This is an optimization exercise on Yosys and OpenROAD, whose aim is small area and a short achievable clock period, not a production implementation.
Where RTL was checked, it was by simulation tests only, not by an equivalence proof against the original.
Some runs may be left out. An edit can pass the tests and still lose a function that they never use.
The RTL of runs 1 to 4 was laid out without a check of its function.
Power is estimated from default activity; no workload was simulated.

Fig. 1: run 1, zoomed window
Window x 119 to 144, y 119 to 144 um. Cells in grey, sequential cells in the stronger grey; small squares are vias.
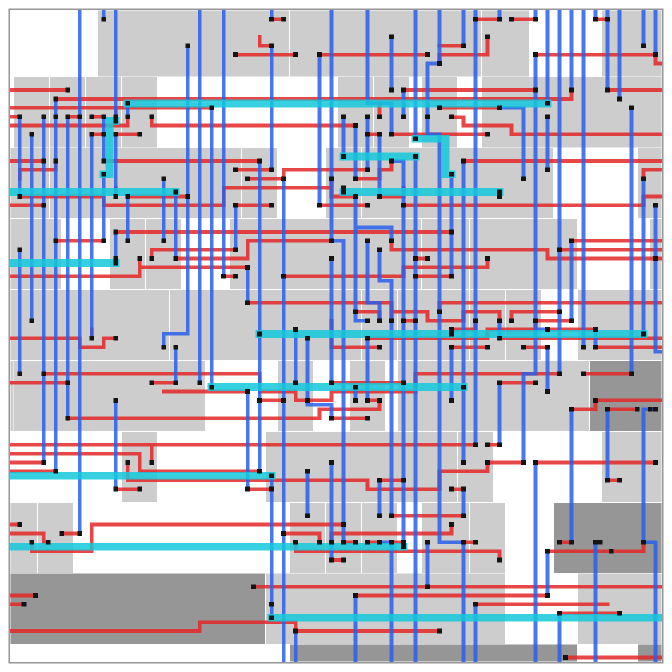
Fig. 2: run 1, top view of the die
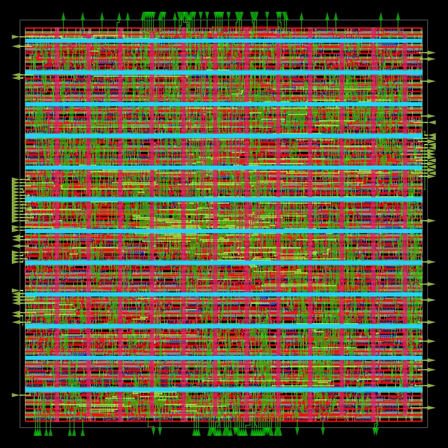
Fig. 3: run 1, wiring by layer
(4 px per um) Only two layers are drawn.
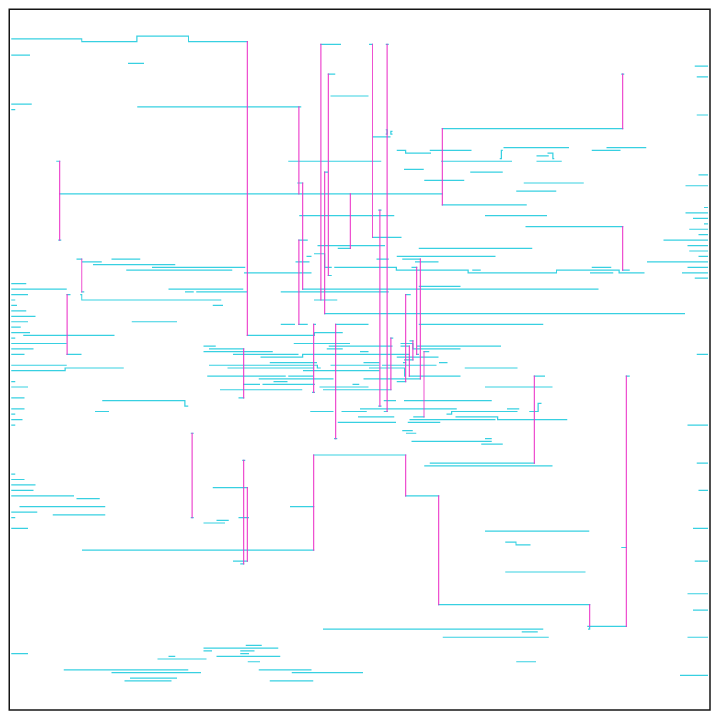
==> flow/design.v, too long to show whole: its modules and the start of the top module <==
// module AdderPair: 28 lines
// module Comparator: 6 lines
// module PAdd: 51 lines
// module CellAO21: 3 lines
// module CellAND2: 3 lines
// module CellXOR2: 3 lines
// module CellNOR2: 3 lines
// module Counter: 16 lines
// module FA: 7 lines
// module HA: 7 lines
// module Multiply16x16: 1872 lines
// module Multiply8x8: 509 lines
// module Tree8x8: 299 lines
// module MuxMod: 14 lines
// module PathSegment: 22 lines
// module ChipLevel: 23 lines
module ChipLevel (
   input  logic [15:0] data16_a, data16_b, data16_c, data16_d,
   input  logic [7:0] din_a, din_b,
   input  logic [1:0] sel,
   input  logic clk, cin, rst, start,
   input  logic s1, s2, op,
   output logic [15:0] mux_out, regout,
   output logic [31:0] m32_out,
   output logic cout1, cout2, comp_out1, comp_out2
);
  // ...
==> flow/flow/run.sh <==
#!/bin/bash
# Layout flow: the standard one, except that synthesis keeps the design's FA
# modules as the library's full-adder cell (flow/synth_fa.tcl) and leaves the
# remaining logic to ABC without re-extracting adders from it.  The
# registers must come out exactly as in the standard synthesis (same names
# and cell types); if they do not, the standard synthesis is used instead.
set -uo pipefail
R=orfs/results/$FLOW_PLATFORM/ChipLevel/base

bash standard.sh synth > std_synth.log 2>&1 || exit 1
cp $R/1_2_yosys.v std_1_2_yosys.v

# 2. the synthesis with full-adder cells, in a work folder of its own
MK=$(sed -n 's/^make -C \S* \(.*\) "\${@:-finish}"$/\1/p' standard.sh | sed 's|WORK_HOME=\S*||; s|SYNTH_SCRIPT=\S*||')
read -ra MKARGS <<< "$MK"
make -C "$FLOW_HOME" "${MKARGS[@]}" WORK_HOME="$PWD/orfs_fa" SYNTH_SCRIPT="$PWD/flow/synth_fa.tcl" \
  "SYNTH_KEEP_MODULES=FA HA CellAO21 CellAND2 CellXOR2 CellNOR2" "ADDER_MAP_FILE=" synth > fa_synth.log 2>&1
ok=$?
if [[ $ok -eq 0 ]] && python3 flow/same_regs.py std_1_2_yosys.v orfs_fa/results/$FLOW_PLATFORM/ChipLevel/base/1_2_yosys.v > regs_check.log 2>&1; then
  echo "using the full-adder synthesis" > synth_choice.log
  cp orfs_fa/results/$FLOW_PLATFORM/ChipLevel/base/1_2_yosys.v $R/1_2_yosys.v
  rm -f $R/1_synth.odb $R/1_synth.sdc
else
  echo "using the standard synthesis (fa synth exit $ok)" > synth_choice.log
fi

# 3. the rest of the standard flow, with the ORFS settings in flow/make_args.txt
EXTRA=()
if [[ -f flow/make_args.txt ]]; then
  while read -r line; do [[ -n "$line" && "$line" != \#* ]] && EXTRA+=("$line"); done < flow/make_args.txt
fi
bash standard.sh finish "${EXTRA[@]}" > std_finish.log 2>&1
==> flow/flow/make_args.txt <==
BUFFER_PORTS_ARGS=-buffer_cell sky130_fd_sc_hd__buf_1
DONT_USE_CELLS=sky130_fd_sc_hd__probe_p_8 sky130_fd_sc_hd__probec_p_8 sky130_fd_sc_hd__lpflow_bleeder_1 sky130_fd_sc_hd__lpflow_clkbufkapwr_1 sky130_fd_sc_hd__lpflow_clkbufkapwr_16 sky130_fd_sc_hd__lpflow_clkbufkapwr_2 sky130_fd_sc_hd__lpflow_clkbufkapwr_4 sky130_fd_sc_hd__lpflow_clkbufkapwr_8 sky130_fd_sc_hd__lpflow_clkinvkapwr_1 sky130_fd_sc_hd__lpflow_clkinvkapwr_16 sky130_fd_sc_hd__lpflow_clkinvkapwr_2 sky130_fd_sc_hd__lpflow_clkinvkapwr_4 sky130_fd_sc_hd__lpflow_clkinvkapwr_8 sky130_fd_sc_hd__lpflow_decapkapwr_12 sky130_fd_sc_hd__lpflow_decapkapwr_3 sky130_fd_sc_hd__lpflow_decapkapwr_4 sky130_fd_sc_hd__lpflow_decapkapwr_6 sky130_fd_sc_hd__lpflow_decapkapwr_8 sky130_fd_sc_hd__lpflow_inputiso0n_1 sky130_fd_sc_hd__lpflow_inputiso0p_1 sky130_fd_sc_hd__lpflow_inputiso1n_1 sky130_fd_sc_hd__lpflow_inputiso1p_1 sky130_fd_sc_hd__lpflow_inputisolatch_1 sky130_fd_sc_hd__lpflow_isobufsrc_1 sky130_fd_sc_hd__lpflow_isobufsrc_16 sky130_fd_sc_hd__lpflow_isobufsrc_2 sky130_fd_sc_hd__lpflow_isobufsrc_4 sky130_fd_sc_hd__lpflow_isobufsrc_8 sky130_fd_sc_hd__lpflow_isobufsrckapwr_16 sky130_fd_sc_hd__lpflow_lsbuf_lh_hl_isowell_tap_1 sky130_fd_sc_hd__lpflow_lsbuf_lh_hl_isowell_tap_2 sky130_fd_sc_hd__lpflow_lsbuf_lh_hl_isowell_tap_4 sky130_fd_sc_hd__lpflow_lsbuf_lh_isowell_4 sky130_fd_sc_hd__lpflow_lsbuf_lh_isowell_tap_1 sky130_fd_sc_hd__lpflow_lsbuf_lh_isowell_tap_2 sky130_fd_sc_hd__lpflow_lsbuf_lh_isowell_tap_4  sky130_fd_sc_hd__clkdlybuf4s15_1 sky130_fd_sc_hd__clkdlybuf4s15_2 sky130_fd_sc_hd__clkdlybuf4s18_1 sky130_fd_sc_hd__clkdlybuf4s18_2 sky130_fd_sc_hd__clkdlybuf4s25_1 sky130_fd_sc_hd__clkdlybuf4s25_2 sky130_fd_sc_hd__clkdlybuf4s50_1 sky130_fd_sc_hd__clkdlybuf4s50_2
==> flow/flow/same_regs.py <==
"""Exit 0 if two netlists have the same flip-flops (instance names and cell types)."""
import re, sys

def regs(path):
    txt = open(path).read()
    return sorted(re.findall(r'(sky130_fd_sc_hd__(?:df|edf|sdf|dl)\w*)\s+(\S+)\s*\(', txt))

a, b = regs(sys.argv[1]), regs(sys.argv[2])
print(len(a), "registers in the standard synthesis,", len(b), "in the other")
if a != b or not a:
    print("differ:", sorted(set(a) ^ set(b))[:20])
    sys.exit(1)
print("same")
==> flow/flow/synth_fa.tcl <==
# synth_recipe.tcl with one change: the small gate modules of the design (FA,
# HA and the Cell* gates), kept as hierarchy through SYNTH_KEEP_MODULES,
# become the library's matching cells instead of being flattened and
# re-synthesized, so the adders keep the structure the RTL gives them.
proc synth {args} { yosys synth -nofsm -noshare {*}$args }
source $::env(SCRIPTS_DIR)/synth.tcl
foreach {m c} {
  FA       sky130_fd_sc_hd__fa_1
  HA       sky130_fd_sc_hd__ha_1
  CellAO21 sky130_fd_sc_hd__a21o_1
  CellAND2 sky130_fd_sc_hd__and2_1
  CellXOR2 sky130_fd_sc_hd__xor2_1
  CellNOR2 sky130_fd_sc_hd__nor2_1
} {
  if {[lsearch -exact $::env(SYNTH_KEEP_MODULES) $m] >= 0} {
    chtype -set $c t:$m
    delete $m
  }
}
# left out here: clear keep_hierarchy, flatten, clean up, hide names made inside functions
tee -o $::env(REPORTS_DIR)/synth_stat_fa.txt stat {*}$lib_args
# left out here: write 1_2_yosys.v
==> flow/standard.sh <==
#!/bin/bash
# synth_recipe.tcl (not shown) runs the flow's synth.tcl, then flattens the netlist and writes it again
# the make line also repeats each setting of config.mk as NAME=value (left out here)
make -C /OpenROAD-flow-scripts/flow DESIGN_CONFIG=/design/flow/config.mk WORK_HOME=/design/flow/orfs CLKGATE_MAP_FILE= SYNTH_SCRIPT=/design/flow/synth_recipe.tcl "${@:-finish}"
==> flow/config.mk <==
export PLATFORM = sky130hd
export DESIGN_NAME = ChipLevel
export DESIGN_NICKNAME = ChipLevel
export VERILOG_FILES = /design/flow/design.v
export SDC_FILE = /design/flow/constraint.sdc
export NUM_CORES = 4
export LEC_CHECK = 0
export CAP_MARGIN = 20
export CORE_MARGIN = 2
export CORE_UTILIZATION = 60
export SETUP_SLACK_MARGIN = 3.6
export SLEW_MARGIN = 20
==> flow/constraint.sdc <==
create_clock -name core_clock -period 8.0 [get_ports {clk}]
set_input_delay 1.6000 -clock core_clock [delete_from_list [all_inputs] [get_ports {clk}]]
set_output_delay 1.6000 -clock core_clock [all_outputs]
set_load 0.01 [all_outputs]
==> impl_metrics.py, run 1 <==
metrics = {
    "route": {
        "dr_total_vias": 12253,
        "drc": 0,
        "vias_per_cell": 5.52,
        "drtIter0Drc": 747,
        "finalWirelength_um": 40800,
        "dr.pass1.iters": 5,
        "routedWlPerCell_um": 18.4,
        "ant_nets": 0,
    },
    "die": {
        "io-pin-count": 157,
        "start_util_pct": 61.0,
        "die_w_um": 175,
        "coreArea_mm2": 0.0287,
    },
    "worst_setup_path": {
        "path_class": "flop to output pin",
        "path_cells": "fa_1 > xor2_2 > a21o_1 > a21o_1 > a21o_4 > a21o_4 > a21o_1 > xor2_1 > buf_2",
        "cpMostUsedCell": "a21o_1",
        "critPathCaptureType": "output pin",
        "start_kind": "flop",
        "crit_buf_inv": 1,
        "cpPeakStageDelay_ns": 0.52,
        "cp_top_family": "compound AO/OA/AOI/OAI gates",
        "reg2reg_depth": 13,
        "cp_data_arrival_time_ns": 3.02,
        "reg2reg_slack_ns": 3.73,
        "crit_path_max_fanout": 8,
        "critPathRequiredTime_ns": 6.40,
        "cp_num_cells": 9,
        "critical_path.slowest_cell": "fa_1",
    },
    "placed_design": {
        "portBuffers": 156,
        "place_hpwl_um": 30900,
        "gp_congestion": 0.879,
        "place_area_mm2": 0.0180,
        "dp_cells": 2145,
    },
    "cts": {
        "clk_latency_ns": 0.52,
        "clkTransAtPathRegs_ns": 0.06,
        "tritoncts": "built",
        "numCtsBuffers": 24,
        "htree_levels": 1,
        "cts_root_buf": "clkbuf_16",
        "clock_path_buffers": 3,
        "cts-hold-fix-buffers": 0,
        "clock_sinks": 214,
    },
    "global_routing": {
        "grt_max_degree": 40,
        "overflow": 0,
        "grtUsageTotal_pct": 27.5,
        "antenna_found_initial": 0,
        "grt_first_pass_wirelength_um": 66400,
        "grt_pass1_vias": 12960,
    },
    "power": {
        "power_frac_seq_pct": 23.1,
        "leakage_uw": 0.00808,
        "intPower_uw": 3960,
        "p_per_area_mw_per_mm2": 356,
        "power.total_uw": 6820,
        "ir_worst_vdd_mv": 0.194,
        "power_frac_comb_pct": 61.4,
        "p_sw_share_pct": 41.9,
        "switchingPower_uw": 2860,
        "clkPwrFrac_pct": 15.5,
    },
    "finish": {
        "nets": 2216,
        "final_common_cell": "nand2_1",
        "area_delta_synth_final_pct": 9.44,
        "final_cell_mix": "nand2_1, fa_1, dfxtp_1",
        "instances_no_fill": 2221,
        "antenna_cells": 0,
        "drive_gt1_share_pct": 10.8,
        "nFillCells": 2378,
        "final_area_mm2": 0.0192,
    },
    "timing": {
        "min_period_ns": 4.62,
        "rsz0062_at_grt": "true",
        "slew_headroom_pct": 36.2,
        "layout_worst_path_cycle_share_pct": 57.7,
        "skew_ns": 0.0116,
        "slew_viol_final": 0,
        "setup_viol": 0,
        "tightest_slew_ns": 0.957,
        "hold_viol": 0,
        "fin_tns_setup_ns": 0,
        "fmax_mhz": 217,
    },
    "outcome": {
        "status": "complete, no violations",
    },
    "synthesis": {
        "syn_inst": 1725,
        "syn_area_mm2": 0.0175,
        "yosys_warnings": 6,
        "synth_area_per_cell_um2": 10.2,
        "synth_fp_nets": 2122,
    },
    "hold_path": {
        "hold_path_class": "flop to flop",
        "min_path_cells": 0,
    },
    "flow_run": {
        "drv_cap": 0,
    },
}
-- Fig. 1 (at the start) --
| layer | colour |
|---|---|
| metal 2 | blue |
| metal 3 | cyan |
| metal 1 | red |
sequential cells in the window: 1
most frequent: nand2_1 (22), fa_1 (11), buf_2 (3)
cells with their middle in the window: 45

-- Fig. 2 (at the start) --
Core Util, Final: 66.8%
Die Ht: 175 um
# rows: 62
die area: 0.0306 mm2

-- Fig. 3 (at the start) --
| layer | colour | wire length |
|---|---|---|
| metal 3 | cyan | 2,770 um |
| metal 4 | magenta | 970 um |

[run 1: metrics by stage]
step	worst slack, ns	hold slack (ns)
after floorplan	3.56	0.310
after global placement	2.90	0.310
after detailed placement	2.86	0.313
after CTS	3.40	0.327
after global routing	3.29	0.332
final	3.38	0.325
[run 1: layer usage]
layer / global-route usage, % / up-vias / routed length, um
met2: 46.8 / 436 / 20100
met5: 0 / - / 0
met4: 7.05 / 0 / 970
met1: 37.1 / 6148 / 17000
li1: - / 5589 / -
met3: 4.59 / 80 / 2770
[run 1: power by group through the flow]
stage | registers, uW | logic, uW | clock network, uW
final | 1580 | 4190 | 1050
after global routing | 1610 | 4650 | 1120
after CTS | 1580 | 4020 | 1080
after detailed placement | 1600 | 3680 | 0
after global placement | 1600 | 3610 | 0
after floorplan | 1560 | 3280 | 0
[run 1: layout make-up]
type | instances | area (um2) | share of cell area, %
clock buffer | 38 | 724 | 3.78
clock inverter | 6 | 32.5 | 0.170
inverter | 38 | 143 | 0.744
multi-input combinational | 1322 | 12300 | 63.9
sequential | 214 | 4610 | 24.0
tap | 384 | 480 | 2.51
timing repair buffer | 219 | 927 | 4.84
[run 1: timing repair]
action / CTS / global route
pin swaps: 18 / 21
resized for setup: 62 / 38
endpoints found under the hold margin: 0 / 0
gates cloned: 1 / 0
setup endpoints to repair: 44 / 34
setup buffers: 9 / 22
Fig. 4: run 1, floorplan with the power grid
(3 px per um) Pins as bars on the die edge. Tap cells in grey.
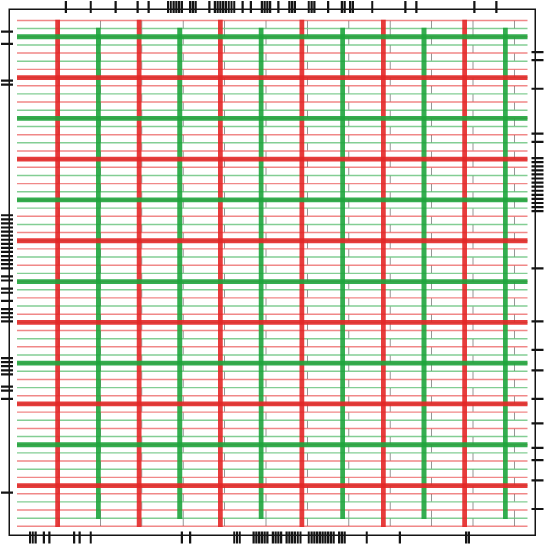

--- run 2 (diff from run 1) ---
--- a/flow/flow/run.sh
+++ b/flow/flow/run.sh
@@ -27,6 +27,6 @@
 # 3. the rest of the standard flow, with the ORFS settings in flow/make_args.txt
 EXTRA=()
 if [[ -f flow/make_args.txt ]]; then
-  while read -r line; do [[ -n "$line" && "$line" != \#* ]] && EXTRA+=("$line"); done < flow/make_args.txt
+  while read -r line; do [[ -n "$line" && "$line" != \#* ]] && EXTRA+=("${line//@FLOW@/$PWD/flow}"); done < flow/make_args.txt
 fi
 bash standard.sh finish "${EXTRA[@]}" > std_finish.log 2>&1
==> flow/flow/make_args.txt (replaced) <==
BUFFER_PORTS_ARGS=-outputs -buffer_cell sky130_fd_sc_hd__buf_1
PRE_GLOBAL_PLACE_TCL=@FLOW@/pre_gpl.tcl
DONT_USE_CELLS=sky130_fd_sc_hd__probe_p_8 sky130_fd_sc_hd__probec_p_8 sky130_fd_sc_hd__lpflow_bleeder_1 sky130_fd_sc_hd__lpflow_clkbufkapwr_1 sky130_fd_sc_hd__lpflow_clkbufkapwr_16 sky130_fd_sc_hd__lpflow_clkbufkapwr_2 sky130_fd_sc_hd__lpflow_clkbufkapwr_4 sky130_fd_sc_hd__lpflow_clkbufkapwr_8 sky130_fd_sc_hd__lpflow_clkinvkapwr_1 sky130_fd_sc_hd__lpflow_clkinvkapwr_16 sky130_fd_sc_hd__lpflow_clkinvkapwr_2 sky130_fd_sc_hd__lpflow_clkinvkapwr_4 sky130_fd_sc_hd__lpflow_clkinvkapwr_8 sky130_fd_sc_hd__lpflow_decapkapwr_12 sky130_fd_sc_hd__lpflow_decapkapwr_3 sky130_fd_sc_hd__lpflow_decapkapwr_4 sky130_fd_sc_hd__lpflow_decapkapwr_6 sky130_fd_sc_hd__lpflow_decapkapwr_8 sky130_fd_sc_hd__lpflow_inputiso0n_1 sky130_fd_sc_hd__lpflow_inputiso0p_1 sky130_fd_sc_hd__lpflow_inputiso1n_1 sky130_fd_sc_hd__lpflow_inputiso1p_1 sky130_fd_sc_hd__lpflow_inputisolatch_1 sky130_fd_sc_hd__lpflow_isobufsrc_1 sky130_fd_sc_hd__lpflow_isobufsrc_16 sky130_fd_sc_hd__lpflow_isobufsrc_2 sky130_fd_sc_hd__lpflow_isobufsrc_4 sky130_fd_sc_hd__lpflow_isobufsrc_8 sky130_fd_sc_hd__lpflow_isobufsrckapwr_16 sky130_fd_sc_hd__lpflow_lsbuf_lh_hl_isowell_tap_1 sky130_fd_sc_hd__lpflow_lsbuf_lh_hl_isowell_tap_2 sky130_fd_sc_hd__lpflow_lsbuf_lh_hl_isowell_tap_4 sky130_fd_sc_hd__lpflow_lsbuf_lh_isowell_4 sky130_fd_sc_hd__lpflow_lsbuf_lh_isowell_tap_1 sky130_fd_sc_hd__lpflow_lsbuf_lh_isowell_tap_2 sky130_fd_sc_hd__lpflow_lsbuf_lh_isowell_tap_4  sky130_fd_sc_hd__clkdlybuf4s15_1 sky130_fd_sc_hd__clkdlybuf4s15_2 sky130_fd_sc_hd__clkdlybuf4s18_1 sky130_fd_sc_hd__clkdlybuf4s18_2 sky130_fd_sc_hd__clkdlybuf4s25_1 sky130_fd_sc_hd__clkdlybuf4s25_2 sky130_fd_sc_hd__clkdlybuf4s50_1 sky130_fd_sc_hd__clkdlybuf4s50_2
==> flow/flow/pre_gpl.tcl (new file) <==
# Inputs get a buffer strong enough for their fanout; outputs get theirs from
# the standard buffer_ports call (BUFFER_PORTS_ARGS -outputs).
buffer_ports -inputs -buffer_cell sky130_fd_sc_hd__buf_4
--- a/flow/config.mk
+++ b/flow/config.mk
@@ -8,5 +8,5 @@
 export CAP_MARGIN = 20
 export CORE_MARGIN = 2
 export CORE_UTILIZATION = 60
-export SETUP_SLACK_MARGIN = 3.6
+export SETUP_SLACK_MARGIN = 3.3
 export SLEW_MARGIN = 20
Fig. 5: run 2, floorplan with the power grid
(3 px per um) Pins as bars on the die edge. Tap cells in grey.
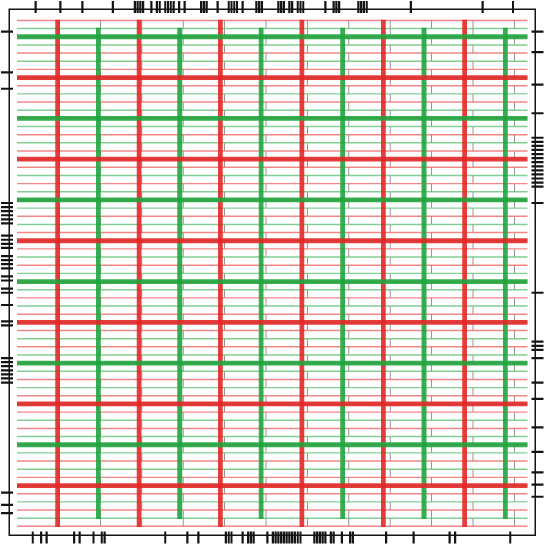
| net | colour |
|---|---|
| VSS | red |
| VDD | green |
rows: 62
met4 straps: 12

Fig. 6: run 2, top view of the die
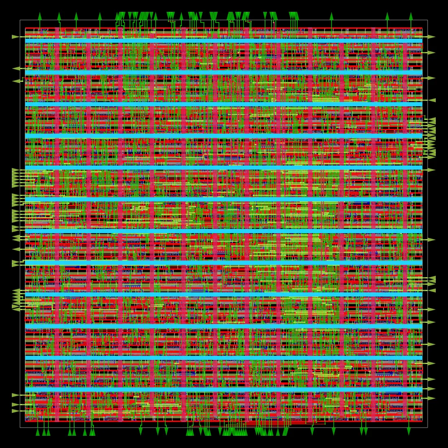
post-route cell area: 0.0185 mm2
fin cells: 2,085

==> impl_metrics.py, run 2 <==
metrics = {
    "outcome": {
        "status": "complete, no violations",
    },
    "synthesis": {
        "syn_inst": 1725,
        "synth_area_per_cell_um2": 10.2,
        "syn_area_mm2": 0.0175,
        "synth_fp_nets": 2122,
    },
    "cts": {
        "cts_root_buf": "clkbuf_16",
        "htree_levels": 1,
        "clkTransAtPathRegs_ns": 0.06,
        "clk_latency_ns": 0.52,
        "numCtsBuffers": 25,
        "clock_sinks": 214,
        "tritoncts": "built",
    },
    "worst_setup_path": {
        "critPathRequiredTime_ns": 6.40,
        "reg2reg_slack_ns": 3.67,
        "reg2reg_depth": 13,
        "crit_path_max_fanout": 8,
        "critPathCaptureType": "output pin",
        "start_kind": "flop",
        "cp_data_arrival_time_ns": 3.02,
    },
    "route": {
        "ant_nets": 0,
        "finalWirelength_um": 40200,
        "drtIter0Drc": 719,
        "routedWlPerCell_um": 19.3,
        "dr_total_vias": 11794,
        "drc": 0,
        "vias_per_cell": 5.66,
        "dr.pass1.iters": 5,
    },
    "timing": {
        "slew_headroom_pct": 31.2,
        "fmax_mhz": 217,
        "setup_viol": 0,
        "slew_viol_final": 0,
        "hold_viol": 0,
        "skew_ns": 0.0141,
        "rsz0062_at_grt": "true",
        "tightest_slew_ns": 1.03,
    },
    "power": {
        "leakage_uw": 0.00774,
        "p_per_area_mw_per_mm2": 355,
        "switchingPower_uw": 2750,
        "power_frac_seq_pct": 24.1,
        "clkPwrFrac_pct": 16.2,
        "intPower_uw": 3820,
        "power.total_uw": 6570,
        "p_sw_share_pct": 41.9,
    },
    "finish": {
        "seq_area_mm2": 0.00460,
        "nets": 2074,
        "area_delta_synth_final_pct": 5.67,
        "nFillCells": 2407,
        "multiInputGateArea_mm2": 0.0122,
    },
    "global_routing": {
        "grt_pass1_vias": 12379,
        "grt_first_pass_wirelength_um": 64800,
        "grt_max_degree": 40,
    },
    "hold_path": {
        "hold_path_class": "flop to flop",
        "min_path_cells": 0,
    },
    "placed_design": {
        "gp_congestion": 0.846,
        "portBuffers": 139,
        "place_hpwl_um": 29000,
    },
    "die": {
        "die_area_mm2": 0.0306,
        "die_w_um": 175,
        "start_util_pct": 61.0,
        "io-pin-count": 157,
        "coreArea_mm2": 0.0287,
    },
    "flow_run": {
        "drv_cap": 0,
    },
}
-- run 2: changes by cell type in the layout (fill, tap and decap cells not counted), moves of 4 or more --
cell,previous run,this run
xor2_1,99,103
diode_2,0,6
buf_2,48,9
and2_4,7,2
and2_1,70,74
buf_1,151,63
clkbuf_2,15,4
-- run 2: power by group through the flow --
| stage | Combinational, uW | Sequential [uW] | Clock [uW] |
|---|---|---|---|
| 2_1_floorplan | 3280 | 1560 | 0 |
| 3_3_place_gp | 3560 | 1590 | 0 |
| 3_5_place_dp | 3620 | 1610 | 0 |
| 4_1_cts | 3650 | 1580 | 1090 |
| 5_1_grt | 4370 | 1620 | 1130 |
| 6_report | 3920 | 1580 | 1070 |
-- run 2: timing repair --
action	CTS	global route
pin swaps	0	4
setup endpoints to repair	16	15
hold buffers	0	0
setup buffers	0	8
gates cloned	0	1
resized for setup	6	28
-- run 2: layer usage --
metal | global-route usage [%] | up-vias | wire, um
li1 | - | 5324 | -
met1 | 35.7 | 6009 | 16600
met2 | 45.5 | 394 | 19900
met3 | 4.57 | 67 | 2810
met4 | 7.71 | 0 | 941
met5 | 0 | - | 0
-- run 2: layout make-up --
type | instances | share of cell area [%]
Inverter | 38 | 0.771
Clock buffer | 36 | 3.87
Tap cell | 384 | 2.60
Antenna cell | 6 | 0.0811
Multi-Input combinational cell | 1322 | 65.9
Sequential cell | 214 | 24.9
Timing Repair Buffer | 76 | 1.63
Clock inverter | 9 | 0.291
-- run 2: critical path, cell delays in order, from the launching register on --
cell,delay [ns]
dfxtp_1,0.31
fa_1,0.53
xor2_2,0.19
and2_1,0.18
a21o_1,0.25
a21o_4,0.27
a21o_4,0.26
a21o_1,0.20
xor2_1,0.14
clkbuf_2,0.15
-- run 2: metrics by stage --
step / instance area [um2] / cells / hold WS, ns / utilization [%] / setup WS, ns
finish: 18500 / 2085 / 0.326 / 64.5 / 3.38
global route: 18500 / 2085 / 0.335 / 64.5 / 3.27
CTS: 18300 / 2070 / 0.328 / 63.7 / 3.36
detailed placement: 17500 / 2025 / 0.316 / 61.0 / 3.54
global placement: 17500 / 2025 / 0.311 / 61.0 / 3.63
floorplan: 17500 / 1725 / 0.310 / - / 3.31
Fig. 7: run 2, wiring by layer
(4 px per um) Only two layers are drawn.
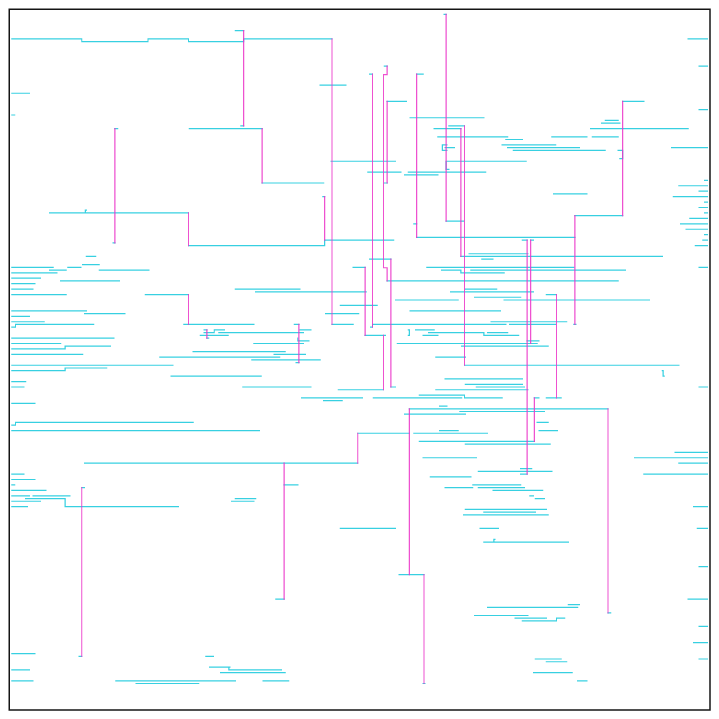

--- run 3 (diff from run 2) ---
==> flow/flow/make_args.txt (replaced) <==
BUFFER_PORTS_ARGS=-buffer_cell sky130_fd_sc_hd__buf_1
POST_GLOBAL_PLACE_TCL=@FLOW@/post_gpl.tcl
DONT_USE_CELLS=sky130_fd_sc_hd__probe_p_8 sky130_fd_sc_hd__probec_p_8 sky130_fd_sc_hd__lpflow_bleeder_1 sky130_fd_sc_hd__lpflow_clkbufkapwr_1 sky130_fd_sc_hd__lpflow_clkbufkapwr_16 sky130_fd_sc_hd__lpflow_clkbufkapwr_2 sky130_fd_sc_hd__lpflow_clkbufkapwr_4 sky130_fd_sc_hd__lpflow_clkbufkapwr_8 sky130_fd_sc_hd__lpflow_clkinvkapwr_1 sky130_fd_sc_hd__lpflow_clkinvkapwr_16 sky130_fd_sc_hd__lpflow_clkinvkapwr_2 sky130_fd_sc_hd__lpflow_clkinvkapwr_4 sky130_fd_sc_hd__lpflow_clkinvkapwr_8 sky130_fd_sc_hd__lpflow_decapkapwr_12 sky130_fd_sc_hd__lpflow_decapkapwr_3 sky130_fd_sc_hd__lpflow_decapkapwr_4 sky130_fd_sc_hd__lpflow_decapkapwr_6 sky130_fd_sc_hd__lpflow_decapkapwr_8 sky130_fd_sc_hd__lpflow_inputiso0n_1 sky130_fd_sc_hd__lpflow_inputiso0p_1 sky130_fd_sc_hd__lpflow_inputiso1n_1 sky130_fd_sc_hd__lpflow_inputiso1p_1 sky130_fd_sc_hd__lpflow_inputisolatch_1 sky130_fd_sc_hd__lpflow_isobufsrc_1 sky130_fd_sc_hd__lpflow_isobufsrc_16 sky130_fd_sc_hd__lpflow_isobufsrc_2 sky130_fd_sc_hd__lpflow_isobufsrc_4 sky130_fd_sc_hd__lpflow_isobufsrc_8 sky130_fd_sc_hd__lpflow_isobufsrckapwr_16 sky130_fd_sc_hd__lpflow_lsbuf_lh_hl_isowell_tap_1 sky130_fd_sc_hd__lpflow_lsbuf_lh_hl_isowell_tap_2 sky130_fd_sc_hd__lpflow_lsbuf_lh_hl_isowell_tap_4 sky130_fd_sc_hd__lpflow_lsbuf_lh_isowell_4 sky130_fd_sc_hd__lpflow_lsbuf_lh_isowell_tap_1 sky130_fd_sc_hd__lpflow_lsbuf_lh_isowell_tap_2 sky130_fd_sc_hd__lpflow_lsbuf_lh_isowell_tap_4  sky130_fd_sc_hd__clkdlybuf4s15_1 sky130_fd_sc_hd__clkdlybuf4s15_2 sky130_fd_sc_hd__clkdlybuf4s18_1 sky130_fd_sc_hd__clkdlybuf4s18_2 sky130_fd_sc_hd__clkdlybuf4s25_1 sky130_fd_sc_hd__clkdlybuf4s25_2 sky130_fd_sc_hd__clkdlybuf4s50_1 sky130_fd_sc_hd__clkdlybuf4s50_2
==> flow/flow/post_gpl.tcl (new file) <==
# The standard port buffering gives every port a buf_1 (BUFFER_PORTS_ARGS);
# input ports fan out to many cells, so their buffers become buf_4.
foreach inst [get_cells input*] {
  if {[get_property $inst ref_name] eq "sky130_fd_sc_hd__buf_1"} {
    replace_cell $inst sky130_fd_sc_hd__buf_4
  }
}
removed: flow/flow/pre_gpl.tcl
Fig. 8: run 3, wiring by layer
(4 px per um) Only two layers are drawn.
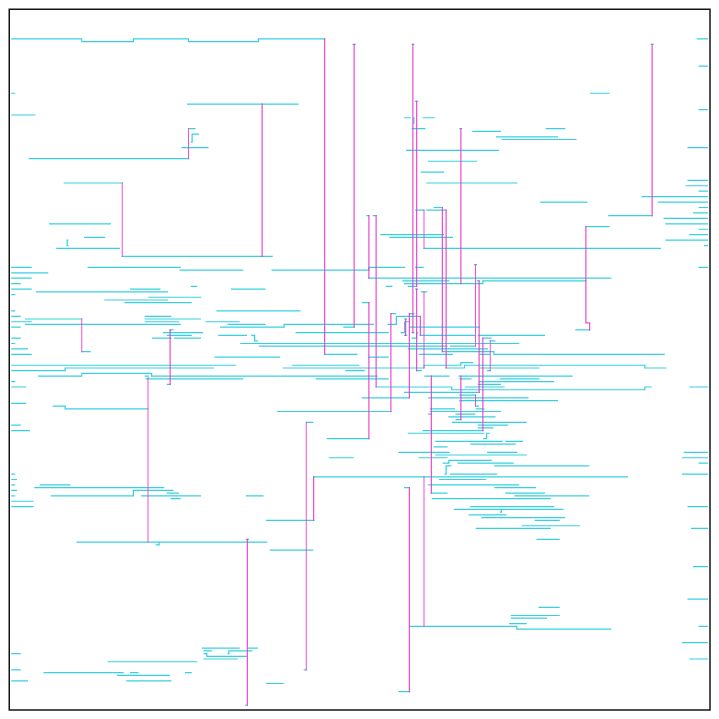
| layer | colour | wire length |
|---|---|---|
| metal 3 | cyan | 3,190 um |
| metal 4 | magenta | 1,100 um |

Fig. 9: run 3, the routed nets
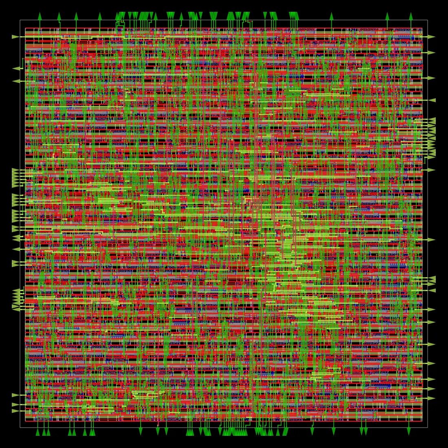
via count: 12,110
Total GRT Usage: 27.9%
Max Used Layer: met4
wire length on met1: 17,200 um
metal3 WL: 3190 um

==> impl_metrics.py, run 3 <==
metrics = {
    "cts": {
        "clkTransAtPathRegs_ns": 0.06,
        "numCtsBuffers": 25,
        "clk_latency_ns": 0.52,
        "tritoncts": "built",
        "clock_sinks": 214,
        "htree_levels": 1,
        "clock_path_buffers": 3,
        "cts_root_buf": "clkbuf_16",
    },
    "timing": {
        "fin_tns_setup_ns": 0,
        "finalHoldWorstSlack_ns": 0.322,
        "min_period_ns": 4.64,
        "setup_viol": 0,
        "fmax_mhz": 216,
        "rsz0062_at_grt": "true",
        "tightest_slew_ns": 1.08,
        "layout_worst_path_cycle_share_pct": 58.0,
        "slew_headroom_pct": 28.2,
        "slew_viol_final": 0,
        "hold_viol": 0,
        "skew_ns": 0.00696,
    },
    "global_routing": {
        "grt_pass1_vias": 12936,
        "grt_max_degree": 40,
        "overflow": 0,
        "antenna_found_initial": 0,
        "grt_first_pass_wirelength_um": 67200,
    },
    "worst_setup_path": {
        "path_cells": "fa_1 > xor2_2 > a21o_1 > a21o_4 > a21o_4 > a21o_4 > a21o_1 > xor2_1 > clkbuf_2",
        "crit_path_max_fanout": 8,
        "cp_data_arrival_time_ns": 3.04,
        "cpPeakStageDelay_ns": 0.53,
        "critPathCaptureType": "output pin",
        "cpMostUsedCell": "a21o_4",
        "reg2reg_slack_ns": 3.65,
        "critical_path.slowest_cell": "fa_1",
        "start_kind": "flop",
        "reg2reg_depth": 13,
        "path_class": "flop to output pin",
        "critPathRequiredTime_ns": 6.40,
    },
    "power": {
        "p_per_area_mw_per_mm2": 351,
        "ir_worst_vdd_mv": 0.195,
        "leakage_uw": 0.00822,
    },
    "die": {
        "start_util_pct": 61.0,
        "io-pin-count": 157,
        "die_area_mm2": 0.0306,
        "rows": 62,
        "fp.dieH_um": 175,
        "die_w_um": 175,
        "coreArea_mm2": 0.0287,
    },
    "placed_design": {
        "place_area_mm2": 0.0183,
        "portBuffers": 156,
        "place_hpwl_um": 31200,
    },
    "finish": {
        "final_cell_mix": "nand2_1, fa_1, dfxtp_1",
        "area_delta_synth_final_pct": 10.3,
        "final_area_mm2": 0.0193,
        "nFillCells": 2288,
        "nets": 2195,
        "drive_gt1_share_pct": 12.7,
        "final_common_cell": "nand2_1",
        "antenna_cells": 0,
    },
    "synthesis": {
        "syn_inst": 1725,
        "syn_area_mm2": 0.0175,
        "synth_fp_nets": 2122,
        "synth_area_per_cell_um2": 10.2,
        "yosys_warnings": 6,
    },
    "route": {
        "ant_nets": 0,
        "drtIter0Drc": 684,
        "vias_per_cell": 5.51,
        "routedWlPerCell_um": 18.8,
        "finalWirelength_um": 41300,
        "drc": 0,
        "dr.pass1.iters": 7,
    },
    "outcome": {
        "status": "complete, no violations",
    },
    "flow_run": {
        "drv_cap": 0,
    },
    "hold_path": {
        "hold_path_class": "flop to flop",
        "min_path_cells": 0,
    },
}
## run 3: per-layer routing
layer | wire, um | up-vias | track usage, %
met5 | 0 | - | 0
met4 | 1100 | 0 | 8.02
met3 | 3190 | 80 | 5.37
met2 | 19900 | 448 | 46.5
met1 | 17200 | 6023 | 37.6
li1 | - | 5559 | -
## run 3: repair_timing
item,in CTS,in global routing
endpoints found under the setup margin,31,16
hold buffers,0,0
gates resized for setup,20,27
pin swaps,2,8
setup buffers,2,6
cloned,1,0
## run 3: worst max-delay path, delay by kind of cell (launching register included)
| family | cells | cell delay (ns) |
|---|---|---|
| xor+xnor | 2 | 0.39 |
| compound gates | 5 | 1.12 |
| buf+inv | 1 | 0.17 |
| flops | 1 | 0.31 |
| fa+ha+maj | 1 | 0.53 |
## run 3: cell type report
| type | count | area (um2) | area share (%) |
|---|---|---|---|
| Inverter | 38 | 143 | 0.738 |
| Tap cell | 384 | 480 | 2.49 |
| Timing Repair Buffer | 197 | 1080 | 5.61 |
| Sequential cell | 214 | 4600 | 23.8 |
| Multi-Input combinational cell | 1322 | 12200 | 63.2 |
| Clock buffer | 34 | 691 | 3.57 |
| Clock inverter | 10 | 108 | 0.557 |
## run 3: power breakdown
part / total [uW] / internal [uW] / switching (uW)
Combinational: 4080 / 1840 / 2240
Clock: 1120 / 667 / 453
Sequential: 1580 / 1410 / 171
## run 3: through the flow
step / cells / worst slack, ns / utilization [%] / total power, uW
CTS: 2193 / 3.27 / 66.9 / 6650
detailed placement: 2146 / 3.05 / 63.7 / 5340
finish: 2199 / 3.36 / 67.3 / 6780
global placement: 2146 / 2.86 / 62.6 / 5230
global route: 2199 / 3.26 / 67.3 / 7330
floorplan: 1725 / 3.31 / - / 4840
Fig. 10: run 3, zoomed window
Window x 119 to 144, y 119 to 144 um. Cells in grey, sequential cells in the stronger grey; small squares are vias.
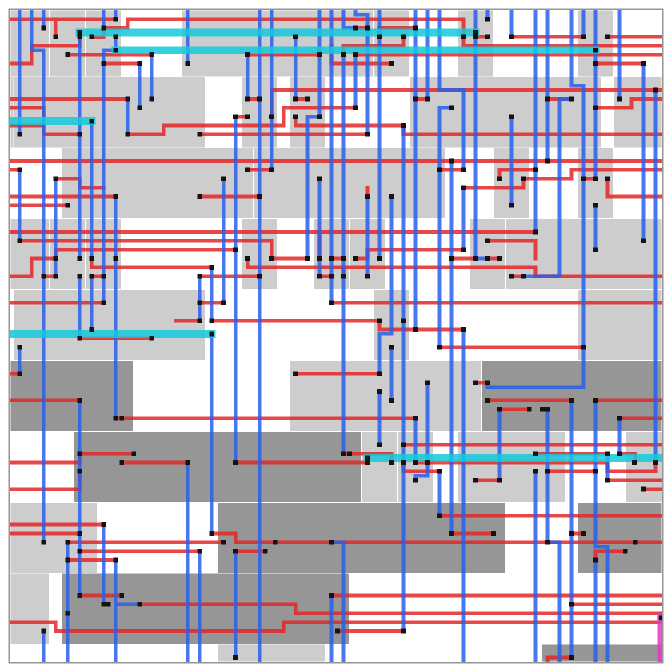

--- run 4: outline of the changes from run 3 ---
flow/design.v: 2866 -> 3212 lines; modules unchanged: 9
  AdderPair: edited, 28 -> 28 lines
  Multiply16x16: edited, 1872 -> 1836 lines
  Multiply8x8: edited, 509 -> 499 lines
  Add8c: new, 106 lines
  Add8: new, 99 lines
  Add16: new, 231 lines
  CellAOI21: new, 3 lines
  CellOAI21: new, 3 lines
  CellNAND2: new, 3 lines
  CellXNOR2: new, 3 lines
  PathSegment: edited, 22 -> 23 lines
  removed: PAdd, CellAO21, CellAND2
==> module PathSegment as of run 4 <==
module PathSegment (
  input  logic [15:0] R1, R2, R3, R4,
  input  logic S2, S1, clk,
  input  logic OP,
  output logic [15:0] REGOUT
);
logic [15:0] ADATA, BDATA;
logic [15:0] px, py, sa, sb, ra, rb;
always_ff @(posedge clk) begin
  if (!S2)      ADATA <= R3;
  else if (!S1) ADATA <= R1;
  if (S2)       BDATA <= R4;
  else if (S1)  BDATA <= R2;
end
Tree8x8 u_tree (.a(ADATA[7:0]), .b(BDATA[7:0]), .x(px), .y(py));
assign sa = OP ? px : ADATA;
assign sb = OP ? py : BDATA;
always_ff @(posedge clk) begin
  ra <= sa;
  rb <= sb;
end
Add16 u_add (.a(ra), .b(rb), .s(REGOUT), .co());
endmodule
==> module CellOAI21 as of run 4 <==
module CellOAI21 (input logic A1, A2, B1, output logic Y);
  assign Y = ~((A1 | A2) & B1);
endmodule
==> module Add8c as of run 4 <==
module Add8c (
  input  logic [7:0] a, b,
  input  logic ci,
  output logic [7:0] s,
  output logic co
);
logic v1;
logic v2;
logic v3;
logic v4;
logic v5;
logic v6;
logic v7;
logic v8;
logic v9;
logic v10;
logic v11;
logic v12;
logic v13;
logic v14;
logic v15;
logic v16;
logic v17;
logic v18;
logic v19;
logic v20;
logic v21;
logic v22;
logic v23;
logic v24;
logic v25;
logic v26;
logic v27;
logic v28;
logic v29;
logic v30;
logic v31;
logic v32;
logic v33;
logic v34;
logic v35;
logic v36;
logic v37;
logic v38;
logic v39;
logic v40;
logic v41;
logic v42;
logic v43;
logic v44;
logic v45;
logic v46;
logic v47;
logic v48;
logic v49;
HA cv1 (.A(a[0]), .B(b[0]), .COUT(v1), .SUM(v2));
HA cv3 (.A(a[1]), .B(b[1]), .COUT(v3), .SUM(v4));
HA cv5 (.A(a[2]), .B(b[2]), .COUT(v5), .SUM(v6));
HA cv7 (.A(a[3]), .B(b[3]), .COUT(v7), .SUM(v8));
HA cv9 (.A(a[4]), .B(b[4]), .COUT(v9), .SUM(v10));
HA cv11 (.A(a[5]), .B(b[5]), .COUT(v11), .SUM(v12));
HA cv13 (.A(a[6]), .B(b[6]), .COUT(v13), .SUM(v14));
HA cv15 (.A(a[7]), .B(b[7]), .COUT(v15), .SUM(v16));
CellAOI21 cv17 (.A1(v2), .A2(ci), .B1(v1), .Y(v17));
CellAOI21 cv18 (.A1(v6), .A2(v3), .B1(v5), .Y(v18));
CellNAND2 cv19 (.A(v6), .B(v4), .Y(v19));
CellAOI21 cv20 (.A1(v10), .A2(v7), .B1(v9), .Y(v20));
CellNAND2 cv21 (.A(v10), .B(v8), .Y(v21));
CellAOI21 cv22 (.A1(v14), .A2(v11), .B1(v13), .Y(v22));
CellNAND2 cv23 (.A(v14), .B(v12), .Y(v23));
assign v24 = ~v17;
CellAOI21 cv25 (.A1(v4), .A2(v24), .B1(v3), .Y(v25));
CellOAI21 cv26 (.A1(v19), .A2(v17), .B1(v18), .Y(v26));
assign v27 = ~v20;
CellAOI21 cv28 (.A1(v12), .A2(v27), .B1(v11), .Y(v28));
assign v29 = ~v12;
CellNOR2 cv30 (.A(v29), .B(v21), .Y(v30));
CellOAI21 cv31 (.A1(v23), .A2(v20), .B1(v22), .Y(v31));
CellNOR2 cv32 (.A(v23), .B(v21), .Y(v32));
CellAOI21 cv33 (.A1(v8), .A2(v26), .B1(v7), .Y(v33));
assign v34 = ~v26;
CellOAI21 cv35 (.A1(v21), .A2(v34), .B1(v20), .Y(v35));
assign v36 = ~v28;
CellAOI21 cv37 (.A1(v30), .A2(v26), .B1(v36), .Y(v37));
CellAOI21 cv38 (.A1(v32), .A2(v26), .B1(v31), .Y(v38));
assign v39 = ~v38;
CellAOI21 cv40 (.A1(v16), .A2(v39), .B1(v15), .Y(v40));
CellXOR2 cv41 (.A(v2), .B(ci), .X(v41));
CellXNOR2 cv42 (.A(v4), .B(v17), .Y(v42));
CellXNOR2 cv43 (.A(v6), .B(v25), .Y(v43));
CellXOR2 cv44 (.A(v8), .B(v26), .X(v44));
CellXNOR2 cv45 (.A(v10), .B(v33), .Y(v45));
CellXOR2 cv46 (.A(v12), .B(v35), .X(v46));
CellXNOR2 cv47 (.A(v14), .B(v37), .Y(v47));
CellXNOR2 cv48 (.A(v16), .B(v38), .Y(v48));
assign v49 = ~v40;
assign s[0] = v41;
assign s[1] = v42;
assign s[2] = v43;
assign s[3] = v44;
assign s[4] = v45;
assign s[5] = v46;
assign s[6] = v47;
assign s[7] = v48;
assign co = v49;
endmodule
==> module Add16 as of run 4 <==
module Add16 (
  input  logic [15:0] a, b,
  output logic [15:0] s,
  output logic co
);
logic v1;
logic v2;
logic v3;
logic v4;
logic v5;
logic v6;
logic v7;
logic v8;
logic v9;
logic v10;
logic v11;
logic v12;
logic v13;
logic v14;
logic v15;
logic v16;
logic v17;
logic v18;
logic v19;
logic v20;
logic v21;
logic v22;
logic v23;
logic v24;
logic v25;
logic v26;
logic v27;
logic v28;
logic v29;
logic v30;
logic v31;
logic v32;
logic v33;
logic v34;
logic v35;
logic v36;
logic v37;
logic v38;
logic v39;
logic v40;
logic v41;
logic v42;
logic v43;
logic v44;
logic v45;
logic v46;
logic v47;
logic v48;
logic v49;
logic v50;
logic v51;
logic v52;
logic v53;
logic v54;
logic v55;
logic v56;
logic v57;
logic v58;
logic v59;
logic v60;
logic v61;
logic v62;
logic v63;
logic v64;
logic v65;
logic v66;
logic v67;
logic v68;
logic v69;
logic v70;
logic v71;
logic v72;
logic v73;
logic v74;
logic v75;
logic v76;
logic v77;
logic v78;
logic v79;
logic v80;
logic v81;
logic v82;
logic v83;
logic v84;
logic v85;
logic v86;
logic v87;
logic v88;
logic v89;
logic v90;
logic v91;
logic v92;
logic v93;
logic v94;
logic v95;
logic v96;
logic v97;
logic v98;
logic v99;
logic v100;
logic v101;
logic v102;
logic v103;
logic v104;
logic v105;
logic v106;
logic v107;
logic v108;
logic v109;
logic v110;
logic v111;
logic v112;
HA cv1 (.A(a[0]), .B(b[0]), .COUT(v1), .SUM(v2));
HA cv3 (.A(a[1]), .B(b[1]), .COUT(v3), .SUM(v4));
HA cv5 (.A(a[2]), .B(b[2]), .COUT(v5), .SUM(v6));
HA cv7 (.A(a[3]), .B(b[3]), .COUT(v7), .SUM(v8));
HA cv9 (.A(a[4]), .B(b[4]), .COUT(v9), .SUM(v10));
HA cv11 (.A(a[5]), .B(b[5]), .COUT(v11), .SUM(v12));
HA cv13 (.A(a[6]), .B(b[6]), .COUT(v13), .SUM(v14));
HA cv15 (.A(a[7]), .B(b[7]), .COUT(v15), .SUM(v16));
HA cv17 (.A(a[8]), .B(b[8]), .COUT(v17), .SUM(v18));
HA cv19 (.A(a[9]), .B(b[9]), .COUT(v19), .SUM(v20));
HA cv21 (.A(a[10]), .B(b[10]), .COUT(v21), .SUM(v22));
HA cv23 (.A(a[11]), .B(b[11]), .COUT(v23), .SUM(v24));
HA cv25 (.A(a[12]), .B(b[12]), .COUT(v25), .SUM(v26));
HA cv27 (.A(a[13]), .B(b[13]), .COUT(v27), .SUM(v28));
HA cv29 (.A(a[14]), .B(b[14]), .COUT(v29), .SUM(v30));
HA cv31 (.A(a[15]), .B(b[15]), .COUT(v31), .SUM(v32));
CellAOI21 cv33 (.A1(v4), .A2(v1), .B1(v3), .Y(v33));
CellAOI21 cv34 (.A1(v8), .A2(v5), .B1(v7), .Y(v34));
CellNAND2 cv35 (.A(v8), .B(v6), .Y(v35));
CellAOI21 cv36 (.A1(v12), .A2(v9), .B1(v11), .Y(v36));
CellNAND2 cv37 (.A(v12), .B(v10), .Y(v37));
CellAOI21 cv38 (.A1(v16), .A2(v13), .B1(v15), .Y(v38));
CellNAND2 cv39 (.A(v16), .B(v14), .Y(v39));
CellAOI21 cv40 (.A1(v20), .A2(v17), .B1(v19), .Y(v40));
CellNAND2 cv41 (.A(v20), .B(v18), .Y(v41));
CellAOI21 cv42 (.A1(v24), .A2(v21), .B1(v23), .Y(v42));
CellNAND2 cv43 (.A(v24), .B(v22), .Y(v43));
CellAOI21 cv44 (.A1(v28), .A2(v25), .B1(v27), .Y(v44));
CellNAND2 cv45 (.A(v28), .B(v26), .Y(v45));
CellAOI21 cv46 (.A1(v32), .A2(v29), .B1(v31), .Y(v46));
CellNAND2 cv47 (.A(v32), .B(v30), .Y(v47));
assign v48 = ~v33;
CellAOI21 cv49 (.A1(v6), .A2(v48), .B1(v5), .Y(v49));
CellOAI21 cv50 (.A1(v35), .A2(v33), .B1(v34), .Y(v50));
assign v51 = ~v36;
CellAOI21 cv52 (.A1(v14), .A2(v51), .B1(v13), .Y(v52));
assign v53 = ~v14;
CellNOR2 cv54 (.A(v53), .B(v37), .Y(v54));
CellOAI21 cv55 (.A1(v39), .A2(v36), .B1(v38), .Y(v55));
CellNOR2 cv56 (.A(v39), .B(v37), .Y(v56));
assign v57 = ~v40;
CellAOI21 cv58 (.A1(v22), .A2(v57), .B1(v21), .Y(v58));
assign v59 = ~v22;
CellNOR2 cv60 (.A(v59), .B(v41), .Y(v60));
CellOAI21 cv61 (.A1(v43), .A2(v40), .B1(v42), .Y(v61));
CellNOR2 cv62 (.A(v43), .B(v41), .Y(v62));
assign v63 = ~v44;
CellAOI21 cv64 (.A1(v30), .A2(v63), .B1(v29), .Y(v64));
assign v65 = ~v30;
CellNOR2 cv66 (.A(v65), .B(v45), .Y(v66));
CellOAI21 cv67 (.A1(v47), .A2(v44), .B1(v46), .Y(v67));
CellNOR2 cv68 (.A(v47), .B(v45), .Y(v68));
CellAOI21 cv69 (.A1(v10), .A2(v50), .B1(v9), .Y(v69));
assign v70 = ~v50;
CellOAI21 cv71 (.A1(v37), .A2(v70), .B1(v36), .Y(v71));
assign v72 = ~v52;
CellAOI21 cv73 (.A1(v54), .A2(v50), .B1(v72), .Y(v73));
CellAOI21 cv74 (.A1(v56), .A2(v50), .B1(v55), .Y(v74));
CellAOI21 cv75 (.A1(v26), .A2(v61), .B1(v25), .Y(v75));
CellNAND2 cv76 (.A(v26), .B(v62), .Y(v76));
assign v77 = ~v61;
CellOAI21 cv78 (.A1(v45), .A2(v77), .B1(v44), .Y(v78));
assign v79 = ~v62;
CellNOR2 cv80 (.A(v45), .B(v79), .Y(v80));
assign v81 = ~v64;
CellAOI21 cv82 (.A1(v66), .A2(v61), .B1(v81), .Y(v82));
CellNAND2 cv83 (.A(v66), .B(v62), .Y(v83));
CellAOI21 cv84 (.A1(v68), .A2(v61), .B1(v67), .Y(v84));
CellNAND2 cv85 (.A(v68), .B(v62), .Y(v85));
assign v86 = ~v74;
CellAOI21 cv87 (.A1(v18), .A2(v86), .B1(v17), .Y(v87));
CellOAI21 cv88 (.A1(v41), .A2(v74), .B1(v40), .Y(v88));
assign v89 = ~v60;
CellOAI21 cv90 (.A1(v89), .A2(v74), .B1(v58), .Y(v90));
assign v91 = ~v74;
CellAOI21 cv92 (.A1(v62), .A2(v91), .B1(v61), .Y(v92));
CellOAI21 cv93 (.A1(v76), .A2(v74), .B1(v75), .Y(v93));
assign v94 = ~v74;
CellAOI21 cv95 (.A1(v80), .A2(v94), .B1(v78), .Y(v95));
CellOAI21 cv96 (.A1(v83), .A2(v74), .B1(v82), .Y(v96));
CellOAI21 cv97 (.A1(v85), .A2(v74), .B1(v84), .Y(v97));
CellXOR2 cv98 (.A(v4), .B(v1), .X(v98));
CellXNOR2 cv99 (.A(v6), .B(v33), .Y(v99));
CellXNOR2 cv100 (.A(v8), .B(v49), .Y(v100));
CellXOR2 cv101 (.A(v10), .B(v50), .X(v101));
CellXNOR2 cv102 (.A(v12), .B(v69), .Y(v102));
CellXOR2 cv103 (.A(v14), .B(v71), .X(v103));
CellXNOR2 cv104 (.A(v16), .B(v73), .Y(v104));
CellXNOR2 cv105 (.A(v18), .B(v74), .Y(v105));
CellXNOR2 cv106 (.A(v20), .B(v87), .Y(v106));
CellXOR2 cv107 (.A(v22), .B(v88), .X(v107));
CellXOR2 cv108 (.A(v24), .B(v90), .X(v108));
CellXNOR2 cv109 (.A(v26), .B(v92), .Y(v109));
CellXOR2 cv110 (.A(v28), .B(v93), .X(v110));
CellXNOR2 cv111 (.A(v30), .B(v95), .Y(v111));
CellXOR2 cv112 (.A(v32), .B(v96), .X(v112));
assign s[0] = v2;
assign s[1] = v98;
assign s[2] = v99;
assign s[3] = v100;
assign s[4] = v101;
assign s[5] = v102;
assign s[6] = v103;
assign s[7] = v104;
assign s[8] = v105;
assign s[9] = v106;
assign s[10] = v107;
assign s[11] = v108;
assign s[12] = v109;
assign s[13] = v110;
assign s[14] = v111;
assign s[15] = v112;
assign co = v97;
endmodule
==> module CellAOI21 as of run 4 <==
module CellAOI21 (input logic A1, A2, B1, output logic Y);
  assign Y = ~((A1 & A2) | B1);
endmodule
==> module CellNAND2 as of run 4 <==
module CellNAND2 (input logic A, B, output logic Y);
  assign Y = ~(A & B);
endmodule
==> module CellXNOR2 as of run 4 <==
module CellXNOR2 (input logic A, B, output logic Y);
  assign Y = ~(A ^ B);
endmodule
==> module AdderPair as of run 4 <==
module AdderPair (
  input  logic        clk,
  input  logic [15:0] ain, bin,
  input  logic        cin,
  output logic [15:0] ad16,    
  output logic        cout1,
  output logic [15:0] s,       
  output logic        cout2,
  output logic        lt       
);
  logic [8:0] lo1, hi1;        
  logic       c1, c2;          
  logic [7:0] s_hi;
  logic [7:0] lo_s, hi_s;
  logic       lo_c, hi_c;
  Add8c u_lo (.a(ain[7:0]),  .b(bin[7:0]),  .ci(cin), .s(lo_s), .co(lo_c));
  Add8  u_hi (.a(ain[15:8]), .b(bin[15:8]), .s(hi_s), .co(hi_c));
  always_ff @(posedge clk) begin
    lo1 <= {lo_c, lo_s};
    hi1 <= {hi_c, hi_s};
    c1  <= lo1[8];
    c2  <= c1;
    {cout1, ad16} <= {hi1 + {8'd0, lo1[8]}, lo1[7:0]};
    {cout2, s_hi} <= hi1 + {8'd0, c2};
    lt <= (c2 & ~lo1[8] & ~&hi1[7:0]) | (lo1[8] & ~c2 & &hi1[7:0]);
  end
  assign s = {s_hi, ad16[7:0]};
endmodule
==> module Add8 as of run 4 <==
module Add8 (
  input  logic [7:0] a, b,
  output logic [7:0] s,
  output logic co
);
logic v1;
logic v2;
logic v3;
logic v4;
logic v5;
logic v6;
logic v7;
logic v8;
logic v9;
logic v10;
logic v11;
logic v12;
logic v13;
logic v14;
logic v15;
logic v16;
logic v17;
logic v18;
logic v19;
logic v20;
logic v21;
logic v22;
logic v23;
logic v24;
logic v25;
logic v26;
logic v27;
logic v28;
logic v29;
logic v30;
logic v31;
logic v32;
logic v33;
logic v34;
logic v35;
logic v36;
logic v37;
logic v38;
logic v39;
logic v40;
logic v41;
logic v42;
logic v43;
logic v44;
logic v45;
logic v46;
HA cv1 (.A(a[0]), .B(b[0]), .COUT(v1), .SUM(v2));
HA cv3 (.A(a[1]), .B(b[1]), .COUT(v3), .SUM(v4));
HA cv5 (.A(a[2]), .B(b[2]), .COUT(v5), .SUM(v6));
HA cv7 (.A(a[3]), .B(b[3]), .COUT(v7), .SUM(v8));
HA cv9 (.A(a[4]), .B(b[4]), .COUT(v9), .SUM(v10));
HA cv11 (.A(a[5]), .B(b[5]), .COUT(v11), .SUM(v12));
HA cv13 (.A(a[6]), .B(b[6]), .COUT(v13), .SUM(v14));
HA cv15 (.A(a[7]), .B(b[7]), .COUT(v15), .SUM(v16));
CellAOI21 cv17 (.A1(v4), .A2(v1), .B1(v3), .Y(v17));
CellAOI21 cv18 (.A1(v8), .A2(v5), .B1(v7), .Y(v18));
CellNAND2 cv19 (.A(v8), .B(v6), .Y(v19));
CellAOI21 cv20 (.A1(v12), .A2(v9), .B1(v11), .Y(v20));
CellNAND2 cv21 (.A(v12), .B(v10), .Y(v21));
CellAOI21 cv22 (.A1(v16), .A2(v13), .B1(v15), .Y(v22));
CellNAND2 cv23 (.A(v16), .B(v14), .Y(v23));
assign v24 = ~v17;
CellAOI21 cv25 (.A1(v6), .A2(v24), .B1(v5), .Y(v25));
CellOAI21 cv26 (.A1(v19), .A2(v17), .B1(v18), .Y(v26));
assign v27 = ~v20;
CellAOI21 cv28 (.A1(v14), .A2(v27), .B1(v13), .Y(v28));
assign v29 = ~v14;
CellNOR2 cv30 (.A(v29), .B(v21), .Y(v30));
CellOAI21 cv31 (.A1(v23), .A2(v20), .B1(v22), .Y(v31));
CellNOR2 cv32 (.A(v23), .B(v21), .Y(v32));
CellAOI21 cv33 (.A1(v10), .A2(v26), .B1(v9), .Y(v33));
assign v34 = ~v26;
CellOAI21 cv35 (.A1(v21), .A2(v34), .B1(v20), .Y(v35));
assign v36 = ~v28;
CellAOI21 cv37 (.A1(v30), .A2(v26), .B1(v36), .Y(v37));
CellAOI21 cv38 (.A1(v32), .A2(v26), .B1(v31), .Y(v38));
CellXOR2 cv39 (.A(v4), .B(v1), .X(v39));
CellXNOR2 cv40 (.A(v6), .B(v17), .Y(v40));
CellXNOR2 cv41 (.A(v8), .B(v25), .Y(v41));
CellXOR2 cv42 (.A(v10), .B(v26), .X(v42));
CellXNOR2 cv43 (.A(v12), .B(v33), .Y(v43));
CellXOR2 cv44 (.A(v14), .B(v35), .X(v44));
CellXNOR2 cv45 (.A(v16), .B(v37), .Y(v45));
assign v46 = ~v38;
assign s[0] = v2;
assign s[1] = v39;
assign s[2] = v40;
assign s[3] = v41;
assign s[4] = v42;
assign s[5] = v43;
assign s[6] = v44;
assign s[7] = v45;
assign co = v46;
endmodule
--- a/flow/flow/run.sh
+++ b/flow/flow/run.sh
@@ -15,5 +15,5 @@
 read -ra MKARGS <<< "$MK"
 make -C "$FLOW_HOME" "${MKARGS[@]}" WORK_HOME="$PWD/orfs_fa" SYNTH_SCRIPT="$PWD/flow/synth_fa.tcl" \
-  "SYNTH_KEEP_MODULES=FA HA CellAO21 CellAND2 CellXOR2 CellNOR2" "ADDER_MAP_FILE=" synth > fa_synth.log 2>&1
+  "SYNTH_KEEP_MODULES=FA HA CellAOI21 CellOAI21 CellNAND2 CellNOR2 CellXOR2 CellXNOR2" "ADDER_MAP_FILE=" synth > fa_synth.log 2>&1
 ok=$?
 if [[ $ok -eq 0 ]] && python3 flow/same_regs.py std_1_2_yosys.v orfs_fa/results/$FLOW_PLATFORM/ChipLevel/base/1_2_yosys.v > regs_check.log 2>&1; then
==> flow/flow/synth_fa.tcl (replaced) <==
# synth_recipe.tcl with one change: the small gate modules of the design (FA,
# HA and the Cell* gates), kept as hierarchy through SYNTH_KEEP_MODULES,
# become the library's matching cells instead of being flattened and
# re-synthesized, so the adders keep the structure the RTL gives them.
proc synth {args} { yosys synth -nofsm -noshare {*}$args }
source $::env(SCRIPTS_DIR)/synth.tcl
foreach {m c} {
  FA        sky130_fd_sc_hd__fa_1
  HA        sky130_fd_sc_hd__ha_1
  CellAOI21 sky130_fd_sc_hd__a21oi_1
  CellOAI21 sky130_fd_sc_hd__o21ai_1
  CellNAND2 sky130_fd_sc_hd__nand2_1
  CellNOR2  sky130_fd_sc_hd__nor2_1
  CellXOR2  sky130_fd_sc_hd__xor2_1
  CellXNOR2 sky130_fd_sc_hd__xnor2_1
} {
  if {[lsearch -exact $::env(SYNTH_KEEP_MODULES) $m] >= 0} {
    chtype -set $c t:$m
    delete $m
  }
}
# left out here: clear keep_hierarchy, flatten, clean up
# a gate module whose ports do not match its cell would leave nets undriven
check -assert
# left out here: hide names made inside functions
tee -o $::env(REPORTS_DIR)/synth_stat_fa.txt stat {*}$lib_args
# left out here: write 1_2_yosys.v
--- a/flow/config.mk
+++ b/flow/config.mk
@@ -9,4 +9,4 @@
 export CORE_MARGIN = 2
 export CORE_UTILIZATION = 60
-export SETUP_SLACK_MARGIN = 3.3
+export SETUP_SLACK_MARGIN = 3.9
 export SLEW_MARGIN = 20
Fig. 11: run 4, zoomed window
Window x 119 to 144, y 119 to 144 um. Cells in grey, sequential cells in the stronger grey; small squares are vias.
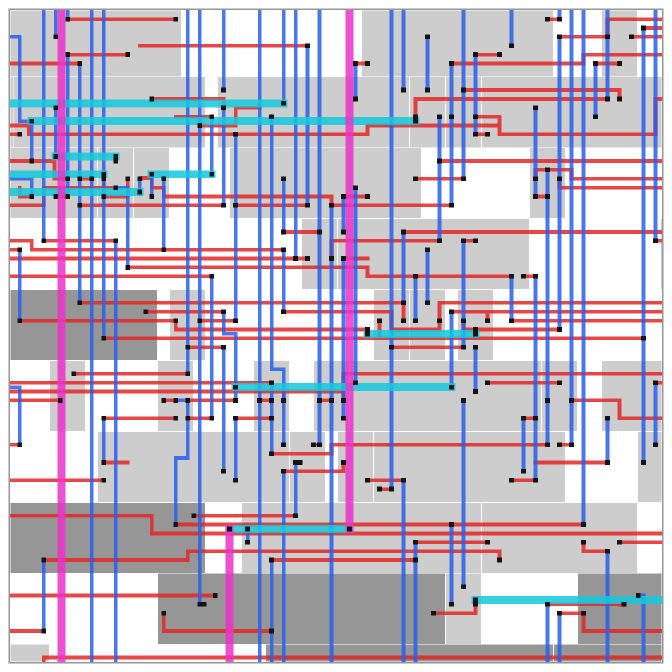
| layer | colour |
|---|---|
| metal 3 | cyan |
| metal 1 | red |
| metal 4 | magenta |
| metal 2 | blue |
most frequent: nand2_1 (18), fa_1 (10), edfxtp_1 (3)
cells with their middle in the window: 36
sequential cells in the window: 3

==> impl_metrics.py, run 4 <==
metrics = {
    "finish": {
        "antenna_cells": 0,
        "nFillCells": 2197,
        "final_cell_mix": "nand2_1, fa_1, dfxtp_1",
        "final_common_cell": "nand2_1",
        "area_delta_synth_final_pct": 15.4,
        "nets": 2307,
        "drive_gt1_share_pct": 21.1,
        "final_util_pct": 70.8,
    },
    "global_routing": {
        "grt_max_degree": 39,
        "grtUsageTotal_pct": 28.3,
        "overflow": 0,
        "grt_first_pass_wirelength_um": 68300,
        "grt_pass1_vias": 13189,
        "antenna_found_initial": 0,
    },
    "synthesis": {
        "syn_area_mm2": 0.0177,
        "synth_fp_nets": 2212,
        "syn_inst": 1815,
        "yosys_warnings": 6,
        "synth_area_per_cell_um2": 9.75,
    },
    "worst_setup_path": {
        "critPathRequiredTime_ns": 6.40,
        "cp_num_cells": 12,
        "start_kind": "flop",
        "cp_data_arrival_time_ns": 2.97,
        "crit_path_max_fanout": 4,
        "crit_buf_inv": 4,
        "reg2reg_depth": 7,
        "path_class": "flop to output pin",
        "reg2reg_slack_ns": 4.88,
        "path_cells": "fa_2 > xor2_4 > nand2_2 > nor2_4 > nand2_2 > o21ai_4 > buf_6 > buf_6 > buf_8 > a21oi_2 > xnor2_1 > buf_2",
        "critPathCaptureType": "output pin",
        "cpPeakStageDelay_ns": 0.64,
        "critical_path.slowest_cell": "fa_2",
        "cp_top_family": "adder cells",
    },
    "die": {
        "rows": 62,
        "start_util_pct": 61.3,
        "die_w_um": 176,
        "fp.dieH_um": 176,
        "io-pin-count": 157,
        "coreArea_mm2": 0.0289,
        "die_area_mm2": 0.0309,
    },
    "flow_run": {
        "drv_cap": 0,
    },
    "timing": {
        "finalHoldWorstSlack_ns": 0.318,
        "hold_viol": 0,
        "fmax_mhz": 219,
        "worst_slack_ns": 3.43,
        "setup_viol": 0,
        "slew_viol_final": 0,
        "tightest_slew_ns": 0.950,
        "fin_tns_setup_ns": 0,
        "layout_worst_path_cycle_share_pct": 57.1,
        "skew_ns": 0.0113,
        "rsz0062_at_grt": "true",
        "slew_headroom_pct": 36.7,
        "min_period_ns": 4.57,
    },
    "power": {
        "ir_worst_vdd_mv": 0.214,
        "leakage_uw": 0.00792,
        "p_per_area_mw_per_mm2": 384,
    },
    "cts": {
        "htree_levels": 1,
        "clk_latency_ns": 0.53,
        "tritoncts": "built",
        "clkTransAtPathRegs_ns": 0.06,
        "clock_path_buffers": 3,
        "clock_sinks": 230,
        "cts_root_buf": "clkbuf_16",
        "numCtsBuffers": 26,
    },
    "placed_design": {
        "portBuffers": 156,
        "place_hpwl_um": 31500,
        "dp_slack_ns": 3.05,
    },
    "route": {
        "ant_nets": 0,
        "drtIter0Drc": 896,
        "vias_per_cell": 5.49,
        "drc": 0,
        "routedWlPerCell_um": 18.3,
        "dr.pass1.iters": 9,
        "finalWirelength_um": 42300,
        "dr_total_vias": 12697,
    },
    "hold_path": {
        "hold_path_class": "flop to flop",
        "min_path_cells": 0,
    },
    "outcome": {
        "status": "complete, no violations",
    },
}
Fig. 12: run 4, pin map
(3 px per um) Pins as bars across the die edge, other pins in grey.
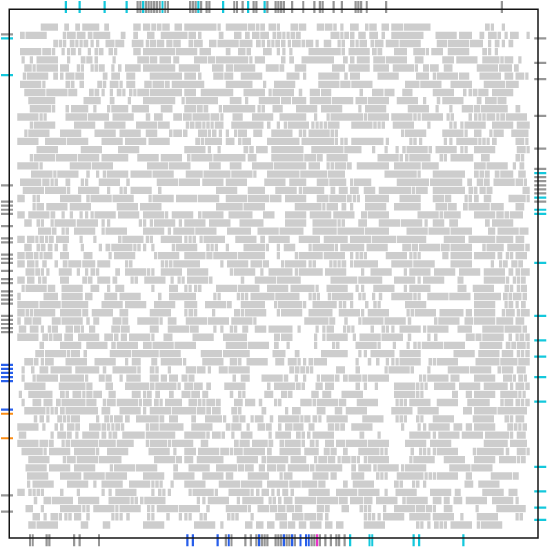
| port | colour | pins | direction | edge |
|---|---|---|---|---|
| m32_out | cyan | 32 | output | 14 right, 10 top, 6 bottom, 2 left |
| mux_out | blue | 16 | output | 10 bottom, 6 left |
| rst | magenta | 1 | input | bottom |
| sel | orange | 2 | input | left |

[run 4: changes by cell type in the layout (fill, tap and decap cells not counted), moves of 37 or more]
cell and delta:
xnor2_1 +37, inv_1 +66, and2_1 -68, a21o_1 -128, xor2_1 -50, a21oi_1 +63
[run 4: worst reg2reg max path, cell delays in order, from the launching register on]
cell and delay [ns]:
edfxtp_1 0.60, nand2_1 0.15, fa_1 0.45, fa_1 0.38, fa_1 0.45, fa_1 0.39, fa_1 0.49, mux2i_1 0.06
[run 4: per-layer routing]
layer	vias to the layer above	wire [um]	GRT usage [%]
met5	-	86	2.08
met4	3	1030	7.37
met3	76	2720	3.70
met2	505	21000	48.6
met1	6312	17400	38.0
li1	5801	-	-
[run 4: repair_timing]
action	CTS	global route
gates cloned	1	0
setup buffers	30	18
pin swaps	33	32
hold buffers	0	0
endpoints found under the hold margin	0	0
endpoints found under the setup margin	54	49
resized for setup	122	90
[run 4: cell type report]
class                   instances  area (um2)  share of cell area [%]
clock inverters                11         104                   0.509
repair buffers                233        1430                    7.01
inverters                     106         400                    1.96
multi-input cells            1313       12200                    59.9
flip-flops and latches        230        4930                    24.2
clock buffers                  37         837                    4.10
well taps                     384         480                    2.35
[run 4: through the flow]
step | cells | cell area, um2 | total power [uW]
floorplan | 1815 | 18400 | 5040
global placement | 2217 | 18100 | 5320
detailed placement | 2217 | 18500 | 5430
CTS | 2296 | 20000 | 7460
global route | 2314 | 20400 | 8430
finish | 2314 | 20400 | 7840
[run 4: report_power, final]
part	leakage, uW	switching [uW]	internal (uW)
Combinational	0.00548	2760	2140
Clock	0.000458	492	765
Sequential	0.00198	191	1490
Total	0.00792	3450	4400
Fig. 13: run 4, top view of the die
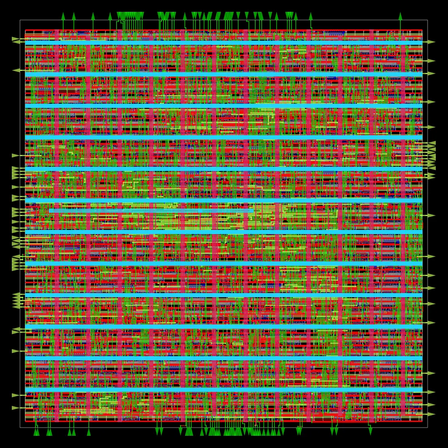

--- run 5: outline of the changes from run 4 ---
flow/design.v: 3212 -> 3164 lines; modules unchanged: 16
  Multiply16x16: edited, 1836 -> 1789 lines
  Multiply8x8: edited, 499 -> 499 lines
  Tree8x8: edited, 299 -> 299 lines
  PathSegment: edited, 23 -> 22 lines
==> module PathSegment as of run 5 <==
module PathSegment (
  input  logic [15:0] R1, R2, R3, R4,
  input  logic S2, S1, clk,
  input  logic OP,
  output logic [15:0] REGOUT
);
logic [15:0] ADATA, BDATA;
logic [15:0] px, py, sa, sb, sum;
always_ff @(posedge clk) begin
  if (!S2)      ADATA <= R3;
  else if (!S1) ADATA <= R1;
  if (S2)       BDATA <= R4;
  else if (S1)  BDATA <= R2;
end
Tree8x8 u_tree (.a(ADATA[7:0]), .b(BDATA[7:0]), .x(px), .y(py));
assign sa = OP ? px : ADATA;
assign sb = OP ? py : BDATA;
Add16 u_add (.a(sa), .b(sb), .s(sum), .co());
always_ff @(posedge clk) begin
  REGOUT <= sum;
end
endmodule
==> module Tree8x8 as of run 5 <==
module Tree8x8 (
  input  logic [7:0] a,
  input  logic [7:0] b,
  output logic [15:0] x, y
);
logic pp0_0;
logic pp0_1;
logic pp0_2;
logic pp0_3;
logic pp0_4;
logic pp0_5;
logic pp0_6;
logic pp0_7;
logic pp1_0;
logic pp1_1;
logic pp1_2;
logic pp1_3;
logic pp1_4;
logic pp1_5;
logic pp1_6;
logic pp1_7;
logic pp2_0;
logic pp2_1;
logic pp2_2;
logic pp2_3;
logic pp2_4;
logic pp2_5;
logic pp2_6;
logic pp2_7;
logic pp3_0;
logic pp3_1;
logic pp3_2;
logic pp3_3;
logic pp3_4;
logic pp3_5;
logic pp3_6;
logic pp3_7;
logic pp4_0;
logic pp4_1;
logic pp4_2;
logic pp4_3;
logic pp4_4;
logic pp4_5;
logic pp4_6;
logic pp4_7;
logic pp5_0;
logic pp5_1;
logic pp5_2;
logic pp5_3;
logic pp5_4;
logic pp5_5;
logic pp5_6;
logic pp5_7;
logic pp6_0;
logic pp6_1;
logic pp6_2;
logic pp6_3;
logic pp6_4;
logic pp6_5;
logic pp6_6;
logic pp6_7;
logic pp7_0;
logic pp7_1;
logic pp7_2;
logic pp7_3;
logic pp7_4;
logic pp7_5;
logic pp7_6;
logic pp7_7;
logic t1;
logic t2;
logic t3;
logic t4;
logic t5;
logic t6;
logic t7;
logic t8;
logic t9;
logic t10;
logic t11;
logic t12;
logic t13;
logic t14;
logic t15;
logic t16;
logic t17;
logic t18;
logic t19;
logic t20;
logic t21;
logic t22;
logic t23;
logic t24;
logic t25;
logic t26;
logic t27;
logic t28;
logic t29;
logic t30;
logic t31;
logic t32;
logic t33;
logic t34;
logic t35;
logic t36;
logic t37;
logic t38;
logic t39;
logic t40;
logic t41;
logic t42;
logic t43;
logic t44;
logic t45;
logic t46;
logic t47;
logic t48;
logic t49;
logic t50;
logic t51;
logic t52;
logic t53;
logic t54;
logic t55;
logic t56;
logic t57;
logic t58;
logic t59;
logic t60;
logic t61;
logic t62;
logic t63;
logic t64;
logic t65;
logic t66;
logic t67;
logic t68;
logic t69;
logic t70;
logic t71;
logic t72;
logic t73;
logic t74;
logic t75;
logic t76;
logic t77;
logic t78;
logic t79;
logic t80;
logic t81;
logic t82;
logic t83;
logic t84;
assign pp0_0 = ~(a[0] & b[0]);
assign pp0_1 = ~(a[0] & b[1]);
assign pp0_2 = ~(a[0] & b[2]);
assign pp0_3 = ~(a[0] & b[3]);
assign pp0_4 = ~(a[0] & b[4]);
assign pp0_5 = ~(a[0] & b[5]);
assign pp0_6 = ~(a[0] & b[6]);
assign pp0_7 = ~(a[0] & b[7]);
assign pp1_0 = ~(a[1] & b[0]);
assign pp1_1 = ~(a[1] & b[1]);
assign pp1_2 = ~(a[1] & b[2]);
assign pp1_3 = ~(a[1] & b[3]);
assign pp1_4 = ~(a[1] & b[4]);
assign pp1_5 = ~(a[1] & b[5]);
assign pp1_6 = ~(a[1] & b[6]);
assign pp1_7 = ~(a[1] & b[7]);
assign pp2_0 = ~(a[2] & b[0]);
assign pp2_1 = ~(a[2] & b[1]);
assign pp2_2 = ~(a[2] & b[2]);
assign pp2_3 = ~(a[2] & b[3]);
assign pp2_4 = ~(a[2] & b[4]);
assign pp2_5 = ~(a[2] & b[5]);
assign pp2_6 = ~(a[2] & b[6]);
assign pp2_7 = ~(a[2] & b[7]);
assign pp3_0 = ~(a[3] & b[0]);
assign pp3_1 = ~(a[3] & b[1]);
assign pp3_2 = ~(a[3] & b[2]);
assign pp3_3 = ~(a[3] & b[3]);
assign pp3_4 = ~(a[3] & b[4]);
assign pp3_5 = ~(a[3] & b[5]);
assign pp3_6 = ~(a[3] & b[6]);
assign pp3_7 = ~(a[3] & b[7]);
assign pp4_0 = ~(a[4] & b[0]);
assign pp4_1 = ~(a[4] & b[1]);
assign pp4_2 = ~(a[4] & b[2]);
assign pp4_3 = ~(a[4] & b[3]);
assign pp4_4 = ~(a[4] & b[4]);
assign pp4_5 = ~(a[4] & b[5]);
assign pp4_6 = ~(a[4] & b[6]);
assign pp4_7 = ~(a[4] & b[7]);
assign pp5_0 = ~(a[5] & b[0]);
assign pp5_1 = ~(a[5] & b[1]);
assign pp5_2 = ~(a[5] & b[2]);
assign pp5_3 = ~(a[5] & b[3]);
assign pp5_4 = ~(a[5] & b[4]);
assign pp5_5 = ~(a[5] & b[5]);
assign pp5_6 = ~(a[5] & b[6]);
assign pp5_7 = ~(a[5] & b[7]);
assign pp6_0 = ~(a[6] & b[0]);
assign pp6_1 = ~(a[6] & b[1]);
assign pp6_2 = ~(a[6] & b[2]);
assign pp6_3 = ~(a[6] & b[3]);
assign pp6_4 = ~(a[6] & b[4]);
assign pp6_5 = ~(a[6] & b[5]);
assign pp6_6 = ~(a[6] & b[6]);
assign pp6_7 = ~(a[6] & b[7]);
assign pp7_0 = ~(a[7] & b[0]);
assign pp7_1 = ~(a[7] & b[1]);
assign pp7_2 = ~(a[7] & b[2]);
assign pp7_3 = ~(a[7] & b[3]);
assign pp7_4 = ~(a[7] & b[4]);
assign pp7_5 = ~(a[7] & b[5]);
assign pp7_6 = ~(a[7] & b[6]);
assign pp7_7 = ~(a[7] & b[7]);
assign t1 = ~(pp0_2 ^ pp1_1);
assign t2 = pp0_2 | pp1_1;
FA fa241 (.A(pp0_3), .B(pp1_2), .CIN(pp2_1), .COUT(t4), .SUM(t3));
assign t5 = ~(pp3_0 ^ t2);
assign t6 = pp3_0 | t2;
FA fa242 (.A(pp0_4), .B(pp1_3), .CIN(pp2_2), .COUT(t8), .SUM(t7));
FA fa243 (.A(pp3_1), .B(pp4_0), .CIN(t4), .COUT(t10), .SUM(t9));
assign t11 = ~(t6 ^ t7);
assign t12 = t6 | t7;
FA fa244 (.A(pp0_5), .B(pp1_4), .CIN(pp2_3), .COUT(t14), .SUM(t13));
FA fa245 (.A(pp3_2), .B(pp4_1), .CIN(pp5_0), .COUT(t16), .SUM(t15));
FA fa246 (.A(t8), .B(t13), .CIN(t15), .COUT(t18), .SUM(t17));
assign t19 = ~(t12 ^ t10);
assign t20 = t12 | t10;
FA fa247 (.A(pp0_6), .B(pp1_5), .CIN(pp2_4), .COUT(t22), .SUM(t21));
FA fa248 (.A(pp3_3), .B(pp4_2), .CIN(pp5_1), .COUT(t24), .SUM(t23));
FA fa249 (.A(pp6_0), .B(t14), .CIN(t16), .COUT(t26), .SUM(t25));
FA fa250 (.A(t21), .B(t23), .CIN(t25), .COUT(t28), .SUM(t27));
assign t29 = ~(t18 ^ t20);
assign t30 = t18 | t20;
FA fa251 (.A(pp0_7), .B(pp1_6), .CIN(pp2_5), .COUT(t32), .SUM(t31));
FA fa252 (.A(pp3_4), .B(pp4_3), .CIN(pp5_2), .COUT(t34), .SUM(t33));
FA fa253 (.A(pp6_1), .B(pp7_0), .CIN(t22), .COUT(t36), .SUM(t35));
FA fa254 (.A(t24), .B(t31), .CIN(t33), .COUT(t38), .SUM(t37));
FA fa255 (.A(t26), .B(t35), .CIN(t37), .COUT(t40), .SUM(t39));
assign t41 = ~(t28 ^ t30);
assign t42 = t28 | t30;
FA fa256 (.A(pp1_7), .B(pp2_6), .CIN(pp3_5), .COUT(t44), .SUM(t43));
FA fa257 (.A(pp4_4), .B(pp5_3), .CIN(pp6_2), .COUT(t46), .SUM(t45));
FA fa258 (.A(pp7_1), .B(t32), .CIN(t34), .COUT(t48), .SUM(t47));
FA fa259 (.A(t43), .B(t45), .CIN(t36), .COUT(t50), .SUM(t49));
FA fa260 (.A(t47), .B(t38), .CIN(t49), .COUT(t52), .SUM(t51));
assign t53 = ~(t40 ^ t42);
assign t54 = t40 | t42;
FA fa261 (.A(pp2_7), .B(pp3_6), .CIN(pp4_5), .COUT(t56), .SUM(t55));
FA fa262 (.A(pp5_4), .B(pp6_3), .CIN(pp7_2), .COUT(t58), .SUM(t57));
FA fa263 (.A(t44), .B(t46), .CIN(t55), .COUT(t60), .SUM(t59));
FA fa264 (.A(t57), .B(t48), .CIN(t59), .COUT(t62), .SUM(t61));
FA fa265 (.A(t50), .B(t61), .CIN(t52), .COUT(t64), .SUM(t63));
FA fa266 (.A(pp3_7), .B(pp4_6), .CIN(pp5_5), .COUT(t66), .SUM(t65));
FA fa267 (.A(pp6_4), .B(pp7_3), .CIN(t56), .COUT(t68), .SUM(t67));
FA fa268 (.A(t58), .B(t65), .CIN(t67), .COUT(t70), .SUM(t69));
FA fa269 (.A(t60), .B(t69), .CIN(t62), .COUT(t72), .SUM(t71));
FA fa270 (.A(pp4_7), .B(pp5_6), .CIN(pp6_5), .COUT(t74), .SUM(t73));
FA fa271 (.A(pp7_4), .B(t66), .CIN(t73), .COUT(t76), .SUM(t75));
FA fa272 (.A(t68), .B(t75), .CIN(t70), .COUT(t78), .SUM(t77));
FA fa273 (.A(pp5_7), .B(pp6_6), .CIN(pp7_5), .COUT(t80), .SUM(t79));
FA fa274 (.A(t74), .B(t79), .CIN(t76), .COUT(t82), .SUM(t81));
FA fa275 (.A(pp6_7), .B(pp7_6), .CIN(t80), .COUT(t84), .SUM(t83));
assign x[0] = ~pp0_0;
assign y[0] = 1'b0;
assign x[1] = ~pp0_1;
assign y[1] = ~pp1_0;
assign x[2] = ~pp2_0;
assign y[2] = ~t1;
assign x[3] = ~t3;
assign y[3] = ~t5;
assign x[4] = ~t9;
assign y[4] = ~t11;
assign x[5] = ~t17;
assign y[5] = ~t19;
assign x[6] = ~t27;
assign y[6] = ~t29;
assign x[7] = ~t39;
assign y[7] = ~t41;
assign x[8] = ~t51;
assign y[8] = ~t53;
assign x[9] = ~t54;
assign y[9] = ~t63;
assign x[10] = ~t64;
assign y[10] = ~t71;
assign x[11] = ~t72;
assign y[11] = ~t77;
assign x[12] = ~t78;
assign y[12] = ~t81;
assign x[13] = ~t82;
assign y[13] = ~t83;
assign x[14] = ~pp7_7;
assign y[14] = ~t84;
assign x[15] = 1'b0;
assign y[15] = 1'b0;
endmodule
--- a/flow/config.mk
+++ b/flow/config.mk
@@ -9,4 +9,4 @@
 export CORE_MARGIN = 2
 export CORE_UTILIZATION = 60
-export SETUP_SLACK_MARGIN = 3.9
+export SETUP_SLACK_MARGIN = 3.8
 export SLEW_MARGIN = 20
Fig. 14: run 5, top view of the die
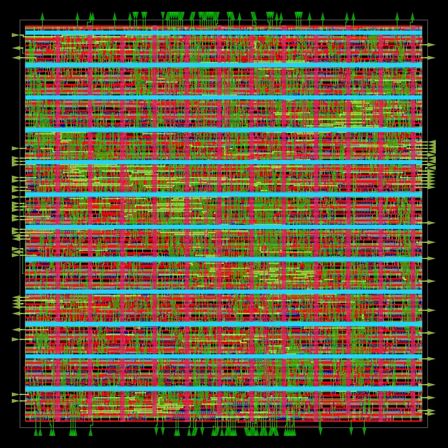
fin cells: 2,286
Core Util, Final: 70.8%
die area: 0.0293 mm2

Fig. 15: run 5, wiring by layer
(4 px per um) Only two layers are drawn.
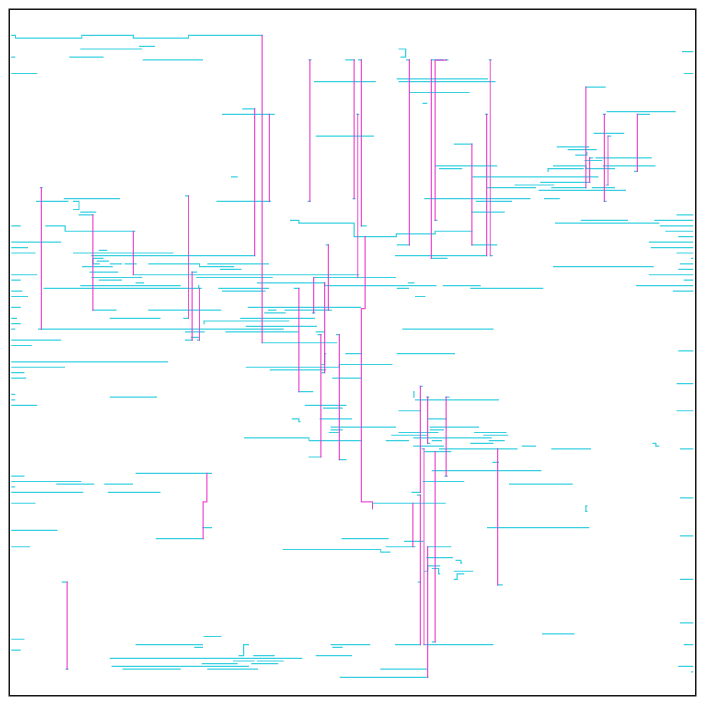
| layer | colour | wire length |
|---|---|---|
| metal 3 | cyan | 2,600 um |
| metal 4 | magenta | 1,260 um |

==> impl_metrics.py, run 5 <==
metrics = {
    "route": {
        "finalWirelength_um": 41000,
        "drtIter0Drc": 957,
        "dr_total_vias": 12567,
        "vias_per_cell": 5.50,
        "ant_nets": 0,
        "dr.pass1.iters": 5,
        "routedWlPerCell_um": 17.9,
        "drc": 0,
    },
    "finish": {
        "area_delta_synth_final_pct": 16.5,
        "antenna_cells": 0,
        "nets": 2291,
        "final_cell_mix": "nand2_1, fa_1, dfxtp_1",
        "final_common_cell": "nand2_1",
        "drive_gt1_share_pct": 20.3,
    },
    "timing": {
        "tightest_slew_ns": 0.966,
        "fin_tns_setup_ns": 0,
        "skew_ns": 0.0122,
        "fmax_mhz": 230,
        "rsz0062_at_grt": "true",
        "min_period_ns": 4.35,
        "hold_viol": 0,
        "setup_viol": 0,
        "layout_worst_path_cycle_share_pct": 54.4,
        "slew_viol_final": 0,
        "finalHoldWorstSlack_ns": 0.325,
        "slew_headroom_pct": 35.6,
    },
    "flow_run": {
        "drv_cap": 0,
    },
    "cts": {
        "tritoncts": "built",
        "htree_levels": 4,
        "clk_latency_ns": 0.45,
        "clkTransAtPathRegs_ns": 0.08,
        "numCtsBuffers": 17,
        "clock_path_buffers": 2,
        "clock_sinks": 191,
        "cts_root_buf": "clkbuf_16",
    },
    "global_routing": {
        "antenna_found_initial": 0,
        "grt_max_degree": 40,
        "overflow": 0,
        "grtUsageTotal_pct": 29.0,
        "grt-busiest-layer": "met2",
        "use_met1_pct": 38.4,
        "grt_first_pass_wirelength_um": 65000,
        "grt_pass1_vias": 12769,
        "met3_usage_pct": 4.49,
        "use_met2_pct": 48.6,
    },
    "outcome": {
        "status": "complete, no violations",
    },
    "synthesis": {
        "yosys_warnings": 6,
        "syn_inst": 1760,
        "synth_area_per_cell_um2": 9.54,
        "synth_fp_nets": 2156,
        "syn_area_mm2": 0.0168,
    },
    "die": {
        "io-pin-count": 157,
        "fp.dieH_um": 171,
        "coreArea_mm2": 0.0276,
        "start_util_pct": 60.7,
        "rows": 61,
        "die_w_um": 171,
    },
    "placed_design": {
        "dp_cells": 2179,
        "place_hpwl_um": 30900,
        "portBuffers": 156,
    },
    "power": {
        "ir_worst_vdd_mv": 0.154,
        "p_per_area_mw_per_mm2": 281,
        "leakage_uw": 0.00756,
        "power.total_uw": 5490,
    },
    "hold_path": {
        "hold_path_class": "flop to flop",
        "min_path_cells": 0,
    },
    "worst_setup_path": {
        "critPathCaptureType": "flop",
        "path_class": "primary input to flop",
        "crit_path_max_fanout": 7,
        "start_kind": "primary input",
        "reg2reg_slack_ns": 3.97,
        "critPathRequiredTime_ns": 8.33,
        "reg2reg_depth": 13,
        "cp_data_arrival_time_ns": 4.68,
    },
}
[run 5: cell type report]
| type | instances | area [um2] |
|---|---|---|
| fill | 2213 | 8080 |
| inverter | 104 | 390 |
| tap | 378 | 473 |
| timing repair buffer | 266 | 1940 |
| sequential | 191 | 4140 |
| multi-input combinational | 1315 | 12000 |
| clock inverter | 15 | 189 |
| clock buffer | 17 | 425 |
[run 5: repair_timing]
item / in CTS / in global routing
buffers inserted: 34 / 41
pin swaps: 36 / 29
endpoints found under the setup margin: 67 / 51
hold buffers: 0 / 0
resized for setup: 145 / 74
[run 5: through the flow]
| step | cell area (um2) | util, % | setup WS [ns] |
|---|---|---|---|
| CTS | 19100 | 69.0 | 3.64 |
| global placement | 17500 | 63.3 | 2.49 |
| floorplan | 17800 | - | 3.18 |
| detailed placement | 17800 | 64.4 | 2.83 |
| finish | 19600 | 70.8 | 3.65 |
| global route | 19600 | 70.8 | 3.59 |
[run 5: routing by layer]
metal,share of wire [%],routed length [um],vias to the layer above
met1,42,17100,6249
met4,3.1,1260,0
li1,-,-,5752
met2,49,20000,474
met5,0,0,-
met3,6.4,2600,92
[run 5: critical path, stage by stage]
cell and delay, ns:
buf_12 0.08, buf_12 0.12, buf_6 0.11, nand2_4 0.04, fa_2 0.55, fa_2 0.45, fa_2 0.37, fa_1 0.53
fa_1 0.43, or3_1 0.40
[run 5: power breakdown]
part           internal (uW)  switching [uW]
registers               1280             175
clock network            428             441
logic                   1410            1760
Fig. 16: run 5, zoomed window
Window x 116 to 141, y 116 to 141 um. Cells in grey, sequential cells in the stronger grey; small squares are vias.
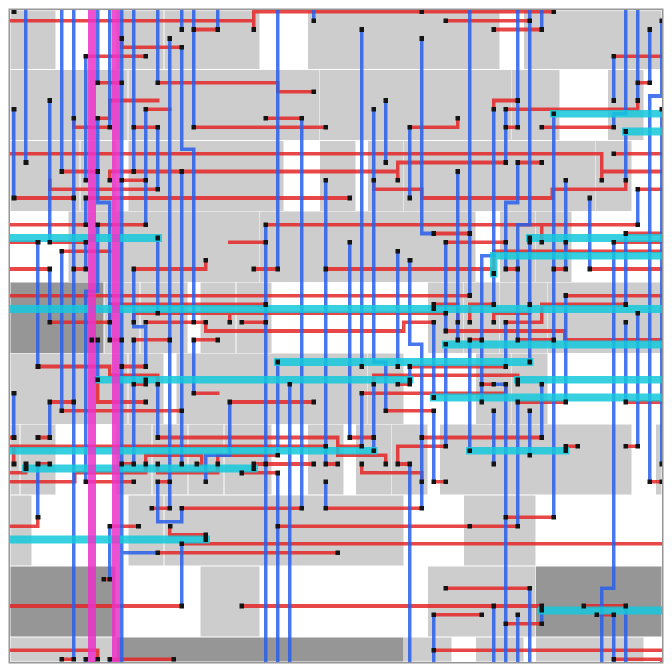

--- run 6 (diff from run 5) ---
--- a/flow/config.mk
+++ b/flow/config.mk
@@ -8,5 +8,5 @@
 export CAP_MARGIN = 20
 export CORE_MARGIN = 2
 export CORE_UTILIZATION = 60
-export SETUP_SLACK_MARGIN = 3.8
+export SETUP_SLACK_MARGIN = 3.6
 export SLEW_MARGIN = 20
Fig. 17: run 6, zoomed window
Window x 116 to 141, y 116 to 141 um. Cells in grey, sequential cells in the stronger grey; small squares are vias.
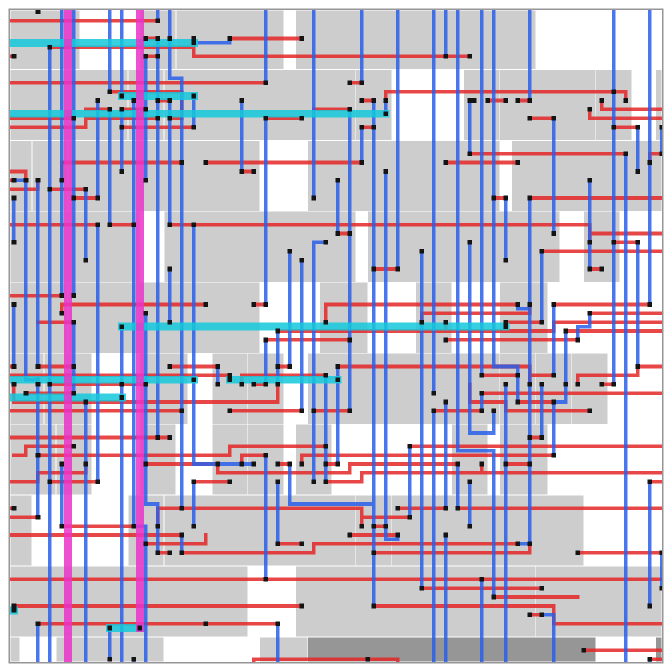
| layer | colour |
|---|---|
| metal 4 | magenta |
| metal 1 | red |
| metal 3 | cyan |
| metal 2 | blue |
cells with their middle in the window: 46
most frequent: nand2_1 (21), fa_1 (13), buf_2 (5)
sequential cells in the window: 0

Fig. 18: run 6, pin map
(3 px per um) Pins as bars across the die edge, other pins in grey.
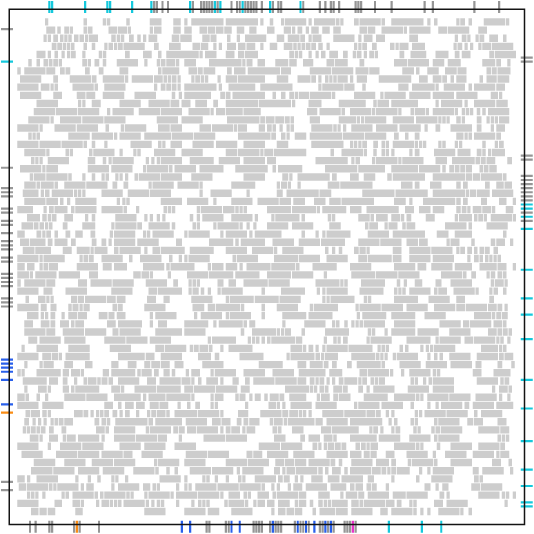
| port | colour | pins | direction | edge |
|---|---|---|---|---|
| rst | magenta | 1 | input | bottom |
| m32_out | cyan | 32 | output | 15 right, 13 top, 3 bottom, 1 left |
| mux_out | blue | 16 | output | 10 bottom, 6 left |
| sel | orange | 2 | input | 1 bottom, 1 left |
all pins by edge: 51 top, 46 bottom, 32 left, 28 right

==> impl_metrics.py, run 6 <==
metrics = {
    "placed_design": {
        "portBuffers": 156,
        "place_hpwl_um": 30700,
        "dp_slack_ns": 2.88,
    },
    "timing": {
        "slew_viol_final": 0,
        "worst_slack_ns": 3.59,
        "tightest_slew_ns": 0.962,
        "min_period_ns": 4.41,
        "layout_worst_path_cycle_share_pct": 55.1,
        "hold_viol": 0,
        "slew_headroom_pct": 35.8,
        "fin_tns_setup_ns": 0,
        "setup_viol": 0,
        "rsz0062_at_grt": "true",
        "skew_ns": 0.0125,
        "fmax_mhz": 227,
    },
    "global_routing": {
        "grt_first_pass_wirelength_um": 64100,
        "grtUsageTotal_pct": 28.7,
        "antenna_found_initial": 0,
        "grt_max_degree": 40,
        "overflow": 0,
        "grt_pass1_vias": 12402,
    },
    "finish": {
        "nets": 2247,
        "antenna_cells": 0,
        "final_util_pct": 68.5,
        "area_delta_synth_final_pct": 12.7,
        "final_cell_mix": "nand2_1, fa_1, dfxtp_1",
        "drive_gt1_share_pct": 17.4,
        "final_common_cell": "nand2_1",
    },
    "synthesis": {
        "syn_inst": 1760,
        "yosys_warnings": 6,
        "synth_fp_nets": 2156,
        "syn_area_mm2": 0.0168,
        "synth_area_per_cell_um2": 9.54,
    },
    "cts": {
        "clkTransAtPathRegs_ns": 0.08,
        "clk_latency_ns": 0.45,
        "htree_levels": 4,
        "clock_sinks": 191,
        "tritoncts": "built",
        "numCtsBuffers": 17,
        "clock_path_buffers": 2,
        "cts_root_buf": "clkbuf_16",
    },
    "outcome": {
        "status": "complete, no violations",
    },
    "route": {
        "vias_per_cell": 5.46,
        "finalWirelength_um": 40500,
        "dr_total_vias": 12251,
        "dr.pass1.iters": 5,
        "drtIter0Drc": 902,
        "drc": 0,
        "routedWlPerCell_um": 18.1,
        "ant_nets": 0,
    },
    "worst_setup_path": {
        "reg2reg_depth": 13,
        "critPathRequiredTime_ns": 8.33,
        "start_kind": "primary input",
        "path_class": "primary input to flop",
        "cp_data_arrival_time_ns": 4.74,
        "critPathCaptureType": "flop",
        "reg2reg_slack_ns": 3.84,
        "crit_path_max_fanout": 7,
    },
    "die": {
        "start_util_pct": 60.7,
        "fp.dieH_um": 171,
        "coreArea_mm2": 0.0276,
        "die_w_um": 171,
        "rows": 61,
        "die_area_mm2": 0.0293,
        "io-pin-count": 157,
    },
    "hold_path": {
        "hold_path_class": "flop to flop",
        "min_path_cells": 0,
    },
    "flow_run": {
        "drv_cap": 0,
    },
    "power": {
        "p_per_area_mw_per_mm2": 285,
        "ir_worst_vdd_mv": 0.138,
        "power.total_uw": 5400,
        "leakage_uw": 0.00731,
    },
}
run 6: per-stage QoR:
stage / cell area (um2) / instances / hold WS, ns
5_1_grt: 18900 / 2242 / 0.337
6_report: 18900 / 2242 / 0.326
3_3_place_gp: 17500 / 2179 / 0.311
3_5_place_dp: 17800 / 2179 / 0.312
2_1_floorplan: 17800 / 1760 / 0.310
4_1_cts: 18500 / 2214 / 0.329
run 6: area by class of cell:
cell class | instances | area (um2)
Multi-Input combinational cell | 1315 | 11800
Fill cell | 2267 | 8710
Sequential cell | 191 | 4140
Timing Repair Buffer | 222 | 1440
Tap cell | 378 | 473
Clock buffer | 17 | 425
Inverter | 104 | 390
Clock inverter | 15 | 218
run 6: timing repair:
action                                  CTS  global route
resized for setup                        43            62
hold buffers                              0             0
endpoints found under the setup margin   40            27
setup buffers                             3            28
pin swaps                                 4            13
run 6: per-layer routing:
metal  vias to the layer above  track usage (%)  wire length [um]
met5                         -                0                 0
met4                         0             8.22              1020
met3                        66             5.15              2350
met2                       411             48.4             19900
met1                      6134             38.4             17200
li1                       5640                -                 -
run 6: power by group:
group	internal (uW)	total [uW]	leakage, uW	switching, uW
Sequential	1280	1450	0.00166	174
Clock	486	920	0.000314	434
Combinational	1330	3020	0.00534	1690
Total	3100	5400	0.00731	2300
run 6: critical path, cell delays in order:
cell and delay (ns):
buf_12 0.08, buf_12 0.12, nand2_4 0.05, fa_2 0.38, fa_1 0.48, fa_1 0.59, fa_2 0.46, fa_2 0.55
fa_2 0.42
Fig. 19: run 6, wiring by layer
(4 px per um) Only two layers are drawn.
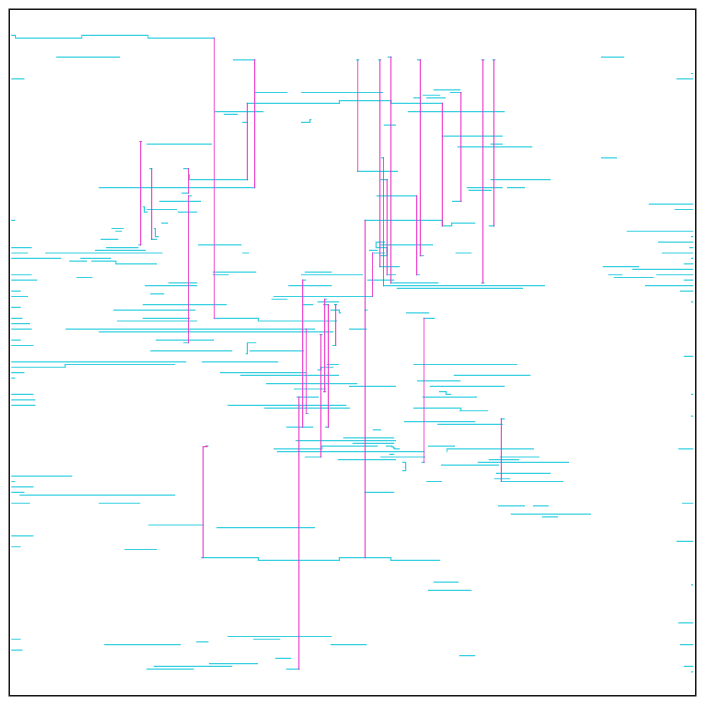

--- run 7 (diff from run 6) ---
--- a/flow/config.mk
+++ b/flow/config.mk
@@ -8,5 +8,6 @@
 export CAP_MARGIN = 20
 export CORE_MARGIN = 2
 export CORE_UTILIZATION = 60
+export CTS_BUF_LIST = sky130_fd_sc_hd__clkbuf_4 sky130_fd_sc_hd__clkbuf_8
 export SETUP_SLACK_MARGIN = 3.6
 export SLEW_MARGIN = 20
Fig. 20: run 7, wiring by layer
(4 px per um) Only two layers are drawn.
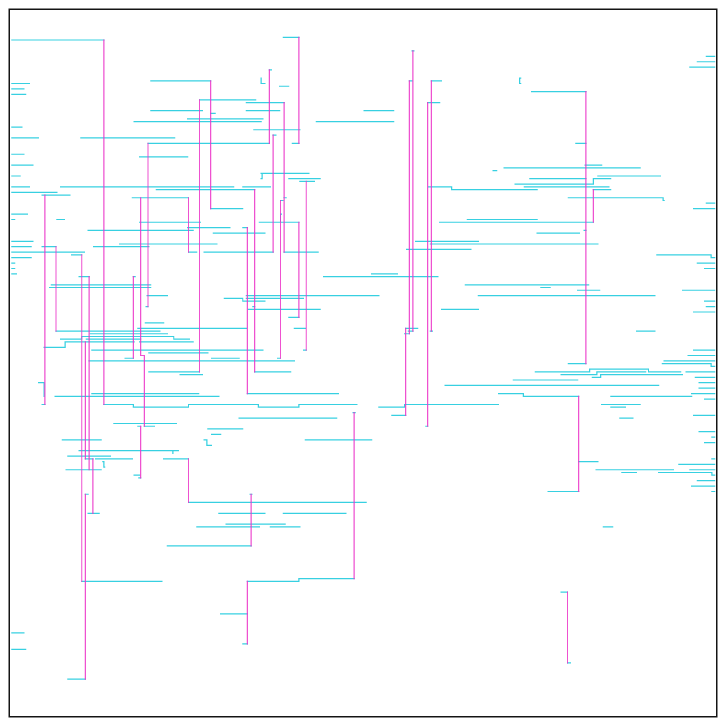
| layer | colour | wire length |
|---|---|---|
| metal 3 | cyan | 2,520 um |
| metal 4 | magenta | 1,430 um |

Fig. 21: run 7, top view of the die
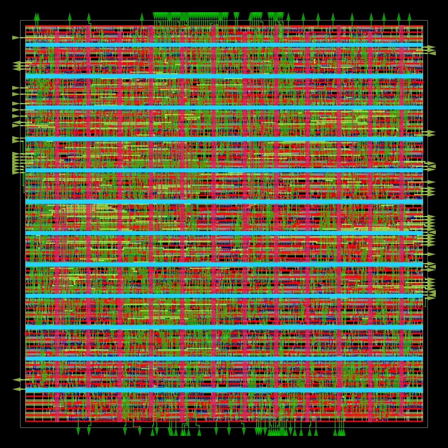
fin cells: 2,355
die area: 0.0311 mm2
Core Util, Final: 70.2%
post-route cell area: 0.0207 mm2
# IOs: 157

==> impl_metrics.py, run 7 <==
metrics = {
    "outcome": {
        "status": "complete, no violations",
    },
    "global_routing": {
        "grtUsageTotal_pct": 29.8,
        "grt_first_pass_wirelength_um": 70100,
        "grt_max_degree": 37,
        "antenna_found_initial": 0,
        "overflow": 0,
        "grt_pass1_vias": 13337,
    },
    "worst_setup_path": {
        "critPathRequiredTime_ns": 8.41,
        "reg2reg_depth": 16,
        "cp_data_arrival_time_ns": 5.08,
        "critPathCaptureType": "flop",
        "path_class": "primary input to flop",
        "reg2reg_slack_ns": 3.70,
        "crit_path_max_fanout": 3,
        "start_kind": "primary input",
    },
    "timing": {
        "hold_viol": 0,
        "setup_viol": 0,
        "finalHoldWorstSlack_ns": 0.318,
        "skew_ns": 0.0200,
        "fmax_mhz": 214,
        "tightest_slew_ns": 0.989,
        "slew_headroom_pct": 34.1,
        "fin_tns_setup_ns": 0,
        "min_period_ns": 4.67,
        "rsz0062_at_grt": "true",
        "layout_worst_path_cycle_share_pct": 58.4,
        "slew_viol_final": 0,
    },
    "synthesis": {
        "synth_mux_area_share_pct": 4.52,
        "ys_types": 47,
        "syn_area_mm2": 0.0178,
        "yosys_warnings": 6,
        "synth_top_area_share_pct": 32.6,
        "synth_xor_area_share_pct": 3.14,
        "ys.flop_type": "dfxtp_1",
        "synth_area_per_cell_um2": 10.2,
        "syn_inst": 1748,
        "synth_compound_area_share_pct": 4.16,
        "synth_top_family_by_area": "adder cells",
        "synth_fp_nets": 2239,
        "synth_common_cells": "inv_1, and2_1, fa_1",
        "yosys.area.top_type": "fa_1",
        "synthAdderAreaFrac_pct": 40.4,
        "synth_edf_count": 32,
        "yosysSeqAreaShare_pct": 23.2,
        "synthSimpleGateAreaFrac_pct": 15.4,
    },
    "die": {
        "coreArea_mm2": 0.0295,
        "fp.dieH_um": 176,
        "start_util_pct": 60.5,
        "rows": 63,
        "die_w_um": 176,
    },
    "route": {
        "dr_total_vias": 12451,
        "drc": 0,
        "vias_per_cell": 5.29,
        "dr.pass1.iters": 5,
        "ant_nets": 0,
        "finalWirelength_um": 43400,
        "drtIter0Drc": 755,
        "routedWlPerCell_um": 18.4,
    },
    "power": {
        "ir_worst_vdd_mv": 0.300,
        "p_per_area_mw_per_mm2": 265,
        "leakage_uw": 0.00989,
    },
    "cts": {
        "cts_root_buf": "clkbuf_8",
        "clock_sinks": 191,
        "cts-hold-fix-buffers": 0,
        "numCtsBuffers": 17,
        "clkTransAtPathRegs_ns": 0.12,
        "clock_path_buffers": 2,
        "tritoncts": "built",
        "htree_levels": 4,
        "clk_latency_ns": 0.52,
    },
    "flow_run": {
        "drv_cap": 0,
    },
    "placed_design": {
        "place_hpwl_um": 32600,
        "dp_cells": 2237,
        "place_area_mm2": 0.0190,
        "portBuffers": 156,
    },
    "finish": {
        "nets": 2443,
        "drive_gt1_share_pct": 22.3,
        "area_delta_synth_final_pct": 15.9,
        "nFillCells": 2329,
        "final_common_cell": "inv_1",
        "antenna_cells": 0,
        "final_cell_mix": "inv_1, and2_1, fa_1",
    },
    "hold_path": {
        "hold_path_class": "flop to flop",
        "min_path_cells": 0,
    },
}
[run 7: what timing repair did]
action	in CTS	in global routing
buffers inserted	54	32
cloned	0	0
gates resized for setup	179	105
endpoints found under the setup margin	58	43
pin swaps	68	72
[run 7: stage by stage]
stage          total power, uW  setup slack, ns
2_1_floorplan             3740             3.09
3_3_place_gp              4270             2.26
3_5_place_dp              4350             2.57
4_1_cts                   5320             3.34
5_1_grt                   6020             3.18
6_report                  5480             3.33
[run 7: area by class of cell]
cell class                 instances  area (um2)  share of cell area [%]
inverter                         323        1210                    5.86
multi-input combinational       1152       12600                    61.1
clock inverter                    14         150                   0.726
sequential                       191        4150                    20.1
timing repair buffer             267        1810                    8.74
clock buffer                      18         248                    1.20
tap                              390         488                    2.36
[run 7: routing by layer]
| layer | up-vias | routed length (um) | global-route usage [%] |
|---|---|---|---|
| li1 | 5698 | - | - |
| met1 | 6308 | 17600 | 38.9 |
| met2 | 361 | 21800 | 50.6 |
| met3 | 84 | 2520 | 4.39 |
| met4 | 0 | 1430 | 11.5 |
| met5 | - | 0 | 0 |
[run 7: kinds of logic after synthesis]
logic type                 count (synthesis)
and+or+nand+nor                          502
DFF                                      191
adders and majority gates                402
AOI/OAI and AO/OA                        119
muxes                                     65
buffers and inverters                    405
xor gates and xnor gates                  64
[run 7: power by group]
group          internal [uW]  total [uW]  switching (uW)
logic                   1610        3440            1830
registers               1270        1380             107
clock network            266         661             395
[run 7: worst max-delay path, cell delays in order]
cell    delay [ns]
buf_12        0.11
and2_4        0.15
fa_2          0.38
fa_1          0.52
inv_2         0.04
fa_1          0.54
inv_2         0.04
fa_1          0.53
inv_2         0.04
fa_2          0.53
inv_2         0.04
fa_2          0.50
inv_1         0.04
Fig. 22: run 7, the routed nets
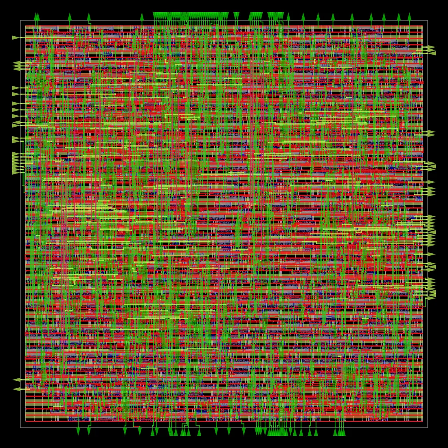

--- run 8 (diff from run 7) ---
--- a/flow/config.mk
+++ b/flow/config.mk
@@ -7,7 +7,6 @@
 export LEC_CHECK = 0
 export CAP_MARGIN = 20
 export CORE_MARGIN = 2
-export CORE_UTILIZATION = 60
-export CTS_BUF_LIST = sky130_fd_sc_hd__clkbuf_4 sky130_fd_sc_hd__clkbuf_8
+export CORE_UTILIZATION = 72
 export SETUP_SLACK_MARGIN = 3.6
 export SLEW_MARGIN = 20
Fig. 23: run 8, the routed nets
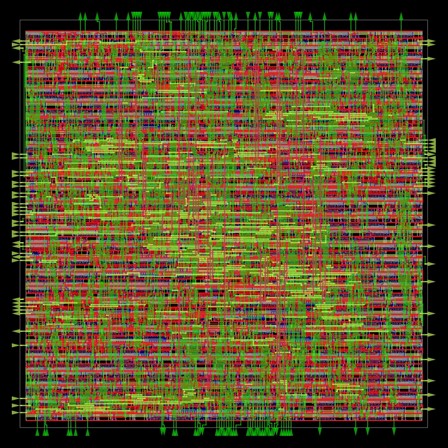
drt wl/cell: 18.7 um
Total GRT Usage: 34.6%

==> impl_metrics.py, run 8 <==
metrics = {
    "outcome": {
        "status": "complete, no violations",
    },
    "timing": {
        "skew_ns": 0.00979,
        "slew_viol_final": 0,
        "slew_headroom_pct": 37.8,
        "fmax_mhz": 223,
        "finalHoldWorstSlack_ns": 0.333,
        "hold_viol": 0,
        "min_period_ns": 4.48,
        "layout_worst_path_cycle_share_pct": 56.0,
        "rsz0062_at_grt": "true",
        "tightest_slew_ns": 0.933,
        "setup_viol": 0,
        "worst_slack_ns": 3.52,
        "fin_tns_setup_ns": 0,
    },
    "worst_setup_path": {
        "reg2reg_slack_ns": 3.73,
        "critPathRequiredTime_ns": 8.38,
        "cpMostUsedCell": "fa_2",
        "path_cells": "buf_4 > nand2_1 > fa_2 > fa_1 > fa_2 > fa_2 > fa_1 > fa_2 > fa_2",
        "path_class": "primary input to flop",
        "reg2reg_depth": 13,
        "crit_path_max_fanout": 9,
        "cpPeakStageDelay_ns": 0.53,
        "critPathCaptureType": "flop",
        "critical_path.slowest_cell": "fa_2",
        "cp_data_arrival_time_ns": 4.86,
        "start_kind": "primary input",
    },
    "die": {
        "io-pin-count": 157,
        "start_util_pct": 73.7,
        "coreArea_mm2": 0.0228,
        "die_area_mm2": 0.0245,
        "die_w_um": 157,
    },
    "cts": {
        "clock_path_buffers": 2,
        "clkTransAtPathRegs_ns": 0.08,
        "tritoncts": "built",
        "clock_sinks": 191,
        "numCtsBuffers": 17,
        "htree_levels": 4,
        "clk_latency_ns": 0.44,
        "cts_root_buf": "clkbuf_16",
    },
    "finish": {
        "nFillCells": 1417,
        "antenna_cells": 0,
        "final_cell_mix": "nand2_1, fa_1, dfxtp_1",
        "final_common_cell": "nand2_1",
        "drive_gt1_share_pct": 16.3,
        "nets": 2238,
        "area_delta_synth_final_pct": 11.2,
    },
    "global_routing": {
        "overflow": 0,
        "grt_pass1_vias": 13361,
        "grt_first_pass_wirelength_um": 65300,
        "grt_max_degree": 40,
        "antenna_found_initial": 0,
    },
    "hold_path": {
        "hold_path_class": "flop to flop",
        "min_path_cells": 0,
    },
    "synthesis": {
        "syn_area_mm2": 0.0168,
        "synth_area_per_cell_um2": 9.54,
        "syn_inst": 1760,
        "yosys_warnings": 6,
        "synth_fp_nets": 2156,
    },
    "route": {
        "dr_total_vias": 12850,
        "drtIter0Drc": 1114,
        "dr.pass1.iters": 6,
        "vias_per_cell": 5.93,
        "ant_nets": 0,
        "finalWirelength_um": 40500,
        "drc": 0,
    },
    "placed_design": {
        "portBuffers": 156,
        "dp_slack_ns": 2.75,
        "dp_cells": 2113,
        "place_hpwl_um": 30500,
    },
    "power": {
        "power.total_uw": 5460,
        "p_per_area_mw_per_mm2": 292,
        "ir_worst_vdd_mv": 0.164,
        "leakage_uw": 0.00723,
    },
    "flow_run": {
        "drv_cap": 0,
    },
}
Fig. 24: run 8, top view of the die
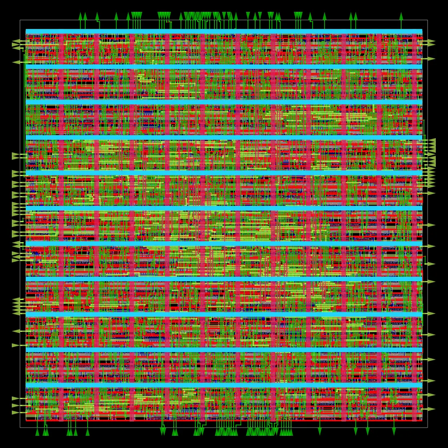
# rows: 55
fin cells: 2,168
post-route cell area: 0.0187 mm2
Die Ht: 157 um

[run 8: power by group]
| group | leakage, uW | switching, uW | total [uW] | internal [uW] |
|---|---|---|---|---|
| Clock | 0.000315 | 433 | 919 | 486 |
| Combinational | 0.00526 | 1760 | 3090 | 1340 |
| Sequential | 0.00166 | 168 | 1450 | 1280 |
[run 8: what timing repair did]
| item | CTS | global route |
|---|---|---|
| gates resized for setup | 32 | 51 |
| hold buffers | 0 | 0 |
| pin swaps | 1 | 10 |
| buffers inserted | 0 | 23 |
| setup endpoints to repair | 45 | 33 |
| endpoints found under the hold margin | 0 | 0 |
[run 8: final cells by class]
class	count	area, um2	area share [%]
clock buffers	17	425	2.28
clock inverters	15	216	1.16
inverters	104	390	2.09
multi-input cells	1315	11800	63.1
flip-flops and latches	191	4140	22.2
well taps	313	392	2.10
repair buffers	213	1330	7.10
[run 8: metal layers]
metal / up-vias / share of wire [%] / routed length [um] / track usage, %
met5: - / 0 / 0 / 0
met4: 0 / 3.6 / 1450 / 14.9
met3: 124 / 8.1 / 3280 / 6.09
met2: 697 / 50 / 20400 / 59.3
met1: 6386 / 38 / 15400 / 43.5
li1: 5643 / - / - / -
[run 8: critical path, delay by kind of cell]
kind	cells	cell delay, ns
fa+ha+maj	7	2.94
buf+inv	1	0.19
simple gates	1	0.12
[run 8: per-stage QoR]
step | instance area [um2] | util (%)
after floorplan | 17800 | -
final | 18700 | 82.0
after detailed placement | 17700 | 77.6
after global placement | 17400 | 76.2
after global routing | 18700 | 82.0
after CTS | 18400 | 80.7
Fig. 25: run 8, wiring by layer
(4 px per um) Only two layers are drawn.
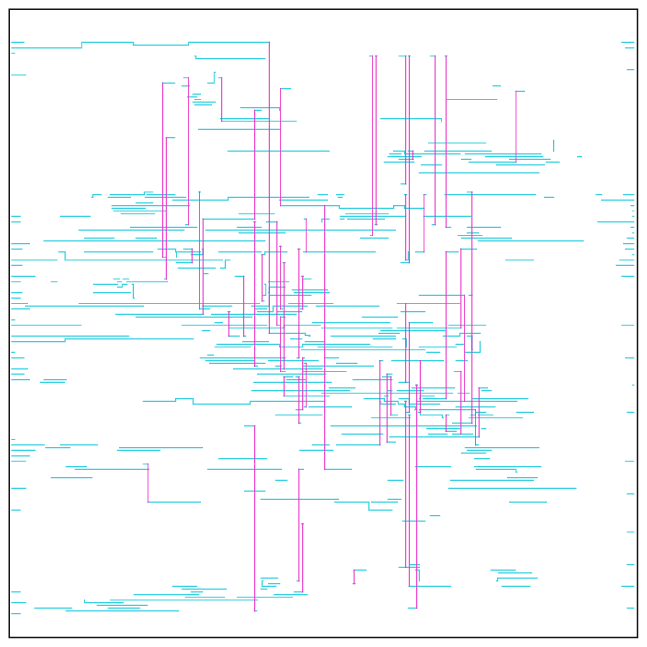

--- run 9 (diff from run 8) ---
==> flow/flow/post_gpl.tcl (replaced) <==
# The standard port buffering gives every port a buf_1 (BUFFER_PORTS_ARGS);
# input ports fan out to many cells, so their buffers become buf_2.
foreach inst [get_cells input*] {
  if {[get_property $inst ref_name] eq "sky130_fd_sc_hd__buf_1"} {
    replace_cell $inst sky130_fd_sc_hd__buf_2
  }
}
--- a/flow/config.mk
+++ b/flow/config.mk
@@ -7,6 +7,6 @@
 export LEC_CHECK = 0
 export CAP_MARGIN = 20
 export CORE_MARGIN = 2
-export CORE_UTILIZATION = 72
-export SETUP_SLACK_MARGIN = 3.6
+export CORE_UTILIZATION = 60
+export SETUP_SLACK_MARGIN = 3.5
 export SLEW_MARGIN = 20
Fig. 26: run 9, wiring by layer
(4 px per um) Only two layers are drawn.
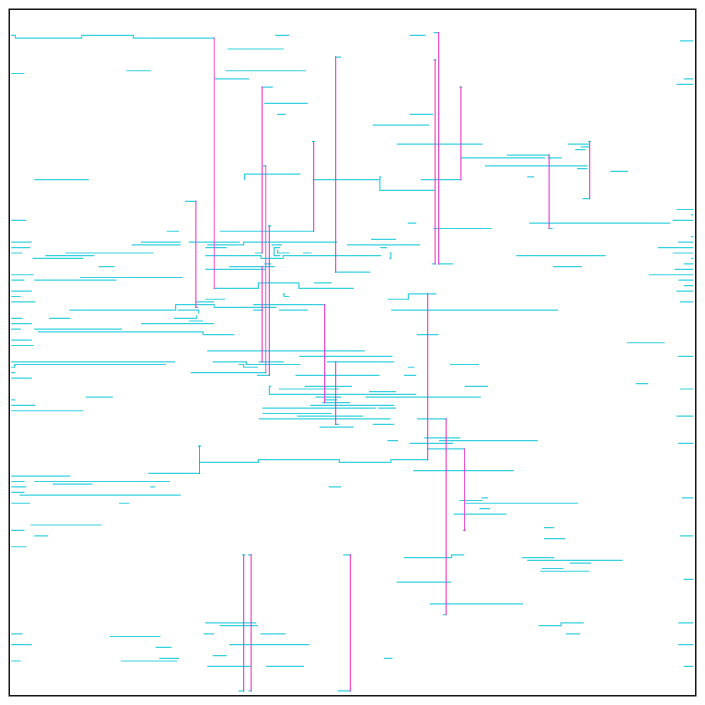
| layer | colour | wire length |
|---|---|---|
| metal 4 | magenta | 744 um |
| metal 3 | cyan | 2,330 um |

Fig. 27: run 9, the routed nets
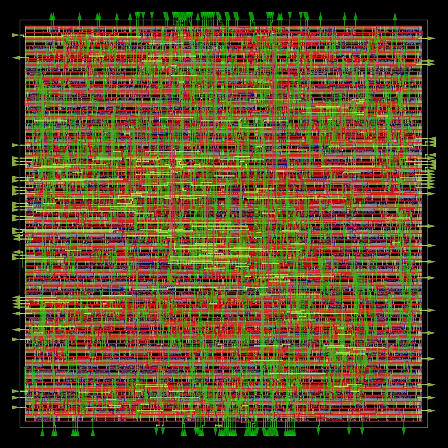
metal3 WL: 2330 um
final WL: 39,600 um

==> impl_metrics.py, run 9 <==
metrics = {
    "finish": {
        "final_common_cell": "nand2_1",
        "final_cell_mix": "nand2_1, fa_1, dfxtp_1",
        "drive_gt1_share_pct": 15.4,
        "nets": 2220,
        "area_delta_synth_final_pct": 9.50,
        "nFillCells": 2346,
        "final_area_mm2": 0.0184,
    },
    "synthesis": {
        "syn_inst": 1760,
        "yosys_warnings": 6,
        "synth_fp_nets": 2156,
        "syn_area_mm2": 0.0168,
        "synth_area_per_cell_um2": 9.54,
    },
    "timing": {
        "hold_viol": 0,
        "layout_worst_path_cycle_share_pct": 56.3,
        "slew_headroom_pct": 39.1,
        "skew_ns": 0.0142,
        "min_period_ns": 4.50,
        "setup_viol": 0,
        "rsz0062_at_grt": "true",
        "fin_tns_setup_ns": 0,
        "slew_viol_final": 0,
        "fmax_mhz": 222,
        "worst_slack_ns": 3.50,
        "tightest_slew_ns": 0.913,
    },
    "power": {
        "p_per_area_mw_per_mm2": 290,
        "ir_worst_vdd_mv": 0.166,
        "power.total_uw": 5340,
        "leakage_uw": 0.00708,
    },
    "global_routing": {
        "grt_first_pass_wirelength_um": 63700,
        "grtUsageTotal_pct": 28.3,
        "overflow": 0,
        "grt_max_degree": 40,
        "grt_pass1_vias": 12503,
        "antenna_found_initial": 1,
    },
    "route": {
        "routedWlPerCell_um": 17.9,
        "drc": 0,
        "dr.pass1.iters": 5,
        "ant_nets": 0,
        "drtIter0Drc": 708,
        "dr_total_vias": 12242,
        "vias_per_cell": 5.52,
    },
    "cts": {
        "clkTransAtPathRegs_ns": 0.09,
        "clk_latency_ns": 0.44,
        "tritoncts": "built",
        "clock_path_buffers": 2,
        "cts_root_buf": "clkbuf_16",
        "clock_sinks": 191,
        "htree_levels": 4,
        "cts-hold-fix-buffers": 0,
        "numCtsBuffers": 17,
    },
    "flow_run": {
        "drv_cap": 0,
    },
    "worst_setup_path": {
        "reg2reg_depth": 13,
        "start_kind": "primary input",
        "reg2reg_slack_ns": 3.72,
        "cp_data_arrival_time_ns": 4.88,
        "path_class": "primary input to flop",
        "crit_path_max_fanout": 8,
        "critPathRequiredTime_ns": 8.38,
        "critPathCaptureType": "flop",
    },
    "placed_design": {
        "dp_slack_ns": 2.76,
        "place_area_mm2": 0.0176,
        "portBuffers": 156,
        "place_hpwl_um": 30300,
    },
    "hold_path": {
        "hold_path_class": "flop to flop",
        "min_path_cells": 0,
    },
    "die": {
        "die_area_mm2": 0.0293,
        "fp.dieH_um": 171,
        "rows": 61,
        "die_w_um": 171,
        "coreArea_mm2": 0.0276,
        "start_util_pct": 60.7,
        "io-pin-count": 157,
    },
    "outcome": {
        "status": "complete, no violations",
    },
}
-- run 9: what timing repair did --
action / in CTS / in global routing
endpoints found under the setup margin: 42 / 21
pin swaps: 0 / 1
resized for setup: 39 / 22
buffers inserted: 0 / 4
-- run 9: critical path, stage by stage --
cell	delay, ns
buf_2	0.24
nand2_1	0.13
fa_2	0.40
fa_1	0.46
fa_2	0.36
fa_2	0.34
fa_1	0.46
fa_2	0.35
fa_2	0.53
-- run 9: per-stage QoR --
step	std cells	util (%)	hold slack [ns]
2_1_floorplan	1760	-	0.310
3_3_place_gp	2179	63.2	0.311
3_5_place_dp	2179	63.6	0.314
4_1_cts	2211	66.2	0.323
5_1_grt	2215	66.5	0.336
6_report	2216	66.5	0.325
-- run 9: cell type report --
class                   instances  area [um2]  area share [%]
clock buffers                  17         425            2.31
inverters                     104         390            2.12
flip-flops and latches        191        4140            22.5
diodes                          1        2.50          0.0136
multi-input cells            1315       11800            63.9
clock inverters                15         211            1.15
well taps                     378         473            2.57
repair buffers                195         981            5.34
-- run 9: power by group --
group / switching (uW) / total [uW] / internal [uW]
registers: 172 / 1450 / 1280
clock network: 435 / 920 / 485
logic: 1670 / 2970 / 1300
total: 2280 / 5340 / 3060
-- run 9: per-layer routing --
layer  vias to the layer above  track usage (%)  routed length (um)
met1                      6181             38.8               17100
li1                       5603                -                   -
met2                       412             48.0               19400
met5                         -                0                   0
met4                         0             7.07                 743
met3                        46             4.00                2330
Fig. 28: run 9, zoomed window
Window x 116 to 141, y 116 to 141 um. Cells in grey, sequential cells in the stronger grey; small squares are vias.
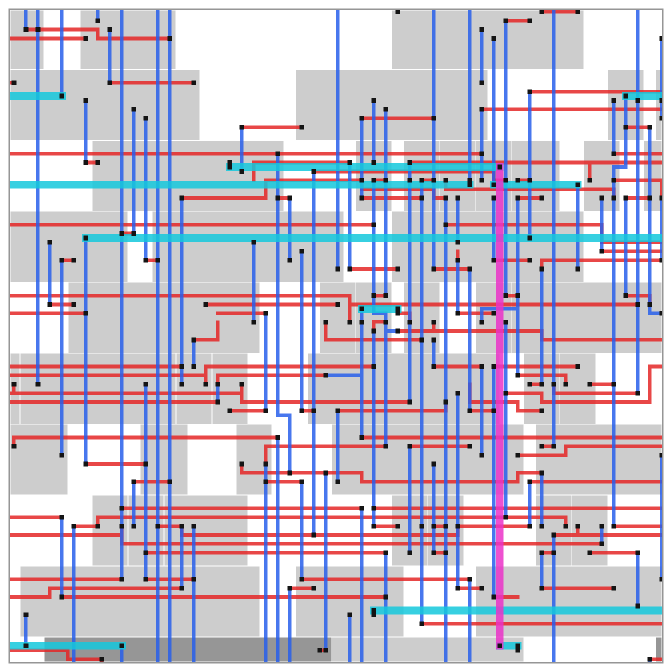

--- run 10 (diff from run 9) ---
--- a/flow/config.mk
+++ b/flow/config.mk
@@ -8,5 +8,6 @@
 export CAP_MARGIN = 20
 export CORE_MARGIN = 2
 export CORE_UTILIZATION = 60
-export SETUP_SLACK_MARGIN = 3.5
+export CTS_CLUSTER_SIZE = 50
+export SETUP_SLACK_MARGIN = 3.7
 export SLEW_MARGIN = 20
Fig. 29: run 10, zoomed window
Window x 116 to 141, y 116 to 141 um. Cells in grey, sequential cells in the stronger grey; small squares are vias.
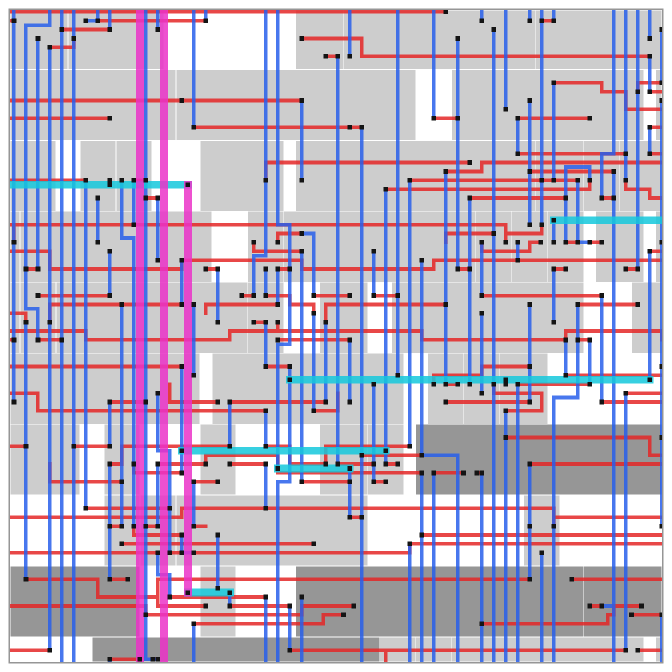
| layer | colour |
|---|---|
| metal 4 | magenta |
| metal 1 | red |
| metal 2 | blue |
| metal 3 | cyan |
most frequent: nand2_1 (16), fa_1 (10), buf_2 (6)
sequential cells in the window: 2
cells with their middle in the window: 41

==> impl_metrics.py, run 10 <==
metrics = {
    "timing": {
        "fmax_mhz": 229,
        "tightest_slew_ns": 0.921,
        "fin_tns_setup_ns": 0,
        "hold_viol": 0,
        "layout_worst_path_cycle_share_pct": 54.5,
        "slew_headroom_pct": 38.6,
        "min_period_ns": 4.36,
        "setup_viol": 0,
        "skew_ns": 0.0106,
        "rsz0062_at_grt": "true",
        "slew_viol_final": 0,
    },
    "die": {
        "fp.dieH_um": 171,
        "die_area_mm2": 0.0293,
        "rows": 61,
        "coreArea_mm2": 0.0276,
        "start_util_pct": 60.7,
        "io-pin-count": 157,
        "die_w_um": 171,
    },
    "cts": {
        "htree_levels": 4,
        "clkTransAtPathRegs_ns": 0.08,
        "clk_latency_ns": 0.44,
        "cts-hold-fix-buffers": 0,
        "clock_path_buffers": 2,
        "tritoncts": "built",
        "numCtsBuffers": 17,
        "cts_root_buf": "clkbuf_16",
        "clock_sinks": 191,
    },
    "worst_setup_path": {
        "critical_path.slowest_cell": "fa_1",
        "cp_data_arrival_time_ns": 4.75,
        "start_kind": "primary input",
        "reg2reg_depth": 14,
        "path_class": "primary input to flop",
        "cp_num_cells": 9,
        "cp_top_family": "adder cells",
        "crit_path_max_fanout": 7,
        "reg2reg_slack_ns": 3.89,
        "cpMostUsedCell": "fa_2",
        "cpPeakStageDelay_ns": 0.52,
        "crit_buf_inv": 1,
        "critPathCaptureType": "flop",
        "path_cells": "buf_8 > nand2_2 > fa_2 > fa_1 > fa_2 > fa_2 > fa_1 > fa_2 > fa_2",
        "critPathRequiredTime_ns": 8.39,
    },
    "global_routing": {
        "grt_first_pass_wirelength_um": 64600,
        "grt_max_degree": 40,
        "grtUsageTotal_pct": 28.8,
        "overflow": 0,
        "antenna_found_initial": 0,
        "grt_pass1_vias": 12787,
    },
    "route": {
        "routedWlPerCell_um": 18.1,
        "wl_met2_um": 20700,
        "wl_met3_um": 1980,
        "vias_per_cell": 5.47,
        "met1_length_um": 17100,
        "finalWirelength_um": 40700,
        "ant_nets": 0,
        "highest-signal-layer": "met4",
        "drc": 0,
        "dr_total_vias": 12316,
        "drtIter0Drc": 693,
        "dr.pass1.iters": 7,
    },
    "finish": {
        "final_cell_mix": "nand2_1, fa_1, dfxtp_1",
        "nets": 2256,
        "area_delta_synth_final_pct": 13.1,
        "final_common_cell": "nand2_1",
        "seq_area_mm2": 0.00414,
        "nFillCells": 2234,
        "antenna_cells": 0,
        "multiInputGateArea_mm2": 0.0119,
        "final_util_pct": 68.7,
        "drive_gt1_share_pct": 17.6,
    },
    "power": {
        "p_per_area_mw_per_mm2": 285,
        "power_frac_comb_pct": 57.0,
        "leakage_uw": 0.00731,
        "power_frac_seq_pct": 26.7,
        "ir_worst_vdd_mv": 0.186,
        "clkPwrFrac_pct": 16.2,
        "switchingPower_uw": 2350,
        "p_sw_share_pct": 43.4,
        "power.total_uw": 5410,
        "intPower_uw": 3060,
    },
    "placed_design": {
        "portBuffers": 156,
        "place_hpwl_um": 31100,
    },
    "synthesis": {
        "synth_area_per_cell_um2": 9.54,
        "synth_fp_nets": 2156,
        "syn_area_mm2": 0.0168,
        "syn_inst": 1760,
        "yosys_warnings": 6,
    },
    "hold_path": {
        "min_path_cells": 0,
        "hold_path_class": "flop to flop",
    },
    "flow_run": {
        "drv_cap": 0,
    },
    "outcome": {
        "status": "complete, no violations",
    },
}
Fig. 30: run 10, wiring by layer
(4 px per um) Only two layers are drawn.
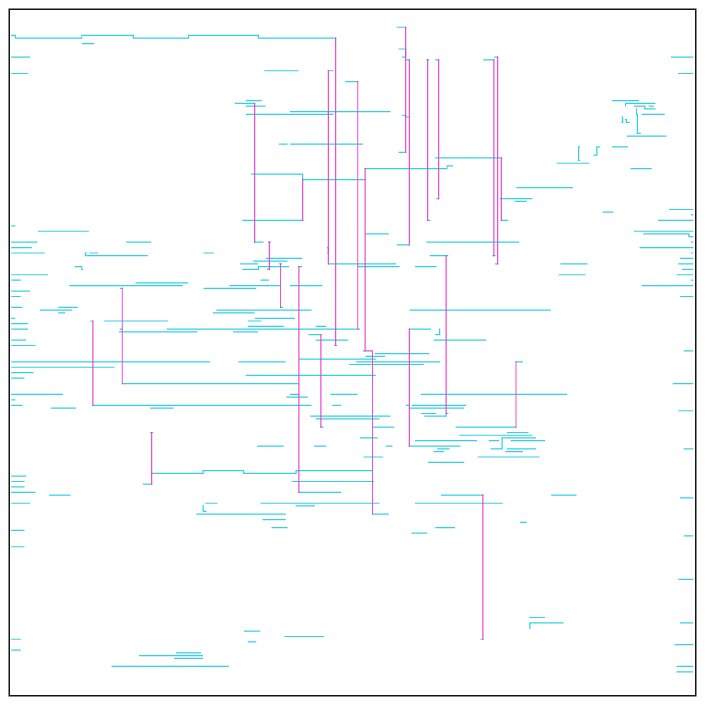
| layer | colour | wire length |
|---|---|---|
| metal 3 | cyan | 1,980 um |
| metal 4 | magenta | 865 um |

-- run 10: power by group through the flow --
stage	clock network (uW)	registers (uW)	logic (uW)
finish	879	1450	3080
global route	935	1480	3500
CTS	893	1450	3000
detailed placement	0	1470	2940
global placement	0	1460	2870
floorplan	0	1430	2550
-- run 10: routing by layer --
layer,vias to the layer above,track usage (%)
li1,5678,-
met3,57,3.87
met1,6182,37.3
met2,399,51.3
met5,-,0
met4,0,7.22
-- run 10: area by class of cell --
cell class / count / share of cell area [%]
multi-input cells: 1315 / 62.4
clock inverters: 15 / 1.00
well taps: 378 / 2.49
clock buffers: 17 / 2.24
repair buffers: 231 / 7.96
inverters: 104 / 2.06
flip-flops and latches: 191 / 21.8
-- run 10: per-stage QoR --
stage	hold slack [ns]	cells	setup slack (ns)	instance area, um2
2_1_floorplan	0.310	1760	3.18	17800
4_1_cts	0.329	2213	3.63	18600
6_report	0.329	2251	3.64	19000
3_5_place_dp	0.312	2180	2.72	17600
5_1_grt	0.332	2251	3.60	19000
3_3_place_gp	0.311	2180	2.44	17500
-- run 10: repair_timing --
action | 4_1_cts | 5_1_grt
endpoints found under the setup margin | 55 | 35
gates resized for setup | 122 | 70
buffers inserted | 1 | 38
pin swaps | 8 | 19

## static timing again, ports no longer ideal
No port has a modelled driver above. Below, the same layouts with a new extraction and two added sets of constraints.
Step 1 sets driving cells, clkbuf_16 on the clock port and buf_2 on the other inputs (assumed; they add their load-dependent delay and slew).
Step 2, shift: input delay + t, output delay - t, t = (earliest + latest rising clock arrival at the registers) / 2. This alone moves slack from input paths to output paths.
Slacks: ideal ports / drivers / drivers and shift; pairs: ideal ports / drivers.
run	t, ns	setup WS [ns]	worst data-port slew with drivers (ns)	cell pins on the clock port's net
run 1	0.566	3.382 / 3.331 / 3.074	0.05	1
run 2	0.567	3.382 / 3.332 / 3.314	0.84	1
run 3	0.571	3.361 / 3.311 / 3.053	0.07	1
run 4	0.582	3.433 / 3.382 / 3.402	0.07	1
run 5	0.496	3.646 / 3.604 / 3.108	0.09	1
run 6	0.495	3.594 / 3.564 / 3.068	0.08	1
run 7	0.551	3.330 / 3.285 / 2.781	0.08	1
run 8	0.486	3.523 / 3.520 / 3.034	0.08	1
run 9	0.486	3.497 / 3.487 / 3.000	0.06	1
run 10	0.487	3.638 / 3.636 / 3.148	0.08	1
After both steps setup and hold are still met in every run listed. For run 7, which loses most, drivers alone change the setup slack by -0.045 ns; drivers and shift together by -0.549 ns.
